What follows belongs to an exercise in optimizing a design on an open flow for small area, a short achievable clock period and few clock cycles per item; a production flow would make more cautious choices. At most, simulation tests tie the RTL to the original design; equivalence was not proved. Some runs may be left out. An edit can pass the tests and still lose a function that they never use. Function not checked in runs 8 to 14: the RTL went through the layout flow alone.

Fig. 1: run 1, floorplan with the power grid
Pins as bars on the die edge. Tap cells in gray.
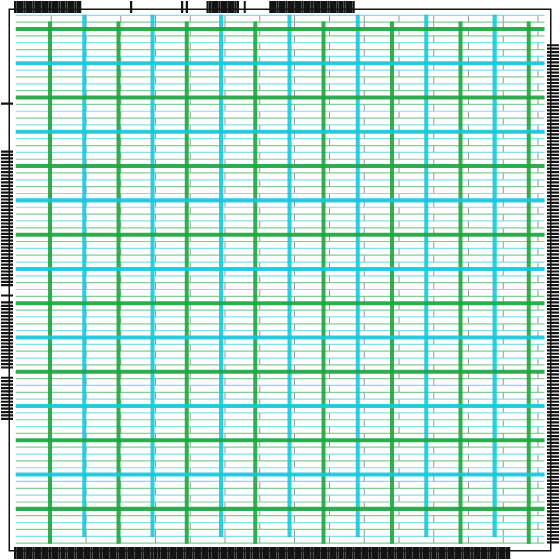
Fig. 2: run 1, cell classes on the final placement
The bar under the picture is 50 microns long. Fill, decap, tap and diode cells in gray.
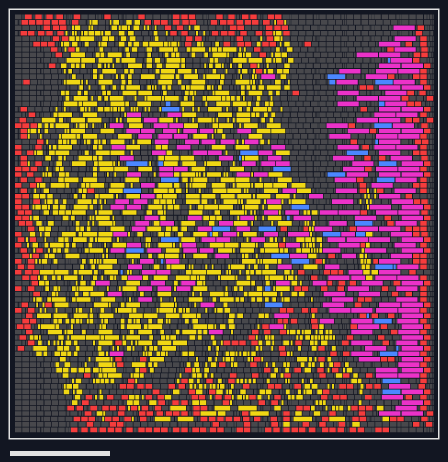
Fig. 3: run 1, routed clock nets over the placement
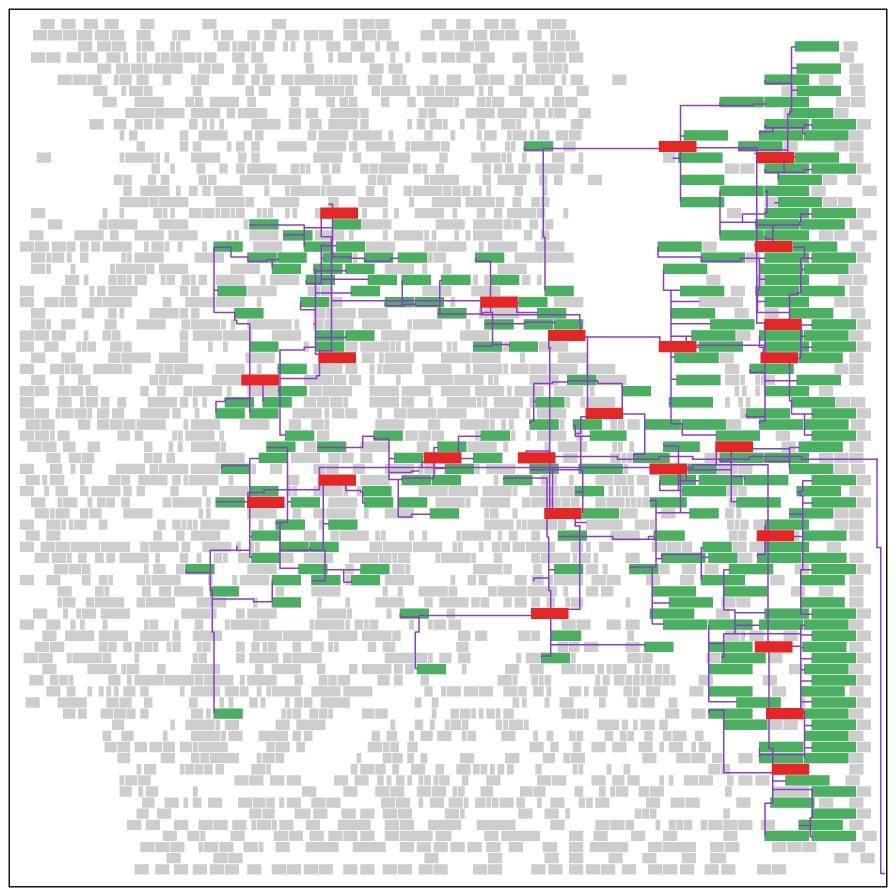
--- flow/design.v: outline only ---
// module matvecmult: 2298 lines
module matvecmult(
    CLK,
    RST,
    vector_x,
    vector_b,
    vector_y,
    Q,
    A,
    finish
);
  // ...
==> flow/run.sh <==
#!/bin/bash
# synth_recipe.tcl (not shown) runs the flow's synth.tcl, then flattens the netlist and writes it again
# the make line also repeats each setting of config.mk as NAME=value (left out here)
make -C /OpenROAD-flow-scripts/flow DESIGN_CONFIG=/design/flow/config.mk WORK_HOME=/design/flow/orfs CLKGATE_MAP_FILE= SYNTH_SCRIPT=/design/flow/synth_recipe.tcl finish
==> flow/config.mk <==
export PLATFORM = sky130hd
export DESIGN_NAME = matvecmult
export DESIGN_NICKNAME = matvecmult
export VERILOG_FILES = /design/flow/design.v
export SDC_FILE = /design/flow/constraint.sdc
export NUM_CORES = 4
export LEC_CHECK = 0
export ABC_CLOCK_PERIOD_IN_PS = 3000
export CAP_MARGIN = 20
export CORE_MARGIN = 2
export CORE_UTILIZATION = 40
export SLEW_MARGIN = 20
==> flow/constraint.sdc <==
create_clock -name core_clock -period 10.0 [get_ports {CLK}]
set_input_delay 2.0000 -clock core_clock [delete_from_list [all_inputs] [get_ports {CLK}]]
set_output_delay 2.0000 -clock core_clock [all_outputs]
set_load 0.01 [all_outputs]
==> flow_metrics.py, run 1 <==
metrics = {
    "placement": {
        "io_buffers": 486,
        "dpl_cell_area_sq_um": 23200,
        "placed_cells": 2638,
        "dp_hpwl_mm": 49.8,
        "pre_cts_slack_ns": 4.70,
        "finalWeightedCongestion": 0.883,
    },
    "floorplan": {
        "core_area_sq_um": 43900,
        "io_pins": 519,
        "rows": 77,
        "initial_core_util_pct": 40.3,
        "die_y_microns": 214,
        "die-area_sq_um": 45900,
        "chipWidth_microns": 214,
    },
    "setup_path": {
        "critPathLaunchType": "primary input",
        "crit_arrival_ns": 5.27,
        "cp.required_ns": 10.43,
        "critPathKind": "primary input to flop",
        "end_kind": "flop",
        "r2r_setup_slack_ns": 5.29,
        "rr_worst_depth": 15,
        "worstPathMaxFanout": 7,
    },
    "sta": {
        "fin_hold_ws_ns": 0.345,
        "finalHoldViolCount": 0,
        "min_period_ns": 4.83,
        "rsz0062_at_grt": "false",
        "fin_setup_tns_ns": 0,
        "max_slew_margin_pct": 28.7,
        "maxSlewViolCount": 0,
        "tightest_slew_ns": 1.06,
        "period_share_pct": 48.3,
        "fmax_mhz": 207,
        "finalSetupViolCount": 0,
        "fin_ws_ns": 5.17,
        "fin_worst_skew_ns": 0.00969,
    },
    "yosys": {
        "synthDistinctLibCells": 55,
        "synth_top_family_by_area": "adder cells",
        "synth_area_leaders": "fa_1 (29%), edfxtp_1 (22%), dfxtp_1 (12%)",
        "synth_edf_count": 129,
        "synth.most_common_cell": "and2_1",
        "synth_top_area_cell": "fa_1",
        "netlist_instances": 1576,
        "async_flop_share_pct": 2.94,
        "synth_seq_cells": 238,
        "synthSimpleGateAreaFrac_pct": 16.1,
        "synthXorXnorAreaFrac_pct": 9.71,
        "synth_compound_gate_area_share_pct": 3.28,
        "avgSynthCellArea_sq_um": 11.2,
        "yosys_warnings": 2,
        "yosys.area_share.adder_pct": 29.3,
        "synth_common_cells": "and2_1 (284), fa_1 (256), inv_1 (191)",
        "synthMuxAreaShare_pct": 2.19,
        "syn_area_sq_um": 17700,
        "ys_dominant_reg_cell": "edfxtp_1",
        "yosysSeqAreaShare_pct": 34.4,
        "netlist.area_leader.share_pct": 29.0,
    },
    "hold_path": {
        "hold_depth": 0,
        "worst_hold_path_type": "flop to flop",
    },
    "cells_and_area": {
        "drive_above_1_share_pct": 2.87,
        "fillCellCount": 3932,
        "syn_to_final_growth_pct": 35.9,
        "layout.cells.non_filler": 2687,
        "largest_reg_flops": 128,
        "layout.nets": 2719,
        "regArea_sq_um": 6090,
        "multiInputGateArea_sq_um": 10700,
        "final_core_util_pct": 54.7,
        "final_area_sq_um": 24000,
    },
    "clock_tree": {
        "cts_sinks": 238,
        "cts_buffers": 24,
        "root_buffer": "clkbuf_16",
        "cts_max_level": 1,
        "cts_hold_buffers": 0,
        "cts_tree": "done",
        "cts_setup_buffers": 0,
        "clkTransAtPathRegs_ns": 0.07,
        "insertion_delay_ns": 0.51,
        "clockBufferDepth": 3,
        "cts_resized": 0,
    },
    "global_route": {
        "grt_pass1_wl_mm": 86.6,
        "grt_remaining_overflow": 0,
        "grt_max_degree": 54,
        "antenna_found_initial": 6,
        "grt_pass1_vias": 13912,
        "grt_usage_pct": 25.2,
    },
    "job": {
        "max_cap_violations": 0,
    },
    "detailed_routing": {
        "via_count": 12871,
        "via_per_inst": 4.79,
        "firstDrtPassIters": 5,
        "drc": 0,
        "avgRoutedWirePerCell_microns": 21.7,
        "drtIter0Drc": 617,
        "ant_nets": 0,
        "wirelength_mm": 58.2,
    },
    "run_status": {
        "status": "finished clean",
    },
}
Testbench counts for the RTL of run 1, summed over its fixed seeds: cycles 43,200, items 2,400.
Notes on Fig. 1 above:
Green shows VSS. Cyan shows VDD.
519 signal pins sit on the boundary. 78 met1 rails follow the rows.

Notes on Fig. 2 above:
Magenta shows registers, cells 238. Yellow shows remaining logic cells, cells 1315. Blue shows clock drivers and dummy loads, cells 44. Red shows remaining buffers and delay cells, cells 493.

Notes on Fig. 3 above:
Purple shows clock wires, length 2840 microns. Red shows clock-net drivers, count 24. Green shows flip-flops, count 238.
There are 25 routed clock nets.

run 1: layout make-up:
| class | count | share of cell area, % |
|---|---|---|
| diodes | 5 | 0.0521 |
| clock buffers | 33 | 2.86 |
| clock inverters | 11 | 0.495 |
| inverters | 193 | 3.01 |
| multi-input cells | 1122 | 44.7 |
| flip-flops and latches | 238 | 25.4 |
| well taps | 592 | 3.08 |
| repair buffers | 493 | 20.5 |
run 1: cells by family after synthesis:
family	after synthesis
mux	26
buf+inv	216
compound gates	90
simple gates	549
flops	238
fa+ha+maj	261
xor+xnor	196
run 1: per-layer routing:
layer / vias to the layer above / track usage [%] / part of all wire, %
met5: - / 0 / 0.021
li1: 5903 / - / -
met4: 2 / 5.88 / 2.0
met1: 6461 / 33.0 / 42
met2: 442 / 44.1 / 50
met3: 63 / 3.76 / 5.3
run 1: cells in the final DEF (no fill, tap or decap), types with 11 or more instances in the layout:
master and n:
inv_1 191, nor2_1 44, and2_1 284, clkbuf_16 26
o22ai_1 11, fa_1 256, nand2_1 182, mux2i_1 14
xnor2_1 155, edfxtp_1 129, dfxtp_1 100, xor2_1 41
o21ai_0 15, a21oi_1 27, clkdlybuf4s50_1 486
run 1: worst max-delay path: stages:
cell	delay, ns
clkdlybuf4s50_1	0.60
and2_1	0.28
fa_1	0.45
fa_1	0.50
fa_1	0.55
xor2_1	0.21
xnor2_1	0.18
xnor2_1	0.16
xnor2_1	0.16
xnor2_1	0.15
==> run 2, diff against run 1 <==
--- a/flow/config.mk
+++ b/flow/config.mk
@@ -7,3 +7,2 @@
 export LEC_CHECK = 0
-export ABC_CLOCK_PERIOD_IN_PS = 3000
 export CAP_MARGIN = 20
Fig. 4: run 2, signal wires by layer
The bar under the picture is 50 microns long. Two of the layers only.
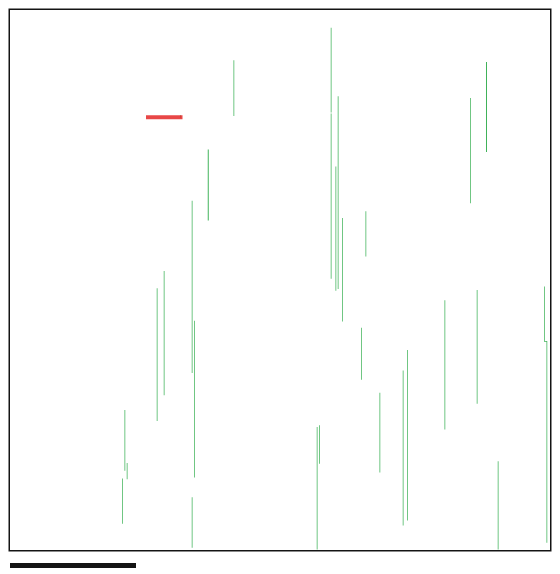
Red shows M5, wire length 12.9 microns. Green shows M4, wire length 1180 microns.

Fig. 5: run 2, CTS result over the die
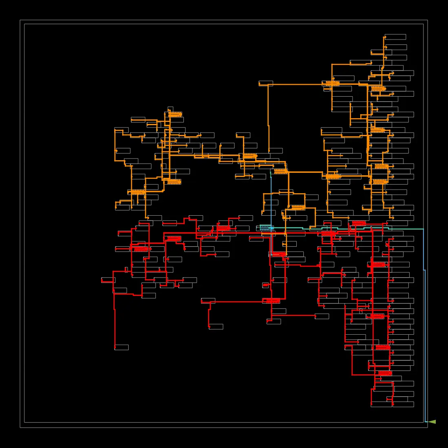
root buffer cell: clkbuf_16
H-Tree Depth: 1
cts bufs inserted: 24
seq_cells: 238
clock sink total: 238

==> flow_metrics.py, run 2 <==
metrics = {
    "detailed_routing": {
        "via_per_inst": 4.79,
        "avgRoutedWirePerCell_microns": 21.7,
        "firstDrtPassIters": 5,
        "drc": 0,
        "drtIter0Drc": 617,
        "wirelength_mm": 58.2,
        "ant_nets": 0,
        "via_count": 12871,
    },
    "cells_and_area": {
        "layout.nets": 2719,
        "fillCellCount": 3932,
        "final_area_sq_um": 24000,
        "largest_reg_flops": 128,
        "syn_to_final_growth_pct": 35.9,
        "layout.cells.non_filler": 2687,
        "final_core_util_pct": 54.7,
        "mostFrequentLayoutCell": "clkdlybuf4s50_1",
        "drive_above_1_share_pct": 2.87,
        "final_cell_mix": "clkdlybuf4s50_1 (486), and2_1 (284), fa_1 (256), inv_1 (191), nand2_1 (182)",
    },
    "placement": {
        "pre_cts_slack_ns": 4.70,
        "finalWeightedCongestion": 0.883,
        "dp_hpwl_mm": 49.8,
        "io_buffers": 486,
        "dpl_cell_area_sq_um": 23200,
        "placed_cells": 2638,
    },
    "sta": {
        "period_share_pct": 48.3,
        "fin_ws_ns": 5.17,
        "tightest_slew_ns": 1.06,
        "max_slew_margin_pct": 28.7,
        "fmax_mhz": 207,
        "min_period_ns": 4.83,
        "finalHoldViolCount": 0,
        "rsz0062_at_grt": "false",
        "fin_worst_skew_ns": 0.00969,
        "fin_setup_tns_ns": 0,
        "maxSlewViolCount": 0,
        "finalSetupViolCount": 0,
        "fin_hold_ws_ns": 0.345,
    },
    "yosys": {
        "async_flop_share_pct": 2.94,
        "yosys_warnings": 2,
        "synth_common_cells": "and2_1 (284), fa_1 (256), inv_1 (191)",
        "yosysSeqAreaShare_pct": 34.4,
        "syn_area_sq_um": 17700,
        "synth_top_area_cell": "fa_1",
        "synth_edf_count": 129,
        "avgSynthCellArea_sq_um": 11.2,
        "netlist_instances": 1576,
        "synth_seq_cells": 238,
        "ys_dominant_reg_cell": "edfxtp_1",
        "synth.most_common_cell": "and2_1",
        "synth_area_leaders": "fa_1 (29%), edfxtp_1 (22%), dfxtp_1 (12%)",
        "synthDistinctLibCells": 55,
        "netlist.area_leader.share_pct": 29.0,
    },
    "floorplan": {
        "io_pins": 519,
        "chipWidth_microns": 214,
        "rows": 77,
        "die-area_sq_um": 45900,
        "initial_core_util_pct": 40.3,
        "die_y_microns": 214,
        "core_area_sq_um": 43900,
    },
    "setup_path": {
        "critPathKind": "primary input to flop",
        "cp.required_ns": 10.43,
        "crit_top_cell": "xnor2_1",
        "critPathMaxStageDelay_ns": 0.60,
        "worstPathMaxFanout": 7,
        "cpMaxStageDelayCell": "clkdlybuf4s50_1",
        "r2r_setup_slack_ns": 5.29,
        "crit_arrival_ns": 5.27,
        "crit_chain": "clkdlybuf4s50_1, and2_1, fa_1, fa_1, fa_1, xor2_1, xnor2_1, xnor2_1, xnor2_1, xnor2_1",
        "critPathLaunchType": "primary input",
        "end_kind": "flop",
        "rr_worst_depth": 15,
    },
    "clock_tree": {
        "insertion_delay_ns": 0.51,
        "clkTransAtPathRegs_ns": 0.07,
        "cts_tree": "done",
        "cts_hold_buffers": 0,
        "cts_setup_buffers": 0,
        "clockBufferDepth": 3,
        "cts_resized": 0,
    },
    "global_route": {
        "antenna_found_initial": 6,
        "grt_pass1_vias": 13912,
        "grt_pass1_wl_mm": 86.6,
        "grt_remaining_overflow": 0,
        "grt_max_degree": 54,
        "grt_usage_pct": 25.2,
    },
    "run_status": {
        "status": "finished clean",
    },
    "job": {
        "max_cap_violations": 0,
    },
    "hold_path": {
        "worst_hold_path_type": "flop to flop",
        "hold_depth": 0,
    },
}
==> run 2: critical path, delay by kind of cell <==
family        cells  cell delay, ns
simple gates      1            0.28
xor+xnor          5            0.86
buf+inv           1            0.60
fa+ha+maj         3            1.50
==> run 2: logic make-up after synthesis <==
family          count (synthesis)  synth area share, %
xor+xnor                      196                 9.71
simple gates                  549                 16.1
mux                            26                 2.19
flops                         238                 34.4
compound gates                 90                 3.28
fa+ha+maj                     261                 29.3
buf+inv                       216                 4.96
==> run 2: final cells by class <==
| cell class | count | area, sq um | area share [%] |
|---|---|---|---|
| Antenna cell | 5 | 12.5 | 0.0521 |
| Timing Repair Buffer | 493 | 4920 | 20.5 |
| Clock inverter | 11 | 119 | 0.495 |
| Multi-Input combinational cell | 1122 | 10700 | 44.7 |
| Inverter | 193 | 724 | 3.01 |
| Sequential cell | 238 | 6090 | 25.4 |
| Tap cell | 592 | 741 | 3.08 |
| Clock buffer | 33 | 687 | 2.86 |
==> run 2: routing by layer <==
| layer | global-route usage (%) | share of wire (%) | up-vias | routed length, microns |
|---|---|---|---|---|
| li1 | - | - | 5903 | - |
| met1 | 33.0 | 42 | 6461 | 24700 |
| met2 | 44.1 | 50 | 442 | 29200 |
| met3 | 3.76 | 5.3 | 63 | 3100 |
| met4 | 5.88 | 2.0 | 2 | 1180 |
| met5 | 0 | 0.021 | - | 12 |
==> run 3, diff against run 2 <==
==> flow/flow/run.sh (new file) <==
#!/bin/bash
set -euo pipefail
export BUFFER_PORTS_ARGS="-buffer_cell sky130_fd_sc_hd__buf_1"
bash standard.sh > standard_make.log 2>&1
==> flow/standard.sh (new file) <==
#!/bin/bash
# synth_recipe.tcl (not shown) runs the flow's synth.tcl, then flattens the netlist and writes it again
# the make line also repeats each setting of config.mk as NAME=value (left out here)
make -C /OpenROAD-flow-scripts/flow DESIGN_CONFIG=/design/flow/config.mk WORK_HOME=/design/flow/orfs CLKGATE_MAP_FILE= SYNTH_SCRIPT=/design/flow/synth_recipe.tcl "${@:-finish}"
--- a/flow/config.mk
+++ b/flow/config.mk
@@ -7,2 +7,3 @@
 export LEC_CHECK = 0
+export ABC_CLOCK_PERIOD_IN_PS = 3000
 export CAP_MARGIN = 20
removed: flow/run.sh
Fig. 6: run 3, routed clock nets over the placement
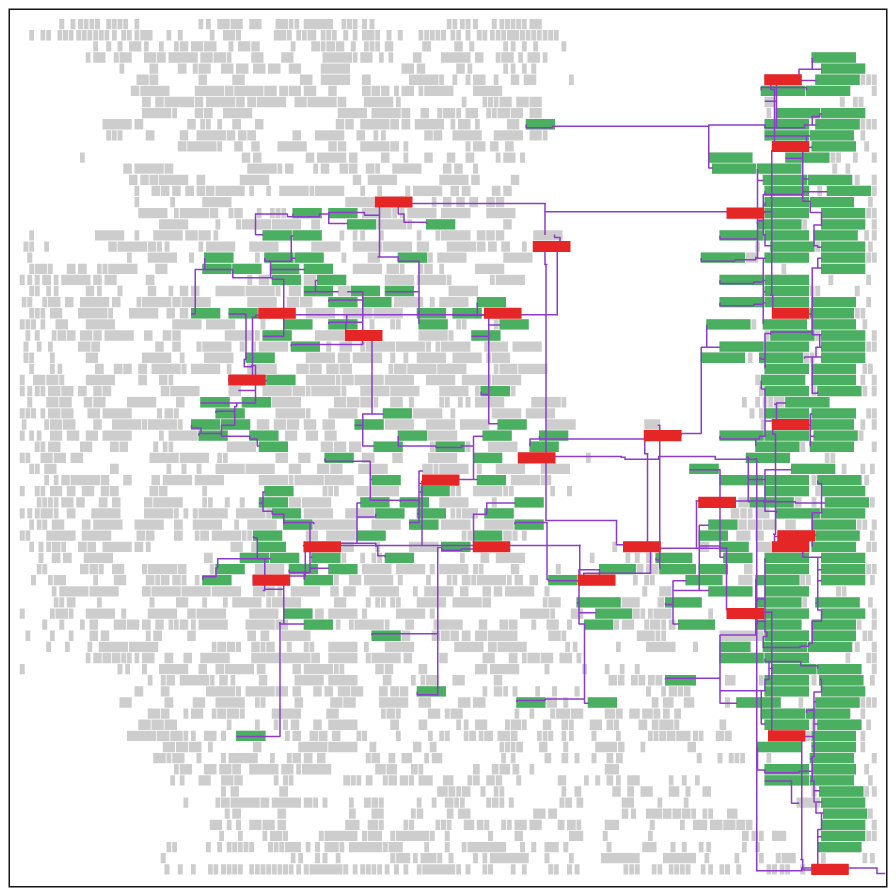
Red shows clock-net drivers, count 25. Purple shows clock wires, length 2820 microns. Green shows flip-flops, count 238.
There are 26 routed clock nets.
Worst Clk Skew: 0.0129 ns
worst skew pair latency: 0.54 ns

Fig. 7: run 3, signal wires by layer
The bar under the picture is 50 microns long. Two of the layers only.
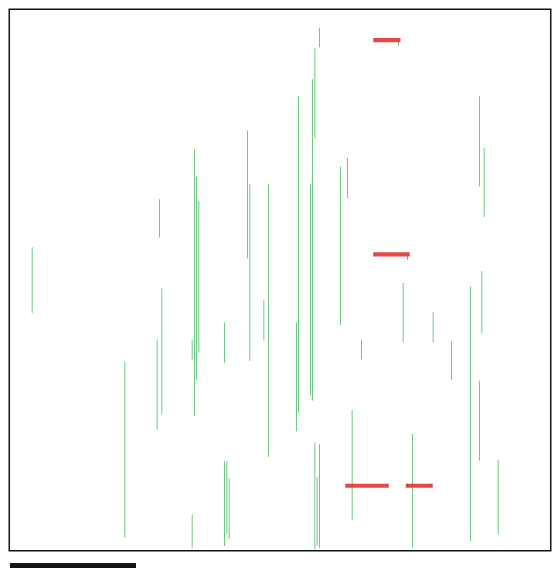
Red shows M5, wire length 46.9 microns. Green shows M4, wire length 1820 microns.
via count: 12849
DR WL/cell: 20.5 microns
final wirelength: 55.1 mm
Total GRT Usage: 24.2%

==> flow_metrics.py, run 3 <==
metrics = {
    "cells_and_area": {
        "largest_reg_flops": 128,
        "layout.cells.non_filler": 2692,
        "final_core_util_pct": 47.9,
        "fillCellCount": 4169,
        "layout.nets": 2720,
        "syn_to_final_growth_pct": 19.1,
        "drive_above_1_share_pct": 3.30,
        "mostFrequentLayoutCell": "buf_1",
        "final_cell_mix": "buf_1 (486), and2_1 (284), fa_1 (256), inv_1 (191), nand2_1 (182)",
    },
    "global_route": {
        "grt_remaining_overflow": 0,
        "grt_max_degree": 32,
        "grt_pass1_vias": 13645,
        "grt_pass1_wl_mm": 83.5,
        "antenna_found_initial": 12,
    },
    "setup_path": {
        "r2r_setup_slack_ns": 5.38,
        "critPathLaunchType": "flop",
        "rr_worst_depth": 15,
        "crit_arrival_ns": 4.97,
        "worstPathMaxFanout": 16,
        "critPathKind": "flop to flop",
        "critPathMaxStageDelay_ns": 0.58,
        "crit_chain": "fa_1, inv_1, fa_1, fa_1, fa_1, fa_1, inv_1, ha_1, xnor2_1, xnor2_1, xnor2_1, xnor2_1, xnor2_1, xnor2_1, buf_4",
        "crit_top_cell": "xnor2_1",
        "end_kind": "flop",
        "cpMaxStageDelayCell": "fa_1",
        "cp.required_ns": 10.35,
    },
    "floorplan": {
        "die_y_microns": 214,
        "rows": 77,
        "initial_core_util_pct": 40.3,
        "core_area_sq_um": 43900,
        "chipWidth_microns": 214,
        "io_pins": 519,
        "die-area_sq_um": 45900,
    },
    "yosys": {
        "synth_common_cells": "and2_1 (284), fa_1 (256), inv_1 (191)",
        "synthDistinctLibCells": 55,
        "ys_dominant_reg_cell": "edfxtp_1",
        "synth.most_common_cell": "and2_1",
        "netlist_instances": 1576,
        "synth_top_area_cell": "fa_1",
        "async_flop_share_pct": 2.94,
        "synth_edf_count": 129,
        "synth_seq_cells": 238,
        "synth_area_leaders": "fa_1 (29%), edfxtp_1 (22%), dfxtp_1 (12%)",
        "avgSynthCellArea_sq_um": 11.2,
        "syn_area_sq_um": 17700,
        "yosys_warnings": 2,
        "yosysSeqAreaShare_pct": 34.4,
        "netlist.area_leader.share_pct": 29.0,
    },
    "placement": {
        "placed_cells": 2638,
        "dp_hpwl_mm": 47.7,
        "io_buffers": 486,
        "finalWeightedCongestion": 0.893,
    },
    "clock_tree": {
        "cts_resized": 0,
        "root_buffer": "clkbuf_16",
        "cts_max_level": 1,
        "clockBufferDepth": 3,
        "clkTransAtPathRegs_ns": 0.07,
        "cts_hold_buffers": 0,
        "cts_tree": "done",
        "cts_sinks": 238,
        "cts_setup_buffers": 0,
        "cts_buffers": 25,
    },
    "sta": {
        "fin_setup_tns_ns": 0,
        "period_share_pct": 46.2,
        "tightest_slew_ns": 0.983,
        "min_period_ns": 4.62,
        "maxSlewViolCount": 0,
        "rsz0062_at_grt": "false",
        "finalSetupViolCount": 0,
        "max_slew_margin_pct": 34.2,
        "fmax_mhz": 216,
        "finalHoldViolCount": 0,
    },
    "hold_path": {
        "worst_hold_path_type": "flop to flop",
        "hold_depth": 0,
    },
    "run_status": {
        "status": "finished clean",
    },
    "detailed_routing": {
        "ant_nets": 0,
        "drc": 0,
        "via_per_inst": 4.77,
        "firstDrtPassIters": 5,
        "drtIter0Drc": 602,
    },
    "job": {
        "max_cap_violations": 0,
    },
}
-- run 3: area by class of cell --
| cell class | instances | area (sq um) | share of cell area (%) |
|---|---|---|---|
| Tap cell | 592 | 741 | 3.52 |
| Clock inverter | 21 | 238 | 1.13 |
| Timing Repair Buffer | 493 | 1880 | 8.91 |
| Antenna cell | 8 | 20.0 | 0.0951 |
| Multi-Input combinational cell | 1122 | 10700 | 51.0 |
| Sequential cell | 238 | 6090 | 28.9 |
| Clock buffer | 25 | 626 | 2.97 |
| Inverter | 193 | 724 | 3.44 |
-- run 3: through the flow --
stage | area (sq um) | hold slack, ns | setup WS [ns]
2_1_floorplan | 17700 | 0.329 | 5.47
3_3_place_gp | 20200 | 0.336 | 5.10
3_5_place_dp | 20200 | 0.340 | 5.11
4_1_cts | 21000 | 0.363 | 5.34
5_1_grt | 21000 | 0.374 | 5.14
6_report | 21100 | 0.356 | 5.38
-- run 3: kinds of logic after synthesis --
| kind of cell | after synthesis | share of synthesized area, % |
|---|---|---|
| compound gates | 90 | 3.28 |
| fa+ha+maj | 261 | 29.3 |
| mux | 26 | 2.19 |
| xor+xnor | 196 | 9.71 |
| buf+inv | 216 | 4.96 |
| simple gates | 549 | 16.1 |
| flops | 238 | 34.4 |
-- run 3: routing by layer --
layer	vias up	track usage, %	part of all wire, %
met3	93	5.01	6.9
met1	6338	30.9	41
met5	-	0	0.083
met2	498	41.2	49
met4	8	8.15	3.3
li1	5912	-	-
-- run 3: worst max-delay path, delay by kind of cell (launching register included) --
family | cells | cell delay (ns)
xor gates and xnor gates | 6 | 0.99
buffers and inverters | 3 | 0.38
adders and majority gates | 6 | 2.73
DFF | 1 | 0.33
--- run 4: outline of the changes from run 3 ---
flow/design.v: 2298 -> 2233 lines; modules unchanged: 0
  matvecmult: edited, 2298 -> 2220 lines
  mv_fa: new, 4 lines
  mv_xor3: new, 3 lines
  mv_xor2: new, 3 lines
  mv_xnor2: new, 3 lines
==> module mv_fa as of run 4 <==
module mv_fa(input a, input b, input c, output s, output co);
assign s  = a ^ b ^ c;
assign co = (a & b) | (a & c) | (b & c);
endmodule
==> module mv_xnor2 as of run 4 <==
module mv_xnor2(input a, input b, output s);
assign s = ~(a ^ b);
endmodule
==> module mv_xor3 as of run 4 <==
module mv_xor3(input a, input b, input c, output s);
assign s = a ^ b ^ c;
endmodule
==> module mv_xor2 as of run 4 <==
module mv_xor2(input a, input b, output s);
assign s = a ^ b;
endmodule
==> flow/flow/run.sh (replaced) <==
#!/bin/bash
set -euo pipefail
export BUFFER_PORTS_ARGS="-buffer_cell sky130_fd_sc_hd__buf_1"
export SETUP_SLACK_MARGIN=6.5
bash standard.sh > standard_make.log 2>&1
--- a/flow/config.mk
+++ b/flow/config.mk
@@ -6,7 +6,8 @@
 export NUM_CORES = 4
 export LEC_CHECK = 0
-export ABC_CLOCK_PERIOD_IN_PS = 3000
 export CAP_MARGIN = 20
 export CORE_MARGIN = 2
 export CORE_UTILIZATION = 40
 export SLEW_MARGIN = 20
+export SYNTH_HIERARCHICAL = 1
+export SYNTH_MINIMUM_KEEP_SIZE = 0
Fig. 8: run 4, routed clock nets over the placement
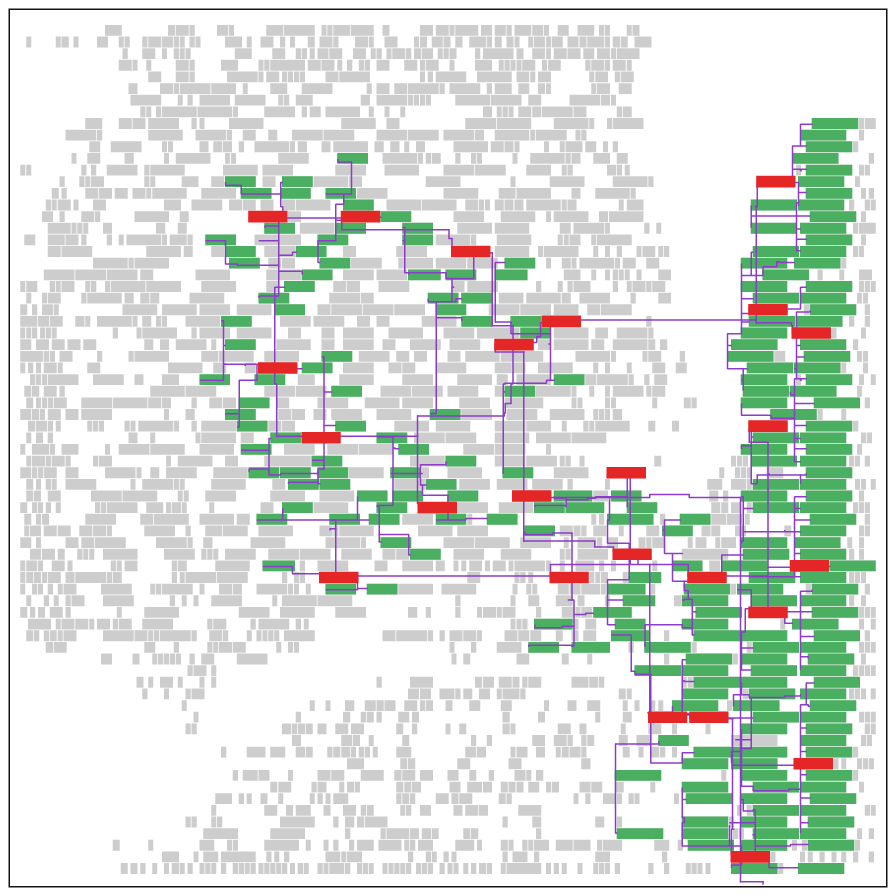
Purple shows clock wires, length 2470 microns. Green shows flip-flops, count 223. Red shows clock-net drivers, count 24.
Position of the flops: all over the die. There are 25 routed clock nets.
Worst Clk Skew: 0.00820 ns
worst skew pair latency: 0.51 ns

Fig. 9: run 4, cell classes on the final placement
The bar under the picture is 50 microns long. Fill, decap, tap and diode cells in gray.
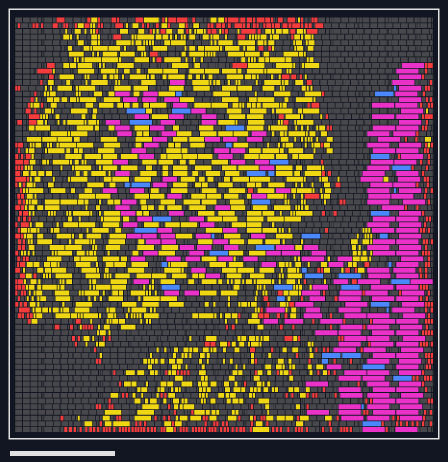
Blue shows clock drivers and dummy loads, cells 44. Yellow shows remaining logic cells, cells 1146. Red shows remaining buffers and delay cells, cells 495. Magenta shows registers, cells 223.
Seq area share: 27.7%
FP Rows: 73

==> flow_metrics.py, run 4 <==
metrics = {
    "sta": {
        "fin_ws_ns": 6.11,
        "fin_setup_tns_ns": 0,
        "maxSlewViolCount": 0,
        "fmax_mhz": 257,
        "rsz0062_at_grt": "true",
        "period_share_pct": 38.9,
        "min_period_ns": 3.89,
        "max_slew_margin_pct": 48.1,
        "finalSetupViolCount": 0,
        "tightest_slew_ns": 0.776,
        "finalHoldViolCount": 0,
    },
    "setup_path": {
        "r2r_setup_slack_ns": 6.11,
        "cpMaxStageDelayCell": "fa_2",
        "crit_chain": "fa_2, fa_2, fa_2, fa_1, fa_1, or3_4, xnor2_4, clkinvlp_4",
        "crit_buf_inv": 1,
        "critPathMaxStageDelay_ns": 0.58,
        "cp.required_ns": 10.21,
        "crit_top_cell": "fa_2",
        "path_depth": 8,
        "critPathLaunchType": "flop",
        "critPathKind": "flop to flop",
        "rr_worst_depth": 8,
        "path_delay_family": "adder cells",
        "worstPathMaxFanout": 8,
        "crit_arrival_ns": 4.10,
        "end_kind": "flop",
    },
    "floorplan": {
        "core_area_sq_um": 39700,
        "die_y_microns": 205,
        "chipWidth_microns": 205,
        "initial_core_util_pct": 40.5,
        "io_pins": 519,
        "die-area_sq_um": 41900,
    },
    "yosys": {
        "ys_dominant_reg_cell": "edfxtp_1",
        "yosys_warnings": 8,
        "synth_edf_count": 129,
        "synthDistinctLibCells": 62,
        "yosysSeqAreaShare_pct": 35.9,
        "synth.most_common_cell": "nand2_1",
        "synth_common_cells": "nand2_1 (468), fa_1 (256), xnor2_1 (197)",
        "synth_area_leaders": "fa_1 (32%), edfxtp_1 (24%), nand2_1 (11%)",
        "avgSynthCellArea_sq_um": 11.6,
        "synth_seq_cells": 223,
        "async_flop_share_pct": 3.14,
        "netlist.area_leader.share_pct": 31.8,
        "netlist_instances": 1391,
        "syn_area_sq_um": 16100,
        "synth_top_area_cell": "fa_1",
    },
    "global_route": {
        "grt_pass1_wl_mm": 78.8,
        "grt_usage_pct": 25.4,
        "grt_pass1_vias": 12928,
        "grt_max_degree": 51,
        "grt_remaining_overflow": 0,
        "antenna_found_initial": 5,
    },
    "detailed_routing": {
        "avgRoutedWirePerCell_microns": 22.0,
        "firstDrtPassIters": 5,
        "drtIter0Drc": 588,
        "drc": 0,
        "wirelength_mm": 53.7,
        "via_count": 12310,
        "via_per_inst": 5.06,
        "ant_nets": 0,
    },
    "hold_path": {
        "hold_depth": 0,
        "worst_hold_path_type": "flop to flop",
    },
    "cells_and_area": {
        "mostFrequentLayoutCell": "nand2_1",
        "layout.nets": 2535,
        "final_cell_mix": "nand2_1 (377), buf_1 (357), xnor2_1 (188), fa_2 (129), edfxtp_1 (129)",
        "largest_reg_flops": 128,
        "regArea_sq_um": 5800,
        "drive_above_1_share_pct": 23.8,
        "layout.cells.non_filler": 2435,
        "multiInputGateArea_sq_um": 11100,
        "fillCellCount": 3512,
        "syn_to_final_growth_pct": 30.0,
    },
    "clock_tree": {
        "root_buffer": "clkbuf_16",
        "cts_max_level": 1,
        "cts_tree": "done",
        "clkTransAtPathRegs_ns": 0.06,
        "cts_sinks": 223,
        "clockBufferDepth": 3,
        "cts_buffers": 24,
    },
    "placement": {
        "io_buffers": 486,
        "finalWeightedCongestion": 0.887,
        "pre_cts_slack_ns": 5.41,
        "placed_cells": 2385,
        "dp_hpwl_mm": 45.7,
    },
    "run_status": {
        "status": "finished clean",
    },
    "job": {
        "max_cap_violations": 0,
    },
}
Testbench counts for the RTL of run 4, summed over its fixed seeds: cycles 43,200, items 2,400.
[run 4: changes by cell type in the layout (fill, tap and decap cells not counted), moves of 26 or more]
cell	change
xnor2_1	+33
fa_1	-129
xor2_1	-40
nand2_1	+195
and2_1	-283
inv_1	-175
clkbuf_2	+26
buf_2	+32
fa_2	+129
buf_1	-129
buf_4	+32
nand2_2	+55
[run 4: area by class of cell]
type / instances / share of cell area [%]
multi-input cells: 1125 / 53.2
flip-flops and latches: 223 / 27.7
repair buffers: 495 / 11.5
well taps: 525 / 3.14
clock buffers: 28 / 3.04
clock inverters: 16 / 1.03
inverters: 20 / 0.376
repair inverters: 1 / 0.0358
diodes: 2 / 0.0239
[run 4: through the flow]
stage | utilization, % | hold slack (ns) | instance area, sq um
6_report | 52.7 | 0.347 | 20900
5_1_grt | 52.7 | 0.358 | 20900
4_1_cts | 51.5 | 0.347 | 20500
3_5_place_dp | 48.6 | 0.339 | 19300
3_3_place_gp | 48.6 | 0.334 | 19300
2_1_floorplan | - | 0.331 | 16900
[run 4: kinds of logic after synthesis]
group | synth area share [%]
flip-flops | 35.9
adder cells (fa/ha/maj) | 32.0
buffers and inverters | 1.55
AO/OA/AOI/OAI | 3.78
XOR/XNOR | 10.8
multiplexers | 2.35
AND/OR/NAND/NOR | 13.5
[run 4: timing repair]
item / CTS / global route
gates cloned: 1 / 0
resized for setup: 148 / 201
pin swaps: 12 / 31
setup buffers: 2 / 1
hold buffers: 0 / 0
setup endpoints to repair: 106 / 56
[run 4: routing by layer]
layer / routed length (microns) / share of wire (%) / up-vias / track usage (%)
met1: 22500 / 42 / 6281 / 34.0
met3: 2680 / 5.0 / 61 / 2.47
met5: 42 / 0.078 / - / 0
met2: 27500 / 51 / 425 / 44.9
met4: 947 / 1.8 / 6 / 5.15
li1: - / - / 5537 / -
==> run 5, diff against run 4 <==
==> flow/flow/run.sh (replaced) <==
#!/bin/bash
set -euo pipefail
export BUFFER_PORTS_ARGS="-buffer_cell sky130_fd_sc_hd__buf_1"
bash standard.sh > standard_make.log 2>&1
Fig. 10: run 5, CTS result over the die
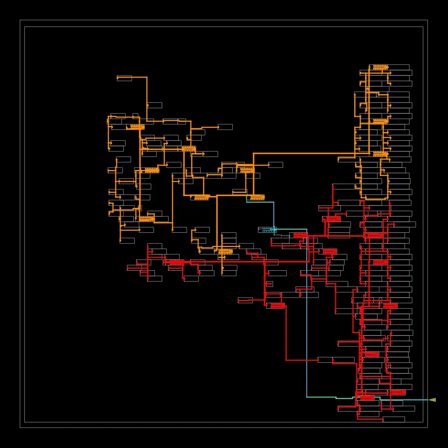
cts bufs inserted: 23
clock sink total: 223
seq_cells: 223

Fig. 11: run 5, cell classes on the final placement
The bar under the picture is 50 microns long. Fill, decap, tap and diode cells in gray.
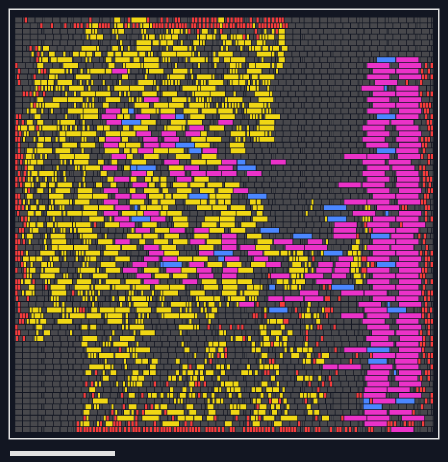
Yellow shows remaining logic cells, cells 1145. Blue shows clock drivers and dummy loads, cells 40. Magenta shows registers, cells 223. Red shows remaining buffers and delay cells, cells 493.

==> flow_metrics.py, run 5 <==
metrics = {
    "run_status": {
        "status": "finished clean",
    },
    "cells_and_area": {
        "drive_above_1_share_pct": 3.73,
        "final_cell_mix": "buf_1 (486), nand2_1 (468), fa_1 (256), xnor2_1 (197), edfxtp_1 (129)",
        "layout.nets": 2531,
        "layout.cells.non_filler": 2429,
        "syn_to_final_growth_pct": 19.6,
        "largest_reg_flops": 128,
        "mostFrequentLayoutCell": "buf_1",
    },
    "floorplan": {
        "die_y_microns": 205,
        "io_pins": 519,
        "core_area_sq_um": 39700,
        "die-area_sq_um": 41900,
        "rows": 73,
        "chipWidth_microns": 205,
        "initial_core_util_pct": 40.5,
    },
    "clock_tree": {
        "cts_setup_buffers": 0,
        "insertion_delay_ns": 0.50,
        "root_buffer": "clkbuf_16",
        "clockBufferDepth": 3,
        "cts_tree": "done",
        "cts_hold_buffers": 0,
        "cts_resized": 0,
        "clkTransAtPathRegs_ns": 0.07,
        "cts_max_level": 1,
    },
    "detailed_routing": {
        "wirelength_mm": 50.9,
        "ant_nets": 0,
        "drc": 0,
        "via_per_inst": 4.98,
        "avgRoutedWirePerCell_microns": 20.9,
        "firstDrtPassIters": 5,
        "drtIter0Drc": 615,
        "via_count": 12105,
    },
    "yosys": {
        "synth_top_area_cell": "fa_1",
        "synth_common_cells": "nand2_1 (468), fa_1 (256), xnor2_1 (197)",
        "yosys_warnings": 8,
        "netlist_instances": 1391,
        "synth_area_leaders": "fa_1 (32%), edfxtp_1 (24%), nand2_1 (11%)",
        "syn_area_sq_um": 16100,
        "synth_seq_cells": 223,
        "ys_dominant_reg_cell": "edfxtp_1",
        "yosysSeqAreaShare_pct": 35.9,
        "avgSynthCellArea_sq_um": 11.6,
        "synth.most_common_cell": "nand2_1",
        "netlist.area_leader.share_pct": 31.8,
        "synthDistinctLibCells": 62,
        "async_flop_share_pct": 3.14,
        "synth_edf_count": 129,
    },
    "setup_path": {
        "crit_arrival_ns": 4.27,
        "cp.required_ns": 10.21,
        "r2r_setup_slack_ns": 5.94,
        "critPathLaunchType": "flop",
        "end_kind": "flop",
        "worstPathMaxFanout": 16,
        "critPathKind": "flop to flop",
        "rr_worst_depth": 8,
    },
    "global_route": {
        "grt_remaining_overflow": 0,
        "grt_pass1_vias": 12507,
        "grt_pass1_wl_mm": 75.4,
        "grt_max_degree": 49,
        "grt_usage_pct": 24.3,
        "antenna_found_initial": 5,
    },
    "placement": {
        "placed_cells": 2386,
        "io_buffers": 486,
        "dp_hpwl_mm": 43.9,
        "finalWeightedCongestion": 0.942,
    },
    "sta": {
        "period_share_pct": 40.6,
        "fin_worst_skew_ns": 0.0110,
        "min_period_ns": 4.06,
        "fin_setup_tns_ns": 0,
        "tightest_slew_ns": 0.899,
        "finalHoldViolCount": 0,
        "rsz0062_at_grt": "false",
        "maxSlewViolCount": 0,
        "max_slew_margin_pct": 39.9,
        "fin_hold_ws_ns": 0.355,
        "finalSetupViolCount": 0,
        "fmax_mhz": 246,
    },
    "hold_path": {
        "hold_depth": 0,
        "worst_hold_path_type": "flop to flop",
    },
    "job": {
        "max_cap_violations": 0,
    },
}
[run 5: stage by stage]
step	utilization (%)	cell area, sq um	setup WS [ns]
after floorplan	-	16100	6.03
after global placement	46.5	18500	5.53
after detailed placement	46.5	18500	5.48
after CTS	48.4	19200	5.90
after global routing	48.5	19300	5.75
final	48.5	19300	5.94
[run 5: logic make-up after synthesis]
group,count (synthesis),share of synthesized area (%)
fa+ha+maj,259,32.0
compound gates,92,3.78
flops,223,35.9
xor+xnor,198,10.8
mux,29,2.35
buf+inv,43,1.55
simple gates,547,13.5
[run 5: worst max-delay path, cell delays in order (launching register included)]
cell and delay (ns):
dfxtp_1 0.33, fa_1 0.45, fa_1 0.58, fa_1 0.46, fa_1 0.54, fa_1 0.44, or3_1 0.34, xnor2_1 0.16
inv_1 0.48
[run 5: area by class of cell]
| class | count | area, sq um |
|---|---|---|
| antenna | 3 | 7.51 |
| clock buffer | 24 | 579 |
| clock inverter | 16 | 193 |
| fill | 3713 | 20500 |
| inverter | 20 | 75.1 |
| multi-input combinational | 1125 | 10100 |
| sequential | 223 | 5790 |
| tap | 525 | 657 |
| timing repair buffer | 493 | 1870 |
[run 5: routing by layer]
layer	part of all wire, %	global-route usage (%)	vias up
met5	0.051	0	-
met4	3.4	7.51	4
met3	5.4	3.04	88
met2	50	42.4	480
met1	41	31.5	6013
li1	-	-	5520
==> run 6, diff against run 5 <==
==> flow/flow/run.sh (replaced) <==
#!/bin/bash
set -euo pipefail
export BUFFER_PORTS_ARGS="-buffer_cell sky130_fd_sc_hd__buf_1"
export SETUP_SLACK_MARGIN=7.0
bash standard.sh > standard_make.log 2>&1
--- a/flow/config.mk
+++ b/flow/config.mk
@@ -9,3 +9,3 @@
 export CORE_MARGIN = 2
-export CORE_UTILIZATION = 40
+export CORE_UTILIZATION = 55
 export SLEW_MARGIN = 20
Fig. 12: run 6, signal wires by layer
The bar under the picture is 50 microns long. Two of the layers only.
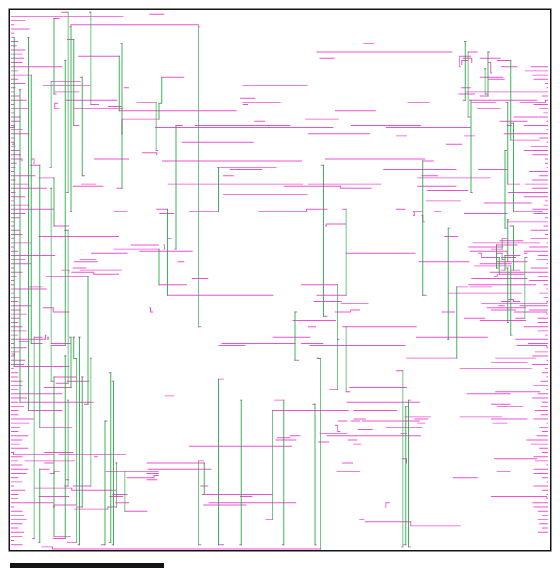
Green shows M4, wire length 2980 microns. Magenta shows M3, wire length 3840 microns.
DR WL/cell: 24.9 microns
Total GRT Usage: 35.6%
final wirelength: 58.6 mm
via count: 13371

Fig. 13: run 6, routed clock nets over the placement
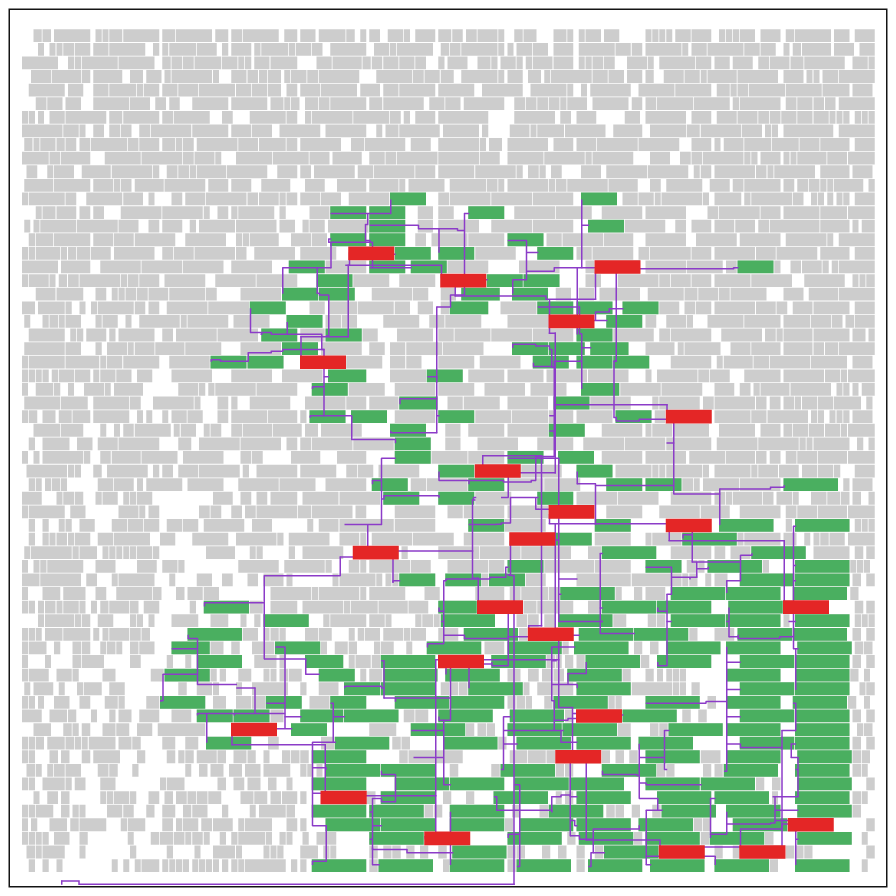
Purple shows clock wires, length 2530 microns. Green shows flip-flops, count 223. Red shows clock-net drivers, count 23.
There are 24 routed clock nets.
worst skew pair latency: 0.52 ns

==> flow_metrics.py, run 6 <==
metrics = {
    "run_status": {
        "status": "finished clean",
    },
    "clock_tree": {
        "cts_sinks": 223,
        "root_buffer": "clkbuf_16",
        "clkTransAtPathRegs_ns": 0.06,
        "cts_buffers": 23,
        "cts_max_level": 1,
        "cts_tree": "done",
        "cts_hold_buffers": 0,
        "clockBufferDepth": 3,
    },
    "job": {
        "max_cap_violations": 0,
    },
    "global_route": {
        "grt_busiest_layer": "met2",
        "grt_pass1_wl_mm": 80.8,
        "grt_remaining_overflow": 0,
        "grt.met3_usage_pct": 4.35,
        "grt_max_degree": 36,
        "globalRouteMet2Util_pct": 61.6,
        "antenna_found_initial": 4,
        "grt_pass1_vias": 13596,
        "grt_util_met1_pct": 46.4,
    },
    "cells_and_area": {
        "layout.cells.non_filler": 2351,
        "drive_above_1_share_pct": 49.7,
        "final_area_sq_um": 24200,
        "regArea_sq_um": 5810,
        "largest_reg_flops": 128,
        "mostFrequentLayoutCell": "nand2_1",
        "final_cell_mix": "nand2_1 (217), fa_2 (197), buf_1 (186), nand2_2 (147), xnor2_1 (141)",
        "syn_to_final_growth_pct": 50.5,
        "multiInputGateArea_sq_um": 12700,
        "layout.nets": 2591,
        "fillCellCount": 1521,
    },
    "sta": {
        "fmax_mhz": 267,
        "maxSlewViolCount": 0,
        "fin_hold_ws_ns": 0.366,
        "finalHoldViolCount": 0,
        "rsz0062_at_grt": "true",
        "tightest_slew_ns": 1.01,
        "fin_setup_tns_ns": 0,
        "fin_worst_skew_ns": 0.0134,
        "finalSetupViolCount": 0,
        "max_slew_margin_pct": 32.1,
        "period_share_pct": 37.4,
        "min_period_ns": 3.74,
    },
    "setup_path": {
        "crit_arrival_ns": 3.96,
        "crit_top_cell": "fa_1",
        "rr_worst_depth": 9,
        "critPathKind": "flop to flop",
        "r2r_setup_slack_ns": 6.26,
        "cpMaxStageDelayCell": "fa_1",
        "cp.required_ns": 10.22,
        "critPathMaxStageDelay_ns": 0.52,
        "worstPathMaxFanout": 8,
        "critPathLaunchType": "flop",
        "crit_chain": "fa_2, fa_1, fa_1, fa_1, fa_2, buf_6, buf_6, xnor2_4, clkinvlp_4",
        "end_kind": "flop",
    },
    "yosys": {
        "avgSynthCellArea_sq_um": 11.6,
        "async_flop_share_pct": 3.14,
        "yosys_warnings": 8,
        "synth_seq_cells": 223,
        "synth.most_common_cell": "nand2_1",
        "synthDistinctLibCells": 62,
        "ys_dominant_reg_cell": "edfxtp_1",
        "synth_edf_count": 129,
        "netlist_instances": 1391,
        "netlist.area_leader.share_pct": 31.8,
        "synth_top_area_cell": "fa_1",
        "syn_area_sq_um": 16100,
        "yosysSeqAreaShare_pct": 35.9,
        "synth_common_cells": "nand2_1 (468), fa_1 (256), xnor2_1 (197)",
        "synth_area_leaders": "fa_1 (32%), edfxtp_1 (24%), nand2_1 (11%)",
    },
    "floorplan": {
        "die-area_sq_um": 30700,
        "chipWidth_microns": 175,
        "core_area_sq_um": 28800,
        "initial_core_util_pct": 56.0,
        "io_pins": 519,
        "die_y_microns": 175,
        "rows": 62,
    },
    "detailed_routing": {
        "via_per_inst": 5.69,
        "drc": 0,
        "firstDrtPassIters": 5,
        "ant_nets": 0,
        "drtIter0Drc": 1095,
    },
    "placement": {
        "io_buffers": 486,
        "finalWeightedCongestion": 0.932,
        "placed_cells": 2244,
        "dpl_cell_area_sq_um": 19600,
        "dp_hpwl_mm": 42.2,
    },
    "hold_path": {
        "hold_depth": 0,
        "worst_hold_path_type": "flop to flop",
    },
}
run 6: cell counts after synthesis:
No cell type changed its count.
run 6: final cells by class:
class	count	area share [%]
Clock inverter	13	0.635
Multi-Input combinational cell	1125	52.3
Tap cell	384	1.98
Clock buffer	29	2.64
Inverter	20	0.346
Antenna cell	4	0.0413
Timing Repair inverter	2	0.0619
Sequential cell	223	24.0
Timing Repair Buffer	551	18.1
run 6: kinds of logic (layout without fill, tap and decap cells):
| logic type | count (synthesis) | after routing | share of synthesized area, % |
|---|---|---|---|
| adder cells (fa/ha/maj) | 259 | 259 | 32.0 |
| multiplexers | 29 | 29 | 2.35 |
| AND/OR/NAND/NOR | 547 | 547 | 13.5 |
| flip-flops | 223 | 223 | 35.9 |
| buffers and inverters | 43 | 615 | 1.55 |
| AO/OA/AOI/OAI | 92 | 92 | 3.78 |
| XOR/XNOR | 198 | 198 | 10.8 |
| other | 0 | 4 | 0 |
run 6: per-stage QoR:
stage,util [%],worst slack (ns)
finish,84.2,6.26
global route,84.2,6.18
CTS,80.1,6.20
detailed placement,68.2,5.39
global placement,68.2,5.41
floorplan,-,6.11
run 6: what timing repair did:
| item | 4_1_cts | 5_1_grt |
|---|---|---|
| setup endpoints to repair | 274 | 254 |
| cloned | 2 | 0 |
| resized for setup | 799 | 280 |
| buffers inserted | 36 | 21 |
| pin swaps | 204 | 147 |
run 6: critical path, delay by kind of cell (launching register included):
family / cells / cell delay (ns)
adder cells (fa/ha/maj): 5 / 2.41
buffers and inverters: 3 / 0.47
flip-flops: 1 / 0.33
XOR/XNOR: 1 / 0.20
run 6: per-layer routing:
metal,share of wire [%],vias to the layer above
met5,0,-
met4,5.1,0
met3,6.5,169
met2,52,798
met1,36,6742
li1,-,5662
==> run 7, diff against run 6 <==
==> flow/run.sh (new file) <==
#!/bin/bash
# synth_recipe.tcl (not shown) runs the flow's synth.tcl, then flattens the netlist and writes it again
# the make line also repeats each setting of config.mk as NAME=value (left out here)
make -C /OpenROAD-flow-scripts/flow DESIGN_CONFIG=/design/flow/config.mk WORK_HOME=/design/flow/orfs CLKGATE_MAP_FILE= SYNTH_SCRIPT=/design/flow/synth_recipe.tcl finish
--- a/flow/config.mk
+++ b/flow/config.mk
@@ -9,3 +9,3 @@
 export CORE_MARGIN = 2
-export CORE_UTILIZATION = 55
+export CORE_UTILIZATION = 40
 export SLEW_MARGIN = 20
removed: flow/flow/run.sh
removed: flow/standard.sh
Fig. 14: run 7, cell placement
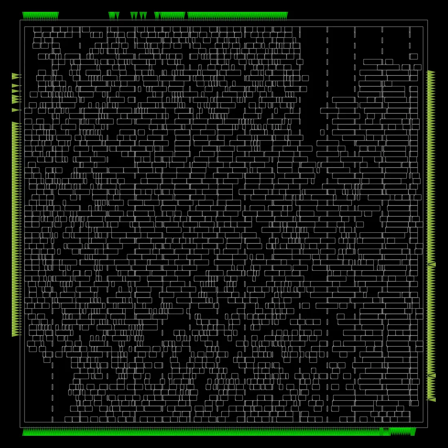
Final Non-Filler Cells: 2426
filler cell count: 3487
fin util: 56.0%
well tap count: 525
total core area: 39700 sq um

Fig. 15: run 7, cell classes on the final placement
The bar under the picture is 50 microns long. Fill, decap, tap and diode cells in gray.
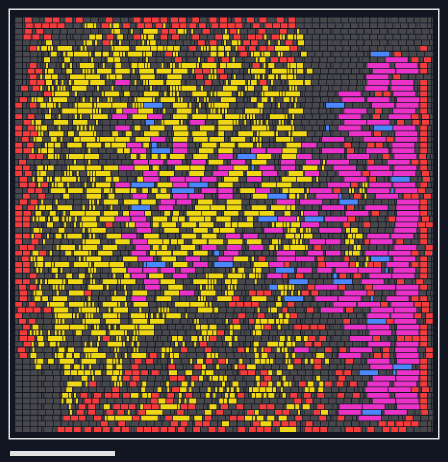
Blue shows clock drivers and dummy loads, cells 39. Magenta shows registers, cells 223. Yellow shows remaining logic cells, cells 1145. Red shows remaining buffers and delay cells, cells 494.
design area: 22300 sq um
Seq area share: 26.0%

==> flow_metrics.py, run 7 <==
metrics = {
    "run_status": {
        "status": "finished clean",
    },
    "yosys": {
        "synth_area_leaders": "fa_1 (32%), edfxtp_1 (24%), nand2_1 (11%)",
        "yosysSeqAreaShare_pct": 35.9,
        "yosys_warnings": 8,
        "syn_area_sq_um": 16100,
        "synth.most_common_cell": "nand2_1",
        "synthDistinctLibCells": 62,
        "netlist_instances": 1391,
        "ys_dominant_reg_cell": "edfxtp_1",
        "synth_edf_count": 129,
        "netlist.area_leader.share_pct": 31.8,
        "synth_common_cells": "nand2_1 (468), fa_1 (256), xnor2_1 (197)",
        "synth_top_area_cell": "fa_1",
        "async_flop_share_pct": 3.14,
        "synth_seq_cells": 223,
    },
    "sta": {
        "min_period_ns": 4.37,
        "fin_setup_tns_ns": 0,
        "fin_ws_ns": 5.63,
        "fin_hold_ws_ns": 0.348,
        "rsz0062_at_grt": "false",
        "fin_worst_skew_ns": 0.0215,
        "max_slew_margin_pct": 35.8,
        "maxSlewViolCount": 0,
        "finalSetupViolCount": 0,
    },
    "clock_tree": {
        "cts_buffers": 22,
        "cts_setup_buffers": 0,
        "clockBufferDepth": 3,
        "cts_max_level": 1,
        "cts_sinks": 223,
        "root_buffer": "clkbuf_16",
        "insertion_delay_ns": 0.51,
        "cts_hold_buffers": 0,
        "cts_tree": "done",
        "cts_resized": 0,
    },
    "floorplan": {
        "die-area_sq_um": 41900,
        "chipWidth_microns": 205,
        "die_y_microns": 205,
        "io_pins": 519,
    },
    "setup_path": {
        "end_kind": "flop",
        "r2r_setup_slack_ns": 5.90,
        "crit_arrival_ns": 4.75,
        "cp.required_ns": 10.38,
        "worstPathMaxFanout": 7,
        "rr_worst_depth": 8,
    },
    "cells_and_area": {
        "antenna-diode-count": 0,
        "multiInputGateArea_sq_um": 10100,
        "layout.nets": 2531,
        "syn_to_final_growth_pct": 38.2,
        "largest_reg_flops": 128,
        "mostFrequentLayoutCell": "clkdlybuf4s50_1",
        "drive_above_1_share_pct": 3.52,
    },
    "global_route": {
        "antenna_found_initial": 1,
        "globalRouteMet2Util_pct": 46.6,
        "grt_max_degree": 48,
        "grt_pass1_vias": 12899,
        "grt_util_met1_pct": 34.0,
        "grt.met3_usage_pct": 2.48,
        "grt_remaining_overflow": 0,
        "grt_pass1_wl_mm": 79.7,
    },
    "detailed_routing": {
        "firstDrtPassIters": 7,
        "wirelength_mm": 53.9,
        "ant_nets": 0,
        "drc": 0,
        "via_per_inst": 5.00,
        "drtIter0Drc": 701,
        "via_count": 12142,
    },
    "job": {
        "max_cap_violations": 0,
    },
    "hold_path": {
        "hold_depth": 0,
        "worst_hold_path_type": "flop to flop",
    },
    "placement": {
        "dp_hpwl_mm": 46.6,
        "pre_cts_slack_ns": 5.14,
        "io_buffers": 486,
    },
}
-- run 7: cell types whose count changed in the layout (fill, tap and decap cells not counted), sizes merged --
cell / before / now
buf: 468 / 8
bufinv: 3 / 2
clkbuf: 112 / 29
clkdlybuf4s50: 0 / 486
clkinv: 8 / 4
clkinvlp: 4 / 2
diode: 4 / 0
inv: 20 / 22
-- run 7: layer usage --
metal | vias up | wire, microns | part of all wire, %
met5 | - | 11 | 0.020
met4 | 2 | 612 | 1.1
met3 | 42 | 2730 | 5.1
met2 | 438 | 28000 | 52
met1 | 6139 | 22600 | 42
li1 | 5521 | - | -
-- run 7: critical path: stages --
cell,delay [ns]
clkdlybuf4s50_1,0.72
nand2_1,0.16
fa_1,0.50
fa_1,0.45
fa_1,0.44
fa_1,0.46
-- run 7: final cells by class --
class                   instances  area share, %
clock buffers                  29           2.78
clock inverters                10          0.517
inverters                      20          0.337
multi-input cells            1125           45.3
flip-flops and latches        223           26.0
well taps                     525           2.95
repair buffers                494           22.1
-- run 7: kinds of logic after synthesis --
group / share of synthesized area, %
fa+ha+maj: 32.0
xor+xnor: 10.8
simple gates: 13.5
mux: 2.35
buf+inv: 1.55
flops: 35.9
compound gates: 3.78
-- run 7: per-stage QoR --
step	instances	instance area, sq um
final	2426	22300
after global routing	2426	22300
after CTS	2426	22300
after detailed placement	2387	21500
after global placement	2387	21500
after floorplan	1391	16100
==> run 8: too many edits to list; what changed since run 7 <==
flow/design.v: 2233 -> 2230 lines; modules unchanged: 2
  matvecmult: edited, 2220 -> 2223 lines
  removed: mv_xor3, mv_xor2
==> flow/flow/run.sh (new file) <==
#!/bin/bash
set -euo pipefail
export BUFFER_PORTS_ARGS="-buffer_cell sky130_fd_sc_hd__buf_1"
bash standard.sh > standard_make.log 2>&1
==> flow/standard.sh (new file) <==
#!/bin/bash
# synth_recipe.tcl (not shown) runs the flow's synth.tcl, then flattens the netlist and writes it again
# the make line also repeats each setting of config.mk as NAME=value (left out here)
make -C /OpenROAD-flow-scripts/flow DESIGN_CONFIG=/design/flow/config.mk WORK_HOME=/design/flow/orfs CLKGATE_MAP_FILE= SYNTH_SCRIPT=/design/flow/synth_recipe.tcl "${@:-finish}"
removed: flow/run.sh
Fig. 16: run 8, signal wires by layer
The bar under the picture is 50 microns long. Two of the layers only.
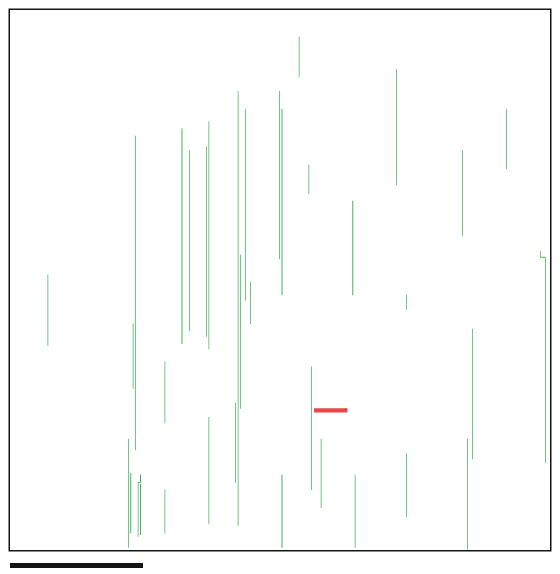
Red shows M5, wire length 11.0 microns. Green shows M4, wire length 1620 microns.
final wirelength: 49.4 mm
via count: 11970
Total GRT Usage: 23.8%
DR WL/cell: 20.6 microns

Fig. 17: run 8, floorplan with the power grid
Pins as bars on the die edge. Tap cells in gray.
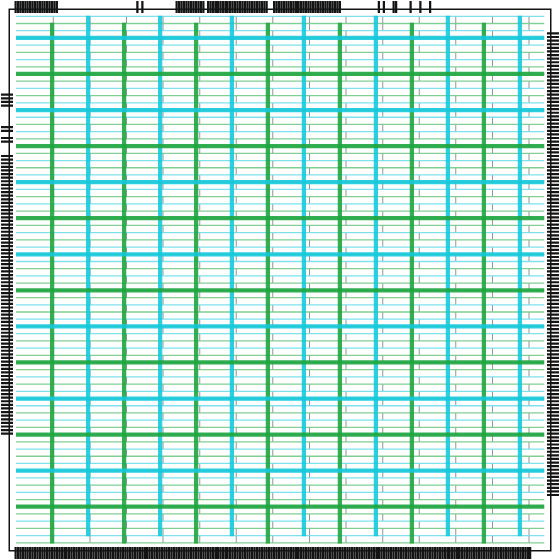
Green shows VSS. Cyan shows VDD.
519 signal pins sit on the boundary. 525 tap cells.

==> flow_metrics.py, run 8 <==
metrics = {
    "run_status": {
        "status": "finished clean",
    },
    "setup_path": {
        "end_kind": "flop",
        "worstPathMaxFanout": 6,
        "crit_buf_inv": 1,
        "crit_top_cell": "xnor2_1",
        "crit_chain": "buf_1, nand2_1, xnor2_1, xnor2_1, xnor2_1, xnor2_1, xnor2_1, xnor2_1, xnor2_1, xnor2_1",
        "critPathLaunchType": "primary input",
        "cp.required_ns": 10.43,
        "rr_worst_depth": 8,
        "path_depth": 10,
        "critPathMaxStageDelay_ns": 0.78,
        "critPathKind": "primary input to flop",
        "crit_arrival_ns": 4.81,
        "r2r_setup_slack_ns": 6.40,
        "cpMaxStageDelayCell": "xnor2_1",
        "path_delay_family": "XOR/XNOR gates",
    },
    "detailed_routing": {
        "via_per_inst": 4.99,
        "drtIter0Drc": 712,
        "drc": 0,
        "ant_nets": 0,
        "firstDrtPassIters": 5,
    },
    "yosys": {
        "synth_common_cells": "nand2_1 (475), fa_1 (256), xnor2_1 (195)",
        "synth_top_area_cell": "fa_1",
        "netlist_instances": 1361,
        "synth_area_leaders": "fa_1 (32%), edfxtp_1 (24%), nand2_1 (11%)",
        "yosysSeqAreaShare_pct": 36.1,
        "avgSynthCellArea_sq_um": 11.7,
        "synth_edf_count": 129,
        "synth.most_common_cell": "nand2_1",
        "ys_dominant_reg_cell": "edfxtp_1",
        "synth_seq_cells": 221,
        "netlist.area_leader.share_pct": 32.1,
        "syn_area_sq_um": 15900,
        "synthDistinctLibCells": 60,
        "async_flop_share_pct": 3.17,
        "yosys_warnings": 8,
    },
    "cells_and_area": {
        "drive_above_1_share_pct": 3.31,
        "syn_to_final_growth_pct": 19.8,
        "mostFrequentLayoutCell": "buf_1",
        "regArea_sq_um": 5760,
        "largest_reg_flops": 128,
        "antenna-diode-count": 0,
        "layout.nets": 2499,
        "final_cell_mix": "buf_1 (486), nand2_1 (475), fa_1 (256), xnor2_1 (195), edfxtp_1 (129)",
        "fillCellCount": 3724,
        "multiInputGateArea_sq_um": 9960,
    },
    "floorplan": {
        "die_y_microns": 204,
        "rows": 73,
        "core_area_sq_um": 39500,
        "die-area_sq_um": 41500,
        "io_pins": 519,
        "initial_core_util_pct": 40.3,
        "chipWidth_microns": 204,
    },
    "clock_tree": {
        "cts_buffers": 24,
        "cts_resized": 0,
        "cts_setup_buffers": 0,
        "cts_max_level": 1,
        "cts_tree": "done",
        "insertion_delay_ns": 0.50,
        "clkTransAtPathRegs_ns": 0.06,
        "cts_sinks": 221,
        "clockBufferDepth": 3,
        "root_buffer": "clkbuf_16",
        "cts_hold_buffers": 0,
    },
    "sta": {
        "rsz0062_at_grt": "false",
        "maxSlewViolCount": 0,
        "min_period_ns": 4.38,
        "tightest_slew_ns": 0.959,
        "finalSetupViolCount": 0,
        "max_slew_margin_pct": 35.6,
        "fin_worst_skew_ns": 0.00958,
        "period_share_pct": 43.8,
        "fin_setup_tns_ns": 0,
        "finalHoldViolCount": 0,
        "fmax_mhz": 228,
    },
    "hold_path": {
        "worst_hold_path_type": "flop to flop",
        "hold_depth": 0,
    },
    "placement": {
        "io_buffers": 486,
        "dp_hpwl_mm": 42.5,
        "finalWeightedCongestion": 0.947,
    },
    "global_route": {
        "antenna_found_initial": 1,
        "grt_max_degree": 94,
        "grt_pass1_wl_mm": 74.1,
        "grt_remaining_overflow": 0,
        "grt_pass1_vias": 12606,
    },
    "job": {
        "max_cap_violations": 0,
    },
}
run 8: layout make-up:
type	count	area share, %
Timing Repair Buffer	491	9.77
Sequential cell	221	30.1
Clock buffer	26	3.29
Clock inverter	18	0.812
Inverter	20	0.393
Multi-Input combinational cell	1096	52.2
Tap cell	525	3.44
run 8: per-layer routing:
layer  up-vias  global-route usage [%]  wire length, microns
met5         -                       0                    11
met2       497                    41.3                 24600
li1       5415                       -                     -
met1      5976                    30.7                 19900
met4         2                    7.61                  1620
met3        80                    3.69                  3300
run 8: cells by family after synthesis:
family	synth area share (%)
xor+xnor	10.8
buf+inv	1.44
compound gates	3.72
fa+ha+maj	32.4
simple gates	13.0
mux	2.57
flops	36.1
run 8: worst reg2reg max path: cells and delay by family, from the launching register on:
| family | cells | cell delay [ns] |
|---|---|---|
| XOR/XNOR | 1 | 0.18 |
| AND/OR/NAND/NOR | 1 | 0.33 |
| flip-flops | 1 | 0.33 |
| buffers and inverters | 1 | 0.06 |
| adder cells (fa/ha/maj) | 5 | 2.46 |
run 8: per-stage QoR:
stage	utilization (%)	std cells	hold WS, ns	instance area (sq um)	setup WS (ns)
2_1_floorplan	-	1361	0.310	15900	6.01
3_3_place_gp	46.3	2353	0.310	18300	5.27
3_5_place_dp	46.3	2353	0.314	18300	5.24
4_1_cts	48.3	2397	0.327	19100	5.75
5_1_grt	48.3	2397	0.329	19100	5.63
6_report	48.3	2397	0.325	19100	5.62
## Run 9: large edit since run 8, in outline
flow/design.v: 2230 -> 2239 lines; modules unchanged: 2
  matvecmult: edited, 2223 -> 2232 lines
Fig. 18: run 9, signal wires by layer
The bar under the picture is 50 microns long. Two of the layers only.
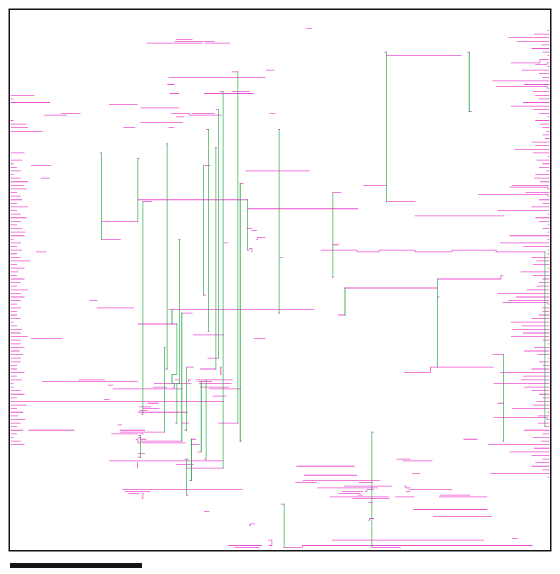
Magenta shows M3, wire length 3020 microns. Green shows M4, wire length 1600 microns.
final wirelength: 48.0 mm
Total GRT Usage: 23.0%
via count: 11833

Fig. 19: run 9, routed clock nets over the placement
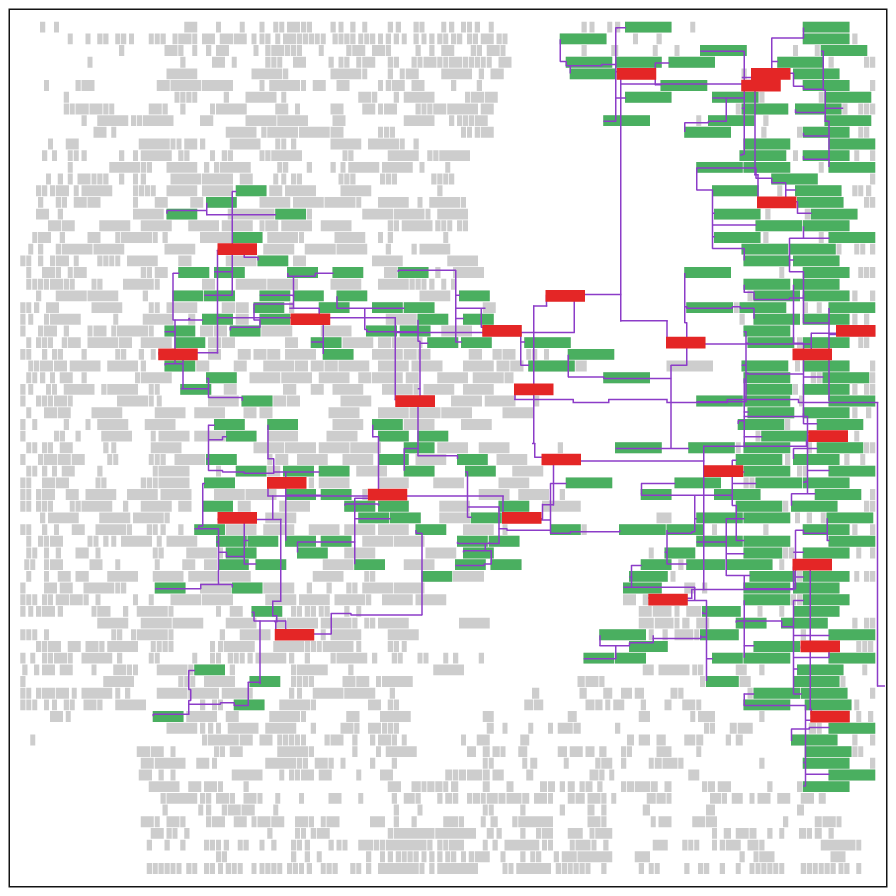
Purple shows clock wires, length 2780 microns. Red shows clock-net drivers, count 26. Green shows flip-flops, count 232.
There are 27 routed clock nets.

==> flow_metrics.py, run 9 <==
metrics = {
    "sta": {
        "maxSlewViolCount": 0,
        "min_period_ns": 4.03,
        "finalSetupViolCount": 0,
        "fin_worst_skew_ns": 0.0100,
        "fmax_mhz": 248,
        "max_slew_margin_pct": 29.1,
        "period_share_pct": 40.3,
        "tightest_slew_ns": 1.06,
        "fin_setup_tns_ns": 0,
        "finalHoldViolCount": 0,
    },
    "clock_tree": {
        "cts_hold_buffers": 0,
        "cts_tree": "done",
        "cts_buffers": 26,
        "cts_max_level": 1,
        "insertion_delay_ns": 0.52,
        "cts_resized": 0,
        "root_buffer": "clkbuf_16",
        "cts_sinks": 232,
        "clkTransAtPathRegs_ns": 0.06,
        "cts_setup_buffers": 0,
    },
    "detailed_routing": {
        "avgRoutedWirePerCell_microns": 20.2,
        "ant_nets": 0,
        "drc": 0,
        "drtIter0Drc": 666,
        "via_per_inst": 4.97,
    },
    "setup_path": {
        "critPathLaunchType": "primary input",
        "crit_chain": "buf_1, or3b_1, a21oi_1, a311oi_1, nor3b_1, o22a_1, fa_1, fa_1",
        "end_kind": "flop",
        "critPathMaxStageDelay_ns": 0.66,
        "cpMaxStageDelayCell": "a311oi_1",
        "rr_worst_depth": 8,
        "worstPathMaxFanout": 2,
        "r2r_setup_slack_ns": 6.41,
        "crit_top_cell": "fa_1",
    },
    "yosys": {
        "avgSynthCellArea_sq_um": 11.9,
        "syn_area_sq_um": 16000,
        "synth_edf_count": 128,
        "synth_common_cells": "nand2_1 (462), fa_1 (256), xnor2_1 (195)",
        "ys_dominant_reg_cell": "edfxtp_1",
        "yosysSeqAreaShare_pct": 37.3,
        "async_flop_share_pct": 3.02,
        "synth_seq_cells": 232,
        "yosys_warnings": 8,
        "synth_top_area_cell": "fa_1",
        "synth.most_common_cell": "nand2_1",
    },
    "run_status": {
        "status": "finished clean",
    },
    "floorplan": {
        "initial_core_util_pct": 40.4,
        "chipWidth_microns": 204,
        "rows": 73,
    },
    "cells_and_area": {
        "fillCellCount": 3705,
        "syn_to_final_growth_pct": 19.9,
        "drive_above_1_share_pct": 2.64,
        "multiInputGateArea_sq_um": 9800,
        "final_cell_mix": "buf_1 (486), nand2_1 (462), fa_1 (256), xnor2_1 (195), edfxtp_1 (128)",
        "regArea_sq_um": 5970,
        "layout.nets": 2481,
        "largest_reg_flops": 128,
        "final_core_util_pct": 48.5,
        "mostFrequentLayoutCell": "buf_1",
    },
    "placement": {
        "finalWeightedCongestion": 0.982,
        "io_buffers": 486,
        "dp_hpwl_mm": 41.1,
    },
    "global_route": {
        "grt_pass1_vias": 12477,
        "grt_util_met1_pct": 29.5,
        "grt_busiest_layer": "met2",
        "grt_max_degree": 89,
        "grt_pass1_wl_mm": 72.0,
        "globalRouteMet2Util_pct": 40.5,
        "grt_remaining_overflow": 0,
    },
    "hold_path": {
        "worst_hold_path_type": "flop to flop",
    },
}
## run 9: cell count changes after synthesis, sizes merged, moves of 4 or more
cell,delta
buf,-4
dfxtp,+12
nand2,-13
nand2b,-7
nand3b,+4
## run 9: area by class of cell
type                       count  share of cell area [%]
tap                          525                    3.43
antenna                        1                  0.0131
inverter                      21                   0.411
clock inverter                13                   0.594
sequential                   232                    31.1
timing repair buffer         490                    9.67
clock buffer                  34                    3.66
multi-input combinational   1065                    51.1
## run 9: cell families after synthesis
| kind of cell | count (synthesis) | share of synthesized area [%] |
|---|---|---|
| and+or+nand+nor | 504 | 12.4 |
| adders and majority gates | 259 | 32.3 |
| DFF | 232 | 37.3 |
| xor gates and xnor gates | 197 | 10.8 |
| AOI/OAI and AO/OA | 76 | 3.09 |
| buffers and inverters | 44 | 1.42 |
| muxes | 29 | 2.73 |
## run 9: metrics by stage
stage | cell area [sq um] | hold slack, ns | std cells | worst slack, ns
3_5_place_dp | 18400 | 0.322 | 2333 | 5.48
4_1_cts | 19200 | 0.332 | 2380 | 6.01
2_1_floorplan | 16000 | 0.310 | 1341 | 6.01
3_3_place_gp | 18400 | 0.312 | 2333 | 5.51
5_1_grt | 19200 | 0.343 | 2380 | 5.84
6_report | 19200 | 0.328 | 2381 | 5.97
## run 9: per-layer routing
metal / share of wire, % / routed length [microns] / vias to the layer above
met3: 6.3 / 3020 / 74
met2: 50 / 24000 / 520
met5: 0 / 0 / -
met4: 3.3 / 1600 / 0
met1: 40 / 19400 / 5904
li1: - / - / 5335
## run 9: critical path, delay by kind of cell
family                     cells  cell delay [ns]
AOI/OAI and AO/OA              3             0.95
adders and majority gates      2             0.98
buffers and inverters          1             0.07
and+or+nand+nor                2             0.41
--- run 10: outline of the changes from run 9 ---
flow/design.v: 2239 -> 2311 lines; modules unchanged: 2
  matvecmult: edited, 2232 -> 2304 lines
Fig. 20: run 10, cell placement
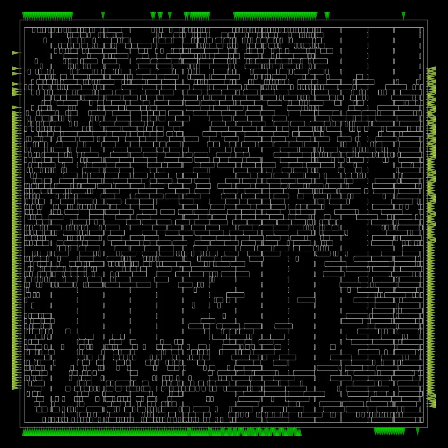
fin util: 48.5%
well tap count: 585
total core area: 43200 sq um

Fig. 21: run 10, floorplan with the power grid
Pins as bars on the die edge. Tap cells in gray.
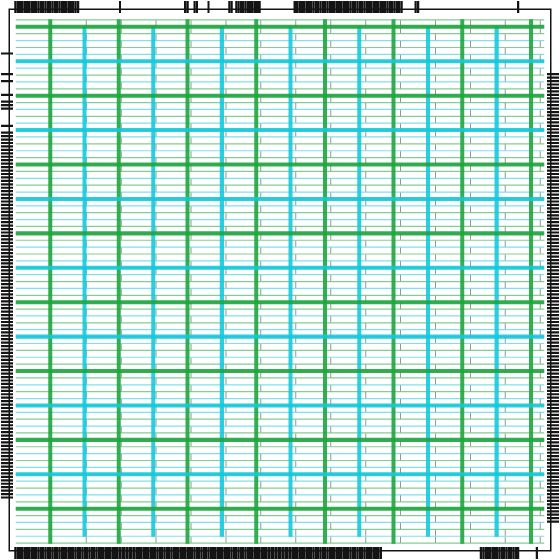
Cyan shows VDD. Green shows VSS.
585 tap cells. 15 straps on met4.
die width: 213 microns
die height: 213 microns

==> flow_metrics.py, run 10 <==
metrics = {
    "setup_path": {
        "rr_worst_depth": 8,
        "r2r_setup_slack_ns": 6.98,
        "critPathKind": "flop to primary output",
        "crit_chain": "nand2b_1, ha_1, inv_1, buf_1",
        "worstPathMaxFanout": 4,
        "end_kind": "primary output",
        "critPathLaunchType": "flop",
        "critPathMaxStageDelay_ns": 0.36,
        "crit_arrival_ns": 1.60,
        "cpMaxStageDelayCell": "edfxtp_1",
        "cp.required_ns": 8.00,
    },
    "floorplan": {
        "initial_core_util_pct": 40.6,
        "rows": 76,
        "die-area_sq_um": 45500,
        "io_pins": 519,
    },
    "yosys": {
        "synthDistinctLibCells": 57,
        "synth_seq_cells": 299,
        "avgSynthCellArea_sq_um": 12.2,
        "synth_common_cells": "nand2_1 (458), fa_1 (256), xnor2_1 (195)",
        "syn_area_sq_um": 17500,
        "synth_edf_count": 129,
        "netlist.area_leader.share_pct": 29.2,
        "synth.most_common_cell": "nand2_1",
        "synth_top_area_cell": "fa_1",
        "async_flop_share_pct": 2.68,
        "ys_dominant_reg_cell": "dfxtp_1",
        "synth_area_leaders": "fa_1 (29%), edfxtp_1 (22%), dfxtp_1 (18%)",
        "yosys_warnings": 8,
        "netlist_instances": 1441,
        "yosysSeqAreaShare_pct": 41.7,
    },
    "global_route": {
        "grt_max_degree": 81,
        "grt_remaining_overflow": 0,
        "grt_pass1_wl_mm": 75.3,
        "antenna_found_initial": 6,
        "grt_usage_pct": 22.3,
        "grt_pass1_vias": 12978,
    },
    "placement": {
        "io_buffers": 486,
        "finalWeightedCongestion": 0.874,
        "dp_hpwl_mm": 43.6,
    },
    "clock_tree": {
        "cts_hold_buffers": 0,
        "cts_buffers": 31,
        "cts_max_level": 1,
        "cts_sinks": 299,
        "insertion_delay_ns": 0.57,
        "clkTransAtPathRegs_ns": 0.06,
        "cts_tree": "done",
        "root_buffer": "clkbuf_16",
        "cts_setup_buffers": 0,
        "clockBufferDepth": 3,
        "cts_resized": 0,
    },
    "cells_and_area": {
        "mostFrequentLayoutCell": "buf_1",
        "drive_above_1_share_pct": 3.58,
        "layout.nets": 2582,
        "syn_to_final_growth_pct": 19.4,
        "final_cell_mix": "buf_1 (486), nand2_1 (458), fa_1 (256), xnor2_1 (195), dfxtp_1 (160)",
        "largest_reg_flops": 134,
        "fillCellCount": 4031,
    },
    "sta": {
        "max_slew_margin_pct": 36.0,
        "fin_setup_tns_ns": 0,
        "fin_worst_skew_ns": 0.0211,
        "finalHoldViolCount": 0,
        "maxSlewViolCount": 0,
        "tightest_slew_ns": 0.960,
        "rsz0062_at_grt": "false",
        "finalSetupViolCount": 0,
        "period_share_pct": 36.0,
        "fmax_mhz": 278,
        "min_period_ns": 3.60,
    },
    "detailed_routing": {
        "drtIter0Drc": 743,
        "drc": 0,
        "firstDrtPassIters": 5,
        "wirelength_mm": 51.4,
        "via_count": 12352,
        "ant_nets": 0,
        "via_per_inst": 4.85,
        "avgRoutedWirePerCell_microns": 20.2,
    },
    "hold_path": {
        "hold_depth": 0,
        "worst_hold_path_type": "flop to flop",
    },
    "run_status": {
        "status": "finished clean",
    },
    "job": {
        "max_cap_violations": 0,
    },
}
run 10: area by class of cell:
| cell class | count | area, sq um | area share, % |
|---|---|---|---|
| Timing Repair Buffer | 491 | 1860 | 8.90 |
| Clock inverter | 10 | 65.1 | 0.311 |
| Multi-Input combinational cell | 1097 | 9970 | 47.6 |
| Sequential cell | 299 | 7320 | 35.0 |
| Clock buffer | 44 | 906 | 4.33 |
| Antenna cell | 4 | 10.0 | 0.0478 |
| Inverter | 17 | 63.8 | 0.305 |
| Tap cell | 585 | 732 | 3.50 |
run 10: cell families (layout without fill, tap and decap cells):
kind of cell	after synthesis	after routing	synth area share, %
and+or+nand+nor	511	511	11.6
DFF	299	299	41.7
adders and majority gates	259	259	29.4
xor gates and xnor gates	197	197	9.84
AOI/OAI and AO/OA	98	98	3.94
buffers and inverters	45	562	1.42
muxes	32	32	2.02
other	0	4	0
run 10: metal layers:
| layer | wire length [microns] | track usage (%) |
|---|---|---|
| met3 | 3740 | 4.96 |
| met2 | 24100 | 36.1 |
| met4 | 892 | 5.29 |
| met1 | 22600 | 30.7 |
| met5 | 31 | 0 |
run 10: metrics by stage:
step                      std cells  worst slack [ns]  area (sq um)  hold WS (ns)
after floorplan                1441              6.43         17500         0.310
after global placement         2489              6.07         19900         0.311
after detailed placement       2489              6.07         19900         0.315
after CTS                      2543              6.34         20900         0.327
after global routing           2545              6.28         20900         0.334
final                          2547              6.40         20900         0.326
run 10: critical path: cells and delay by family, from the launching register on:
| family | cells | cell delay, ns |
|---|---|---|
| flip-flops | 1 | 0.36 |
| AND/OR/NAND/NOR | 1 | 0.24 |
| adder cells (fa/ha/maj) | 1 | 0.23 |
| buffers and inverters | 2 | 0.23 |
## Run 11: large edit since run 10, in outline
flow/design.v: 2311 -> 2326 lines; modules unchanged: 2
  matvecmult: edited, 2304 -> 2319 lines
Fig. 22: run 11, floorplan with the power grid
Pins as bars on the die edge. Tap cells in gray.
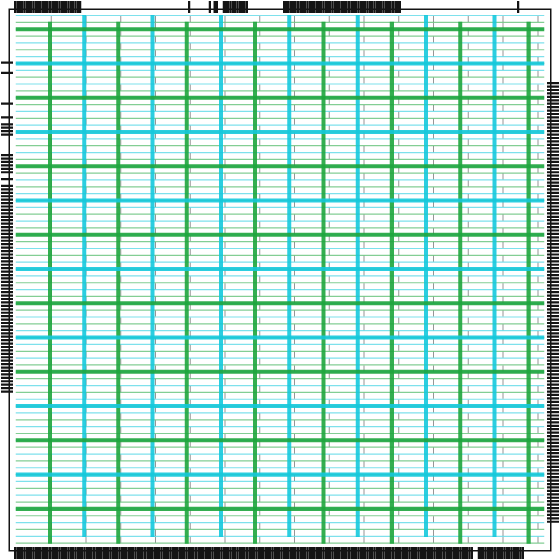
Green shows VSS. Cyan shows VDD.
519 signal pins sit on the boundary. 78 met1 rails follow the rows.

Fig. 23: run 11, CTS result over the die
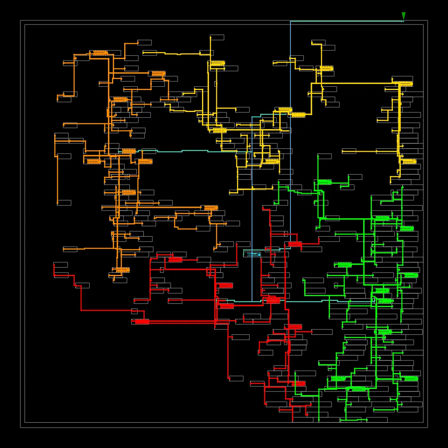
H-Tree Depth: 2
seq_cells: 316

==> flow_metrics.py, run 11 <==
metrics = {
    "run_status": {
        "status": "finished clean",
    },
    "floorplan": {
        "rows": 77,
        "chipWidth_microns": 214,
        "core_area_sq_um": 43900,
        "initial_core_util_pct": 40.3,
        "die-area_sq_um": 45900,
        "io_pins": 519,
        "die_y_microns": 214,
    },
    "clock_tree": {
        "root_buffer": "clkbuf_16",
        "clkTransAtPathRegs_ns": 0.05,
        "cts_sinks": 316,
        "cts_resized": 0,
        "cts_buffers": 37,
        "insertion_delay_ns": 0.54,
        "cts_hold_buffers": 0,
        "cts_tree": "done",
        "clockBufferDepth": 3,
        "cts_setup_buffers": 0,
    },
    "sta": {
        "maxSlewViolCount": 0,
        "tightest_slew_ns": 1.04,
        "finalHoldViolCount": 0,
        "finalSetupViolCount": 0,
        "fin_worst_skew_ns": 0.0140,
        "period_share_pct": 34.1,
        "min_period_ns": 3.41,
        "rsz0062_at_grt": "false",
        "fin_setup_tns_ns": 0,
        "max_slew_margin_pct": 30.6,
        "fmax_mhz": 293,
    },
    "detailed_routing": {
        "drtIter0Drc": 633,
        "ant_nets": 0,
        "drc": 0,
        "wirelength_mm": 53.9,
        "avgRoutedWirePerCell_microns": 21.1,
    },
    "setup_path": {
        "critPathKind": "flop to primary output",
        "end_kind": "primary output",
        "r2r_setup_slack_ns": 7.00,
        "cpMaxStageDelayCell": "dfxtp_1",
        "cp.required_ns": 8.00,
        "critPathLaunchType": "flop",
        "rr_worst_depth": 6,
        "worstPathMaxFanout": 3,
        "crit_chain": "inv_1, ha_1, inv_1, buf_1",
        "critPathMaxStageDelay_ns": 0.33,
        "crit_arrival_ns": 1.41,
    },
    "cells_and_area": {
        "final_cell_mix": "buf_1 (486), nand2_1 (459), fa_1 (256), xnor2_1 (195), dfxtp_1 (178)",
        "syn_to_final_growth_pct": 20.6,
        "drive_above_1_share_pct": 4.15,
        "fillCellCount": 4045,
        "largest_reg_flops": 158,
        "layout.nets": 2573,
        "mostFrequentLayoutCell": "buf_1",
    },
    "global_route": {
        "grt_usage_pct": 23.5,
        "grt_remaining_overflow": 0,
        "grt_pass1_wl_mm": 80.0,
        "grt_pass1_vias": 13084,
        "grt_max_degree": 86,
        "antenna_found_initial": 4,
    },
    "job": {
        "max_cap_violations": 0,
    },
    "yosys": {
        "netlist_instances": 1420,
        "async_flop_share_pct": 2.53,
        "yosys_warnings": 8,
        "yosysSeqAreaShare_pct": 43.2,
        "avgSynthCellArea_sq_um": 12.5,
        "synth_top_area_cell": "fa_1",
        "synth.most_common_cell": "nand2_1",
        "ys_dominant_reg_cell": "dfxtp_1",
        "synth_common_cells": "nand2_1 (459), fa_1 (256), xnor2_1 (195)",
        "synthDistinctLibCells": 62,
        "netlist.area_leader.share_pct": 29.0,
    },
    "hold_path": {
        "hold_depth": 0,
    },
    "placement": {
        "finalWeightedCongestion": 0.924,
    },
}
run 11: cell types whose count changed after synthesis, sizes merged, moves of 6 or more:
cell / delta
nor2: -8
a21oi: -8
o21ai: -10
mux4: +8
mux2i: -6
dfxtp: +18
run 11: area by class of cell:
class / count / area (sq um) / area share [%]
multi-input combinational: 1064 / 9860 / 46.2
sequential: 316 / 7650 / 35.9
timing repair buffer: 491 / 1860 / 8.72
clock buffer: 50 / 1020 / 4.80
tap: 592 / 741 / 3.47
clock inverter: 15 / 124 / 0.580
inverter: 18 / 67.6 / 0.317
antenna: 4 / 10.0 / 0.0469
run 11: logic make-up after synthesis:
kind of cell	after synthesis	synth area share (%)
buffers and inverters	40	1.07
AOI/OAI and AO/OA	67	2.68
DFF	316	43.2
adders and majority gates	259	29.2
muxes	37	2.89
and+or+nand+nor	504	11.2
xor gates and xnor gates	197	9.75
run 11: metal layers:
metal,up-vias,global-route usage (%),wire (microns)
met5,-,0,0
met4,0,6.30,1210
met3,72,4.62,3530
met2,465,37.6,25400
met1,6238,32.7,23700
li1,5625,-,-
run 11: critical path: cells and delay by family (launching register included):
| kind | cells | cell delay, ns |
|---|---|---|
| fa+ha+maj | 1 | 0.19 |
| buf+inv | 3 | 0.36 |
| flops | 1 | 0.33 |
run 11: per-stage QoR:
step | util (%) | setup WS, ns | instances | instance area, sq um | hold WS (ns)
floorplan | - | 6.37 | 1420 | 17700 | 0.310
global placement | 45.9 | 6.10 | 2481 | 20200 | 0.310
detailed placement | 45.9 | 6.08 | 2481 | 20200 | 0.314
CTS | 48.6 | 6.54 | 2546 | 21300 | 0.330
global route | 48.6 | 6.52 | 2550 | 21300 | 0.343
finish | 48.6 | 6.59 | 2550 | 21300 | 0.326
==> run 12: too many edits to list; what changed since run 11 <==
flow/design.v: 2326 -> 2326 lines; modules unchanged: 2
  matvecmult: edited, 2319 -> 2316 lines
  mv_or2: new, 3 lines
==> module mv_or2 as of run 12 <==
module mv_or2(input a, input b, output y);
assign y = a | b;
endmodule
Fig. 24: run 12, cell classes on the final placement
The bar under the picture is 50 microns long. Fill, decap, tap and diode cells in gray.
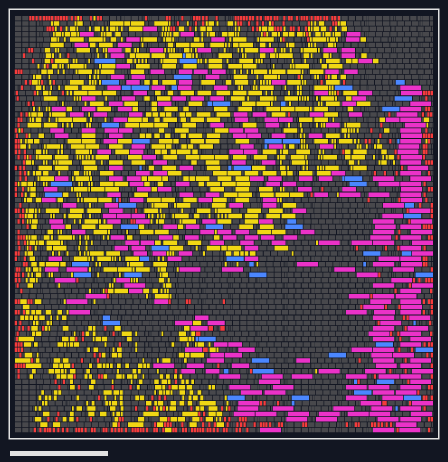
Red shows remaining buffers and delay cells, cells 491. Yellow shows remaining logic cells, cells 1157. Blue shows clock drivers and dummy loads, cells 68. Magenta shows registers, cells 318.

Fig. 25: run 12, routed clock nets over the placement
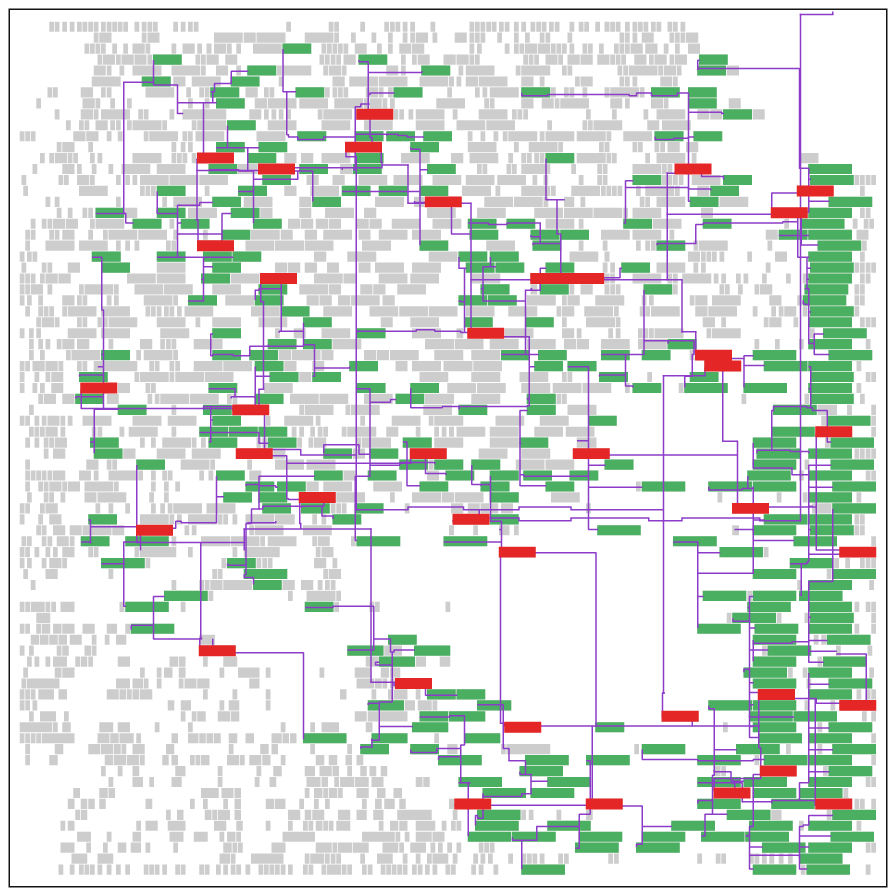
Green shows flip-flops, count 318. Purple shows clock wires, length 4560 microns. Red shows clock-net drivers, count 38.
Position of the flops: all over the die. There are 39 routed clock nets.
Worst Clk Skew: 0.0271 ns
worst skew pair latency: 0.55 ns

==> flow_metrics.py, run 12 <==
metrics = {
    "run_status": {
        "status": "finished clean",
    },
    "clock_tree": {
        "clkTransAtPathRegs_ns": 0.06,
        "cts_max_level": 2,
        "cts_buffers": 38,
        "cts_setup_buffers": 0,
        "cts_resized": 0,
        "cts_hold_buffers": 0,
        "cts_tree": "done",
        "clockBufferDepth": 3,
        "cts_sinks": 318,
        "root_buffer": "clkbuf_16",
    },
    "setup_path": {
        "path_delay_family": "buffers and inverters",
        "cpMaxStageDelayCell": "buf_4",
        "critPathMaxStageDelay_ns": 0.70,
        "crit_arrival_ns": 2.00,
        "crit_chain": "or2_2, buf_4, buf_1",
        "rr_worst_depth": 6,
        "r2r_setup_slack_ns": 7.00,
        "crit_buf_inv": 2,
        "critPathLaunchType": "flop",
        "worstPathMaxFanout": 86,
        "end_kind": "primary output",
        "cp.required_ns": 8.00,
        "path_depth": 3,
        "critPathKind": "flop to primary output",
    },
    "sta": {
        "rsz0062_at_grt": "false",
        "period_share_pct": 40.0,
        "finalSetupViolCount": 0,
        "max_slew_margin_pct": 35.1,
        "maxSlewViolCount": 0,
        "fmax_mhz": 250,
        "finalHoldViolCount": 0,
        "fin_setup_tns_ns": 0,
        "min_period_ns": 4.00,
        "tightest_slew_ns": 0.973,
    },
    "yosys": {
        "syn_area_sq_um": 18300,
        "netlist_instances": 1497,
        "ys_dominant_reg_cell": "dfxtp_1",
        "async_flop_share_pct": 2.52,
        "yosys_warnings": 8,
        "synth_top_area_cell": "fa_1",
        "avgSynthCellArea_sq_um": 12.2,
        "synthDistinctLibCells": 62,
        "synth_seq_cells": 318,
        "netlist.area_leader.share_pct": 28.1,
        "synth_area_leaders": "fa_1 (28%), edfxtp_1 (22%), dfxtp_1 (19%)",
        "synth.most_common_cell": "nand2_1",
        "synth_edf_count": 136,
        "synth_common_cells": "nand2_1 (470), fa_1 (256), xnor2_1 (197)",
        "yosysSeqAreaShare_pct": 42.5,
    },
    "placement": {
        "finalWeightedCongestion": 0.920,
        "placed_cells": 2566,
        "dp_hpwl_mm": 43.8,
        "io_buffers": 486,
    },
    "floorplan": {
        "core_area_sq_um": 45200,
        "die-area_sq_um": 47400,
        "io_pins": 519,
        "initial_core_util_pct": 40.4,
        "rows": 78,
        "chipWidth_microns": 218,
        "die_y_microns": 218,
    },
    "global_route": {
        "grt_max_degree": 87,
        "antenna_found_initial": 9,
        "grt_pass1_vias": 13531,
        "grt_util_met1_pct": 31.4,
        "grt_busiest_layer": "met2",
        "globalRouteMet2Util_pct": 35.4,
        "grt_pass1_wl_mm": 79.4,
        "grt.met3_usage_pct": 5.47,
        "grt_remaining_overflow": 0,
        "grt_usage_pct": 22.6,
    },
    "detailed_routing": {
        "via_count": 12997,
        "via_per_inst": 4.92,
        "drtIter0Drc": 771,
        "avgRoutedWirePerCell_microns": 20.2,
        "ant_nets": 0,
        "drc": 0,
        "wirelength_mm": 53.3,
        "firstDrtPassIters": 6,
    },
    "cells_and_area": {
        "mostFrequentLayoutCell": "buf_1",
        "layout.nets": 2650,
        "drive_above_1_share_pct": 4.72,
        "syn_to_final_growth_pct": 20.3,
        "largest_reg_flops": 156,
        "final_cell_mix": "buf_1 (486), nand2_1 (470), fa_1 (256), xnor2_1 (197), dfxtp_1 (173)",
        "layout.cells.non_filler": 2639,
        "fillCellCount": 4225,
    },
    "hold_path": {
        "hold_depth": 0,
        "worst_hold_path_type": "flop to flop",
    },
    "job": {
        "max_cap_violations": 0,
    },
}
run 12: per-stage QoR:
| step | instance area [sq um] | util (%) | setup slack, ns | hold slack (ns) |
|---|---|---|---|---|
| after global routing | 22000 | 48.6 | 5.86 | 0.340 |
| final | 22000 | 48.6 | 6.00 | 0.326 |
| after detailed placement | 20700 | 45.8 | 6.10 | 0.312 |
| after CTS | 22000 | 48.6 | 5.98 | 0.327 |
| after floorplan | 18300 | - | 6.43 | 0.310 |
| after global placement | 20700 | 45.8 | 6.12 | 0.310 |
run 12: logic make-up (layout without fill, tap and decap cells):
family | count (synthesis) | count (layout) | share of synthesized area (%)
xor gates and xnor gates | 197 | 197 | 9.45
DFF | 318 | 318 | 42.5
AOI/OAI and AO/OA | 106 | 106 | 4.01
adders and majority gates | 258 | 258 | 28.2
other | 1 | 13 | 0.0205
buffers and inverters | 53 | 583 | 1.71
and+or+nand+nor | 530 | 530 | 11.7
muxes | 34 | 34 | 2.38
run 12: metal layers:
metal,routed length (microns),vias to the layer above,part of all wire (%)
met5,55,-,0.10
met1,23300,6478,44
met4,964,8,1.8
li1,-,5906,-
met3,4240,64,8.0
met2,24700,541,46
run 12: cell type report:
cell class / count / area, sq um / area share [%]
inverters: 24 / 90.1 / 0.410
well taps: 600 / 751 / 3.42
clock inverters: 14 / 164 / 0.746
multi-input cells: 1133 / 10200 / 46.5
diodes: 5 / 12.5 / 0.0569
clock buffers: 54 / 1110 / 5.07
repair buffers: 491 / 1860 / 8.47
flip-flops and latches: 318 / 7770 / 35.4
==> run 13, diff against run 12 <==
--- a/flow/design.v
+++ b/flow/design.v
@@ -27,7 +27,9 @@
 reg        skip;                        
-wire [3:0] a_w;
-mv_or2 ua0 (.a(cnt[0]), .b(skip), .y(a_w[0]));
-assign a_w[3:1] = cnt[3:1];
+reg  [3:0] ar;                          
+wire [3:0] a_w = {cnt[3:1], cnt[0] ^ skip};    
+wire [3:0] a_o;
+mv_or2 ua0 (.a(ar[0]), .b(skip), .y(a_o[0]));
+assign a_o[3:1] = ar[3:1];
 wire       fetched = cnt[4];            
-assign A = a_w;
+assign A = a_o;
 assign finish = fin;
@@ -41,2 +43,3 @@
         cnt  <= 5'd0;
+        ar   <= 4'd0;
         done <= {3{1'b0}};
@@ -44,4 +47,6 @@
     end else begin
-        if (!fetched)
+        if (!fetched) begin
             cnt <= cnt + (skip ? 5'd2 : 5'd1);
+            ar  <= {ar[3:1] + {2'b0, ar[0]}, ~ar[0]} + {3'b0, skip};
+        end
         done <= {done, fetched};
@@ -50,7 +55,4 @@
 end
-always @(posedge CLK) begin
-    for (i = 0; i < 16; i = i + 1)
-        if (a_w == i)
-            bsel <= vector_b[8*i +: 8];
-end
+always @(posedge CLK)
+    bsel <= vector_b[8*a_w +: 8];
 wire p1;
Fig. 26: run 13, floorplan with the power grid
Pins as bars on the die edge. Tap cells in gray.
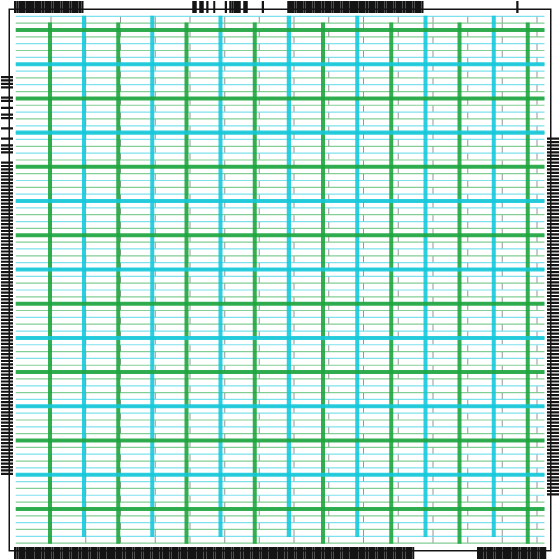
Green shows VSS. Cyan shows VDD.
15 straps on met4. 78 met1 rails follow the rows. 15 straps on met5. 592 tap cells.
die width: 215 microns

Fig. 27: run 13, CTS result over the die
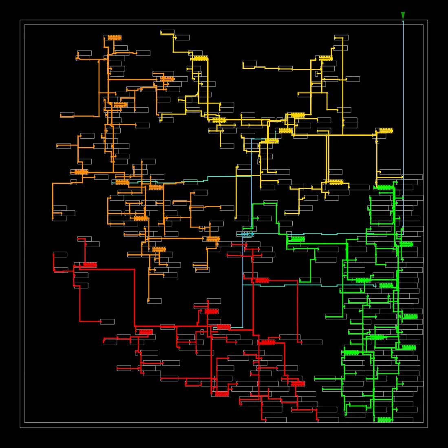
cts bufs inserted: 36
seq_cells: 322
clock sink total: 322

==> flow_metrics.py, run 13 <==
metrics = {
    "hold_path": {
        "hold_depth": 0,
        "worst_hold_path_type": "flop to flop",
    },
    "yosys": {
        "synth_edf_count": 128,
        "yosys_warnings": 8,
        "ys_dominant_reg_cell": "dfxtp_1",
        "yosysSeqAreaShare_pct": 43.9,
        "syn_area_sq_um": 17800,
        "netlist.area_leader.share_pct": 28.9,
        "synth_seq_cells": 322,
        "avgSynthCellArea_sq_um": 12.9,
        "synthDistinctLibCells": 37,
        "synth_top_area_cell": "fa_1",
        "synth_common_cells": "nand2_1 (457), fa_1 (256), xnor2_1 (197)",
        "netlist_instances": 1377,
        "synth.most_common_cell": "nand2_1",
        "async_flop_share_pct": 3.73,
    },
    "detailed_routing": {
        "drc": 0,
        "wirelength_mm": 49.2,
        "firstDrtPassIters": 5,
        "avgRoutedWirePerCell_microns": 19.6,
        "via_count": 11936,
        "ant_nets": 0,
        "via_per_inst": 4.76,
    },
    "sta": {
        "rsz0062_at_grt": "false",
        "period_share_pct": 33.9,
        "tightest_slew_ns": 0.844,
        "min_period_ns": 3.39,
        "finalSetupViolCount": 0,
        "maxSlewViolCount": 0,
        "fin_setup_tns_ns": 0,
        "fmax_mhz": 295,
        "fin_worst_skew_ns": 0.0110,
        "max_slew_margin_pct": 43.7,
        "finalHoldViolCount": 0,
    },
    "clock_tree": {
        "cts_setup_buffers": 0,
        "root_buffer": "clkbuf_16",
        "cts_tree": "done",
        "clkTransAtPathRegs_ns": 0.06,
        "cts_hold_buffers": 0,
        "cts_resized": 0,
        "insertion_delay_ns": 0.54,
        "cts_max_level": 2,
    },
    "cells_and_area": {
        "final_cell_mix": "buf_1 (486), nand2_1 (457), fa_1 (256), xnor2_1 (197), dfxtp_1 (181)",
        "syn_to_final_growth_pct": 20.4,
        "mostFrequentLayoutCell": "buf_1",
        "largest_reg_flops": 156,
        "final_area_sq_um": 21400,
        "regArea_sq_um": 7790,
        "fillCellCount": 4050,
        "drive_above_1_share_pct": 4.13,
        "layout.nets": 2531,
    },
    "floorplan": {
        "initial_core_util_pct": 40.3,
        "core_area_sq_um": 44000,
        "rows": 77,
        "die-area_sq_um": 46100,
    },
    "global_route": {
        "grt_pass1_wl_mm": 74.0,
        "grt_remaining_overflow": 0,
        "grt_pass1_vias": 12665,
        "grt_usage_pct": 21.5,
        "grt_max_degree": 70,
        "antenna_found_initial": 6,
    },
    "run_status": {
        "status": "finished clean",
    },
    "setup_path": {
        "cp.required_ns": 10.40,
        "end_kind": "flop",
        "worstPathMaxFanout": 7,
        "crit_arrival_ns": 3.79,
        "critPathLaunchType": "primary input",
        "r2r_setup_slack_ns": 6.98,
        "critPathKind": "primary input to flop",
        "rr_worst_depth": 5,
    },
    "placement": {
        "dp_hpwl_mm": 41.3,
        "finalWeightedCongestion": 0.899,
        "dpl_cell_area_sq_um": 20200,
    },
    "job": {
        "max_cap_violations": 0,
    },
}
[run 13: cell type report]
cell class | count | share of cell area, %
flip-flops and latches | 322 | 36.4
repair buffers | 488 | 8.60
diodes | 4 | 0.0468
clock inverters | 21 | 1.03
multi-input cells | 1018 | 45.5
inverters | 17 | 0.298
clock buffers | 45 | 4.56
well taps | 592 | 3.46
[run 13: logic make-up after synthesis]
group / synth area share (%)
and+or+nand+nor: 10.0
DFF: 43.9
adders and majority gates: 29.3
xor gates and xnor gates: 9.87
muxes: 4.23
buffers and inverters: 1.29
AOI/OAI and AO/OA: 1.43
[run 13: per-layer routing]
| layer | routed length [microns] | share of wire [%] | global-route usage (%) | vias to the layer above |
|---|---|---|---|---|
| met5 | 27 | 0.055 | 0 | - |
| met4 | 835 | 1.7 | 5.42 | 4 |
| met3 | 3190 | 6.5 | 4.82 | 58 |
| met2 | 23500 | 48 | 34.4 | 415 |
| met1 | 21700 | 44 | 29.6 | 6005 |
| li1 | - | - | - | 5454 |
[run 13: worst max-delay path: stages]
cell	delay [ns]
buf_1	0.41
nand2_1	0.29
fa_1	0.56
fa_1	0.52
[run 13: stage by stage]
stage | util, % | hold slack [ns] | cells | setup slack (ns)
after global routing | 48.6 | 0.329 | 2507 | 6.59
after detailed placement | 45.8 | 0.312 | 2437 | 6.08
after CTS | 48.5 | 0.325 | 2503 | 6.65
after floorplan | - | 0.310 | 1377 | 6.43
after global placement | 45.8 | 0.311 | 2437 | 6.03
final | 48.6 | 0.324 | 2507 | 6.61
==> run 14, diff against run 13 <==
--- a/flow/design.v
+++ b/flow/design.v
@@ -28,3 +28,3 @@
 reg  [3:0] ar;                          
-wire [3:0] a_w = {cnt[3:1], cnt[0] ^ skip};    
+wire [3:0] a_w = {cnt[3:1], cnt[0] ^ skip} | {4{cnt[4]}};
 wire [3:0] a_o;
@@ -38,3 +38,3 @@
     skip <= RST & ~rs;
-    val  <= {val, RST ? ~rs : ~fetched};
+    val  <= {val, ~RST & ~fetched & (a_w != 4'd0)};
 end
@@ -49,3 +49,4 @@
             cnt <= cnt + (skip ? 5'd2 : 5'd1);
-            ar  <= {ar[3:1] + {2'b0, ar[0]}, ~ar[0]} + {3'b0, skip};
+            if (ar != 4'd15)
+                ar <= {ar[3:1] + {2'b0, ar[0]}, ~ar[0]} + {3'b0, skip};
         end
@@ -2307,7 +2308,6 @@
 always @(posedge CLK) begin
-    if (val[3]) begin
+    if (val[3])
         for (i = 0; i < 15; i = i + 1)
             y_r[i] <= y_r[i + 1];
-        y_r[15] <= {sum, b0_2};
-    end
+    y_r[15] <= {sum, b0_2};
 end
@@ -2322,2 +2322,5 @@
 endmodule
+module mv_add7(input [6:0] a, input [6:0] b, output [6:0] s);
+assign s = ~a + ~b;
+endmodule
 module mv_or2(input a, input b, output y);
==> flow/flow/run.sh (replaced) <==
#!/bin/bash
set -euo pipefail
export BUFFER_PORTS_ARGS="-buffer_cell sky130_fd_sc_hd__buf_2"
bash standard.sh > standard_make.log 2>&1
Fig. 28: run 14, signal wires by layer
The bar under the picture is 50 microns long. Two of the layers only.
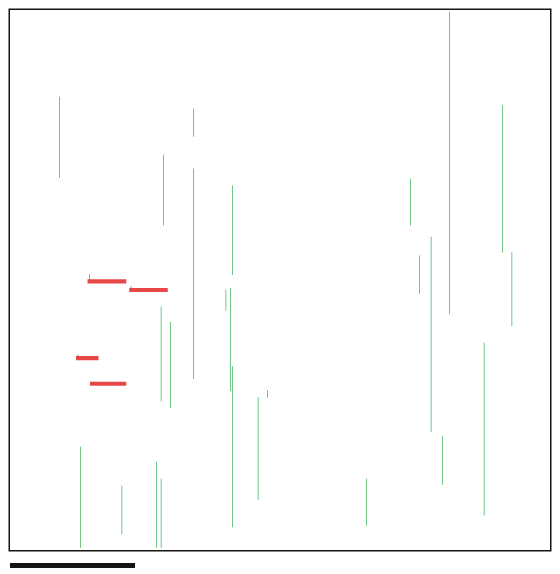
Red shows M5, wire length 47.8 microns. Green shows M4, wire length 969 microns.

Fig. 29: run 14, routed clock nets over the placement
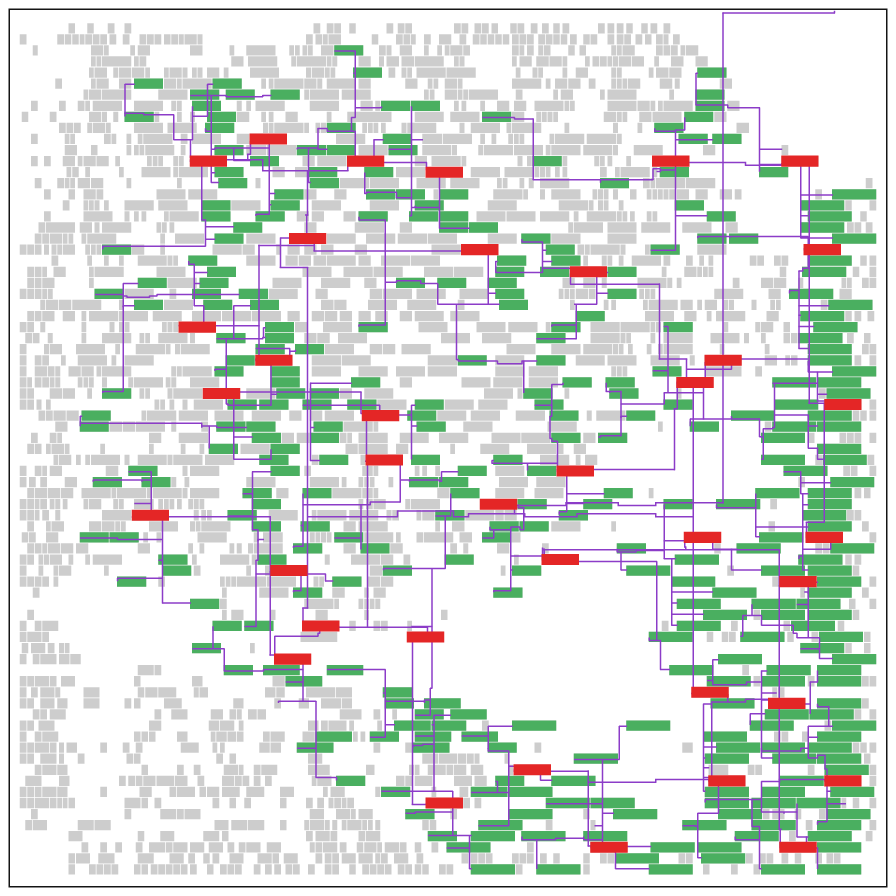
Red shows clock-net drivers, count 37. Green shows flip-flops, count 322. Purple shows clock wires, length 4450 microns.
Position of the flops: all over the die.
worst skew pair latency: 0.54 ns
Worst Clk Skew: 0.0149 ns

==> flow_metrics.py, run 14 <==
metrics = {
    "run_status": {
        "status": "finished clean",
    },
    "detailed_routing": {
        "via_count": 12439,
        "drtIter0Drc": 652,
        "firstDrtPassIters": 5,
        "wl_met2_mm": 24.5,
        "wl_met3_mm": 3.69,
        "via_per_inst": 4.85,
        "wl_met1_mm": 21.9,
        "ant_nets": 0,
        "avgRoutedWirePerCell_microns": 19.9,
        "drc": 0,
        "wirelength_mm": 51.1,
        "highest_layer": "met5",
    },
    "global_route": {
        "antenna_found_initial": 7,
        "grt_usage_pct": 22.1,
        "grt_remaining_overflow": 0,
        "grt_pass1_wl_mm": 76.8,
        "grt_pass1_vias": 13236,
        "grt_max_degree": 84,
    },
    "cells_and_area": {
        "final_cell_mix": "buf_2 (486), nand2_1 (476), fa_1 (256), xnor2_1 (199), dfxtp_1 (189)",
        "fillCellCount": 4013,
        "final_core_util_pct": 50.1,
        "syn_to_final_growth_pct": 23.8,
        "multiInputGateArea_sq_um": 9940,
        "regArea_sq_um": 7710,
        "layout.nets": 2592,
        "drive_above_1_share_pct": 28.9,
        "mostFrequentLayoutCell": "buf_2",
        "largest_reg_flops": 156,
    },
    "setup_path": {
        "worstPathMaxFanout": 5,
        "critPathKind": "flop to primary output",
        "crit_arrival_ns": 1.30,
        "cp.required_ns": 8.00,
        "end_kind": "primary output",
        "critPathLaunchType": "flop",
        "rr_worst_depth": 6,
        "r2r_setup_slack_ns": 6.96,
    },
    "yosys": {
        "async_flop_share_pct": 3.73,
        "synth_edf_count": 120,
        "synth_seq_cells": 322,
        "synthDistinctLibCells": 48,
        "ys_dominant_reg_cell": "dfxtp_1",
        "synth_area_leaders": "fa_1 (29%), dfxtp_1 (21%), edfxtp_1 (20%)",
        "yosys_warnings": 8,
        "avgSynthCellArea_sq_um": 12.4,
        "syn_area_sq_um": 17900,
        "synth_top_area_cell": "fa_1",
        "netlist_instances": 1440,
        "synth.most_common_cell": "nand2_1",
        "netlist.area_leader.share_pct": 28.7,
        "synth_common_cells": "nand2_1 (476), fa_1 (256), xnor2_1 (199)",
        "yosysSeqAreaShare_pct": 43.2,
    },
    "clock_tree": {
        "cts_tree": "done",
        "cts_sinks": 322,
        "cts_hold_buffers": 0,
        "cts_buffers": 37,
        "clkTransAtPathRegs_ns": 0.06,
        "cts_resized": 0,
        "root_buffer": "clkbuf_16",
        "clockBufferDepth": 3,
        "cts_max_level": 2,
        "cts_setup_buffers": 0,
    },
    "sta": {
        "rsz0062_at_grt": "false",
        "finalHoldViolCount": 0,
        "min_period_ns": 3.30,
        "max_slew_margin_pct": 29.7,
        "fin_hold_ws_ns": 0.328,
        "tightest_slew_ns": 1.04,
        "fin_setup_tns_ns": 0,
        "fmax_mhz": 303,
        "finalSetupViolCount": 0,
        "period_share_pct": 33.0,
        "maxSlewViolCount": 0,
    },
    "floorplan": {
        "die_y_microns": 215,
        "initial_core_util_pct": 40.5,
        "die-area_sq_um": 46400,
        "chipWidth_microns": 215,
        "rows": 77,
        "io_pins": 519,
        "core_area_sq_um": 44100,
    },
    "placement": {
        "io_buffers": 486,
        "dp_hpwl_mm": 42.8,
        "finalWeightedCongestion": 0.916,
    },
    "hold_path": {
        "hold_depth": 0,
        "worst_hold_path_type": "flop to flop",
    },
    "job": {
        "max_cap_violations": 0,
    },
}
[run 14: cell types whose count changed after synthesis, sizes merged, moves of 8 or more]
cell	previous run	this run
a211oi	0	8
mux4	16	0
nand2	457	476
dfxtp	182	190
mux2	4	17
edfxtp	128	120
a22oi	8	0
a21oi	1	10
[run 14: final cells by class]
type,instances,share of cell area (%)
multi-input combinational,1074,45.0
sequential,322,34.9
timing repair buffer,490,11.1
clock buffer,53,4.88
tap,592,3.35
clock inverter,14,0.430
inverter,19,0.323
antenna,3,0.0340
[run 14: per-stage QoR]
step                      setup WS, ns  instances  instance area (sq um)
after floorplan                   6.61       1440                  17900
after global placement            6.37       2497                  20900
after detailed placement          6.37       2497                  20900
after CTS                         6.66       2564                  22100
after global routing              6.63       2567                  22100
final                             6.70       2567                  22100
[run 14: kinds of logic after synthesis]
kind of cell | count (synthesis) | synth area share (%)
multiplexers | 50 | 2.92
flip-flops | 322 | 43.2
AND/OR/NAND/NOR | 505 | 11.1
AO/OA/AOI/OAI | 57 | 2.75
XOR/XNOR | 200 | 9.81
adder cells (fa/ha/maj) | 262 | 29.1
buffers and inverters | 44 | 1.18
[run 14: critical path, cell delays in order, from the launching register on]
cell and delay, ns:
dfxtp_1 0.38, or2_1 0.24, buf_2 0.14
[run 14: layer usage]
metal  track usage (%)  vias to the layer above
met5                 0                        -
met4              6.09                        8
met3              4.87                       68
met2              35.8                      483
met1              30.0                     6218
li1                  -                     5662

## Gallery

Cell placement.
(a)
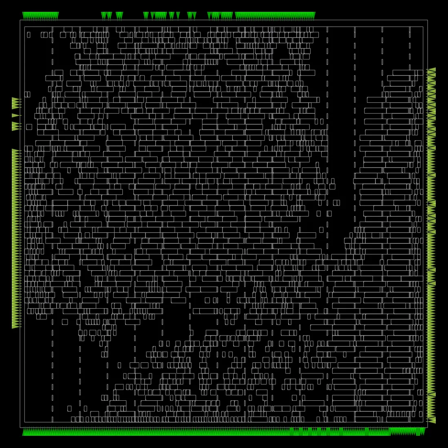
(b)
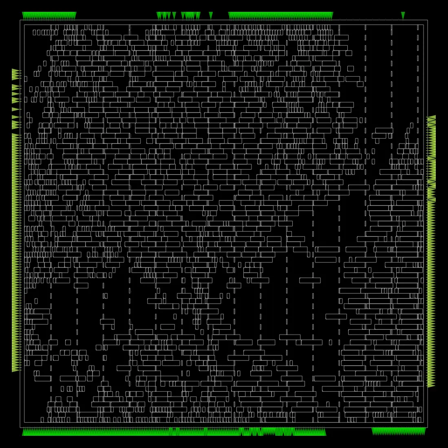
(c)
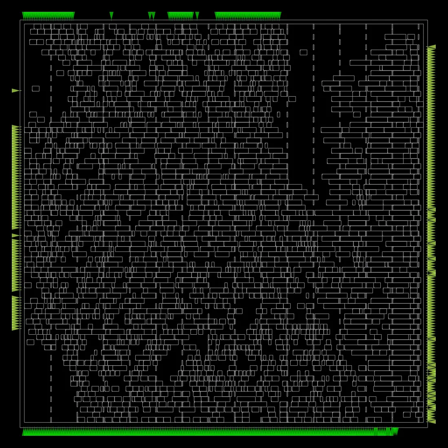
(d)
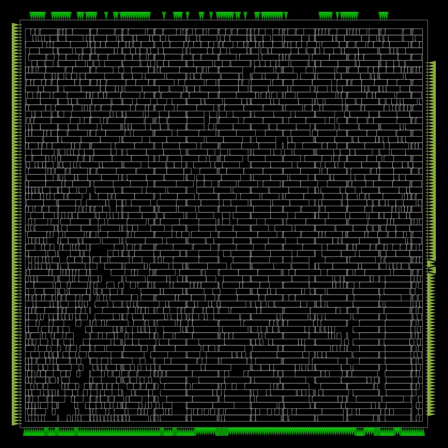
run 4 -> (a)
run 1 -> (c)
run 6 -> (d)
run 13 -> (b)


==> gallery <==
CTS result over the die.
panel A
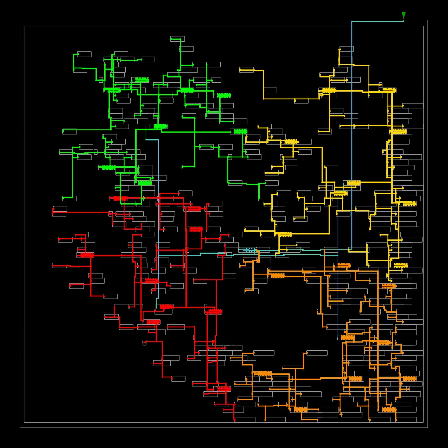
panel B
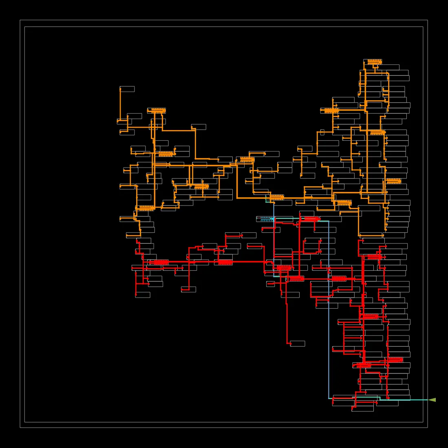
panel C
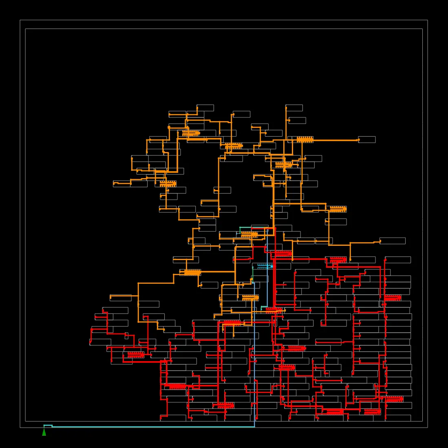
panel D
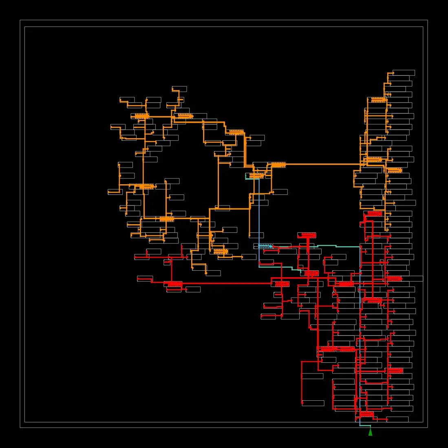
panel E
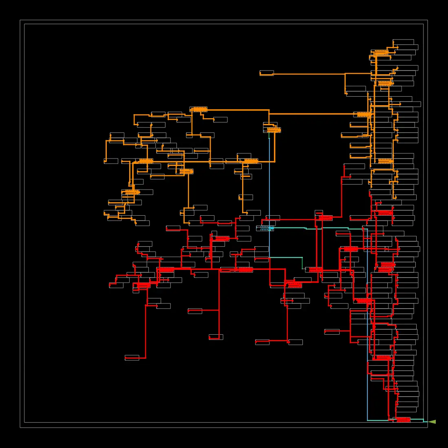
For run 6, see panel C.
For run 4, see panel D.
For run 7, see panel B.
For run 3, see panel E.
For run 14, see panel A.

-- separate check: timing with driven ports --
No port has a modelled driver above. Below, the same layouts with a new extraction and two added sets of constraints.
Step 1: set_driving_cell puts a clkbuf_16 on CLK and a buf_2 on each other input, an assumption about the parent block.
Step 2 moves the port delays by t, midway between the first and last clock arrival at a register: inputs arrive t later, outputs are due t later. That takes back most of the time a late clock gives input paths.
Slacks: ideal ports / drivers / drivers and shift; pairs: ideal ports / drivers.
run	t, ns	slack for setup (ns)	worst hold slack (ns)
run 1	0.560	5.165 / 5.166 / 4.605	0.345 / 0.345 / 0.345
run 2	0.560	5.165 / 5.166 / 4.605	0.345 / 0.345 / 0.345
run 3	0.591	5.379 / 5.379 / 5.087	0.356 / 0.356 / 0.356
run 4	0.562	6.105 / 6.105 / 5.798	0.347 / 0.347 / 0.347
run 5	0.547	5.936 / 5.936 / 5.465	0.355 / 0.355 / 0.355
run 6	0.563	6.261 / 6.261 / 5.791	0.366 / 0.366 / 0.366
run 7	0.548	5.635 / 5.658 / 5.109	0.348 / 0.348 / 0.348
run 8	0.546	5.621 / 5.642 / 5.096	0.325 / 0.325 / 0.325
run 9	0.556	5.969 / 5.996 / 5.439	0.328 / 0.328 / 0.328
run 10	0.613	6.400 / 6.347 / 6.059	0.326 / 0.326 / 0.326
run 11	0.595	6.587 / 6.530 / 6.096	0.326 / 0.326 / 0.326
run 12	0.589	5.996 / 5.940 / 6.072	0.326 / 0.326 / 0.326
run 13	0.584	6.609 / 6.635 / 6.051	0.324 / 0.324 / 0.324
run 14	0.587	6.698 / 6.645 / 6.365	0.328 / 0.328 / 0.328
After both steps every run listed still meets setup and hold.
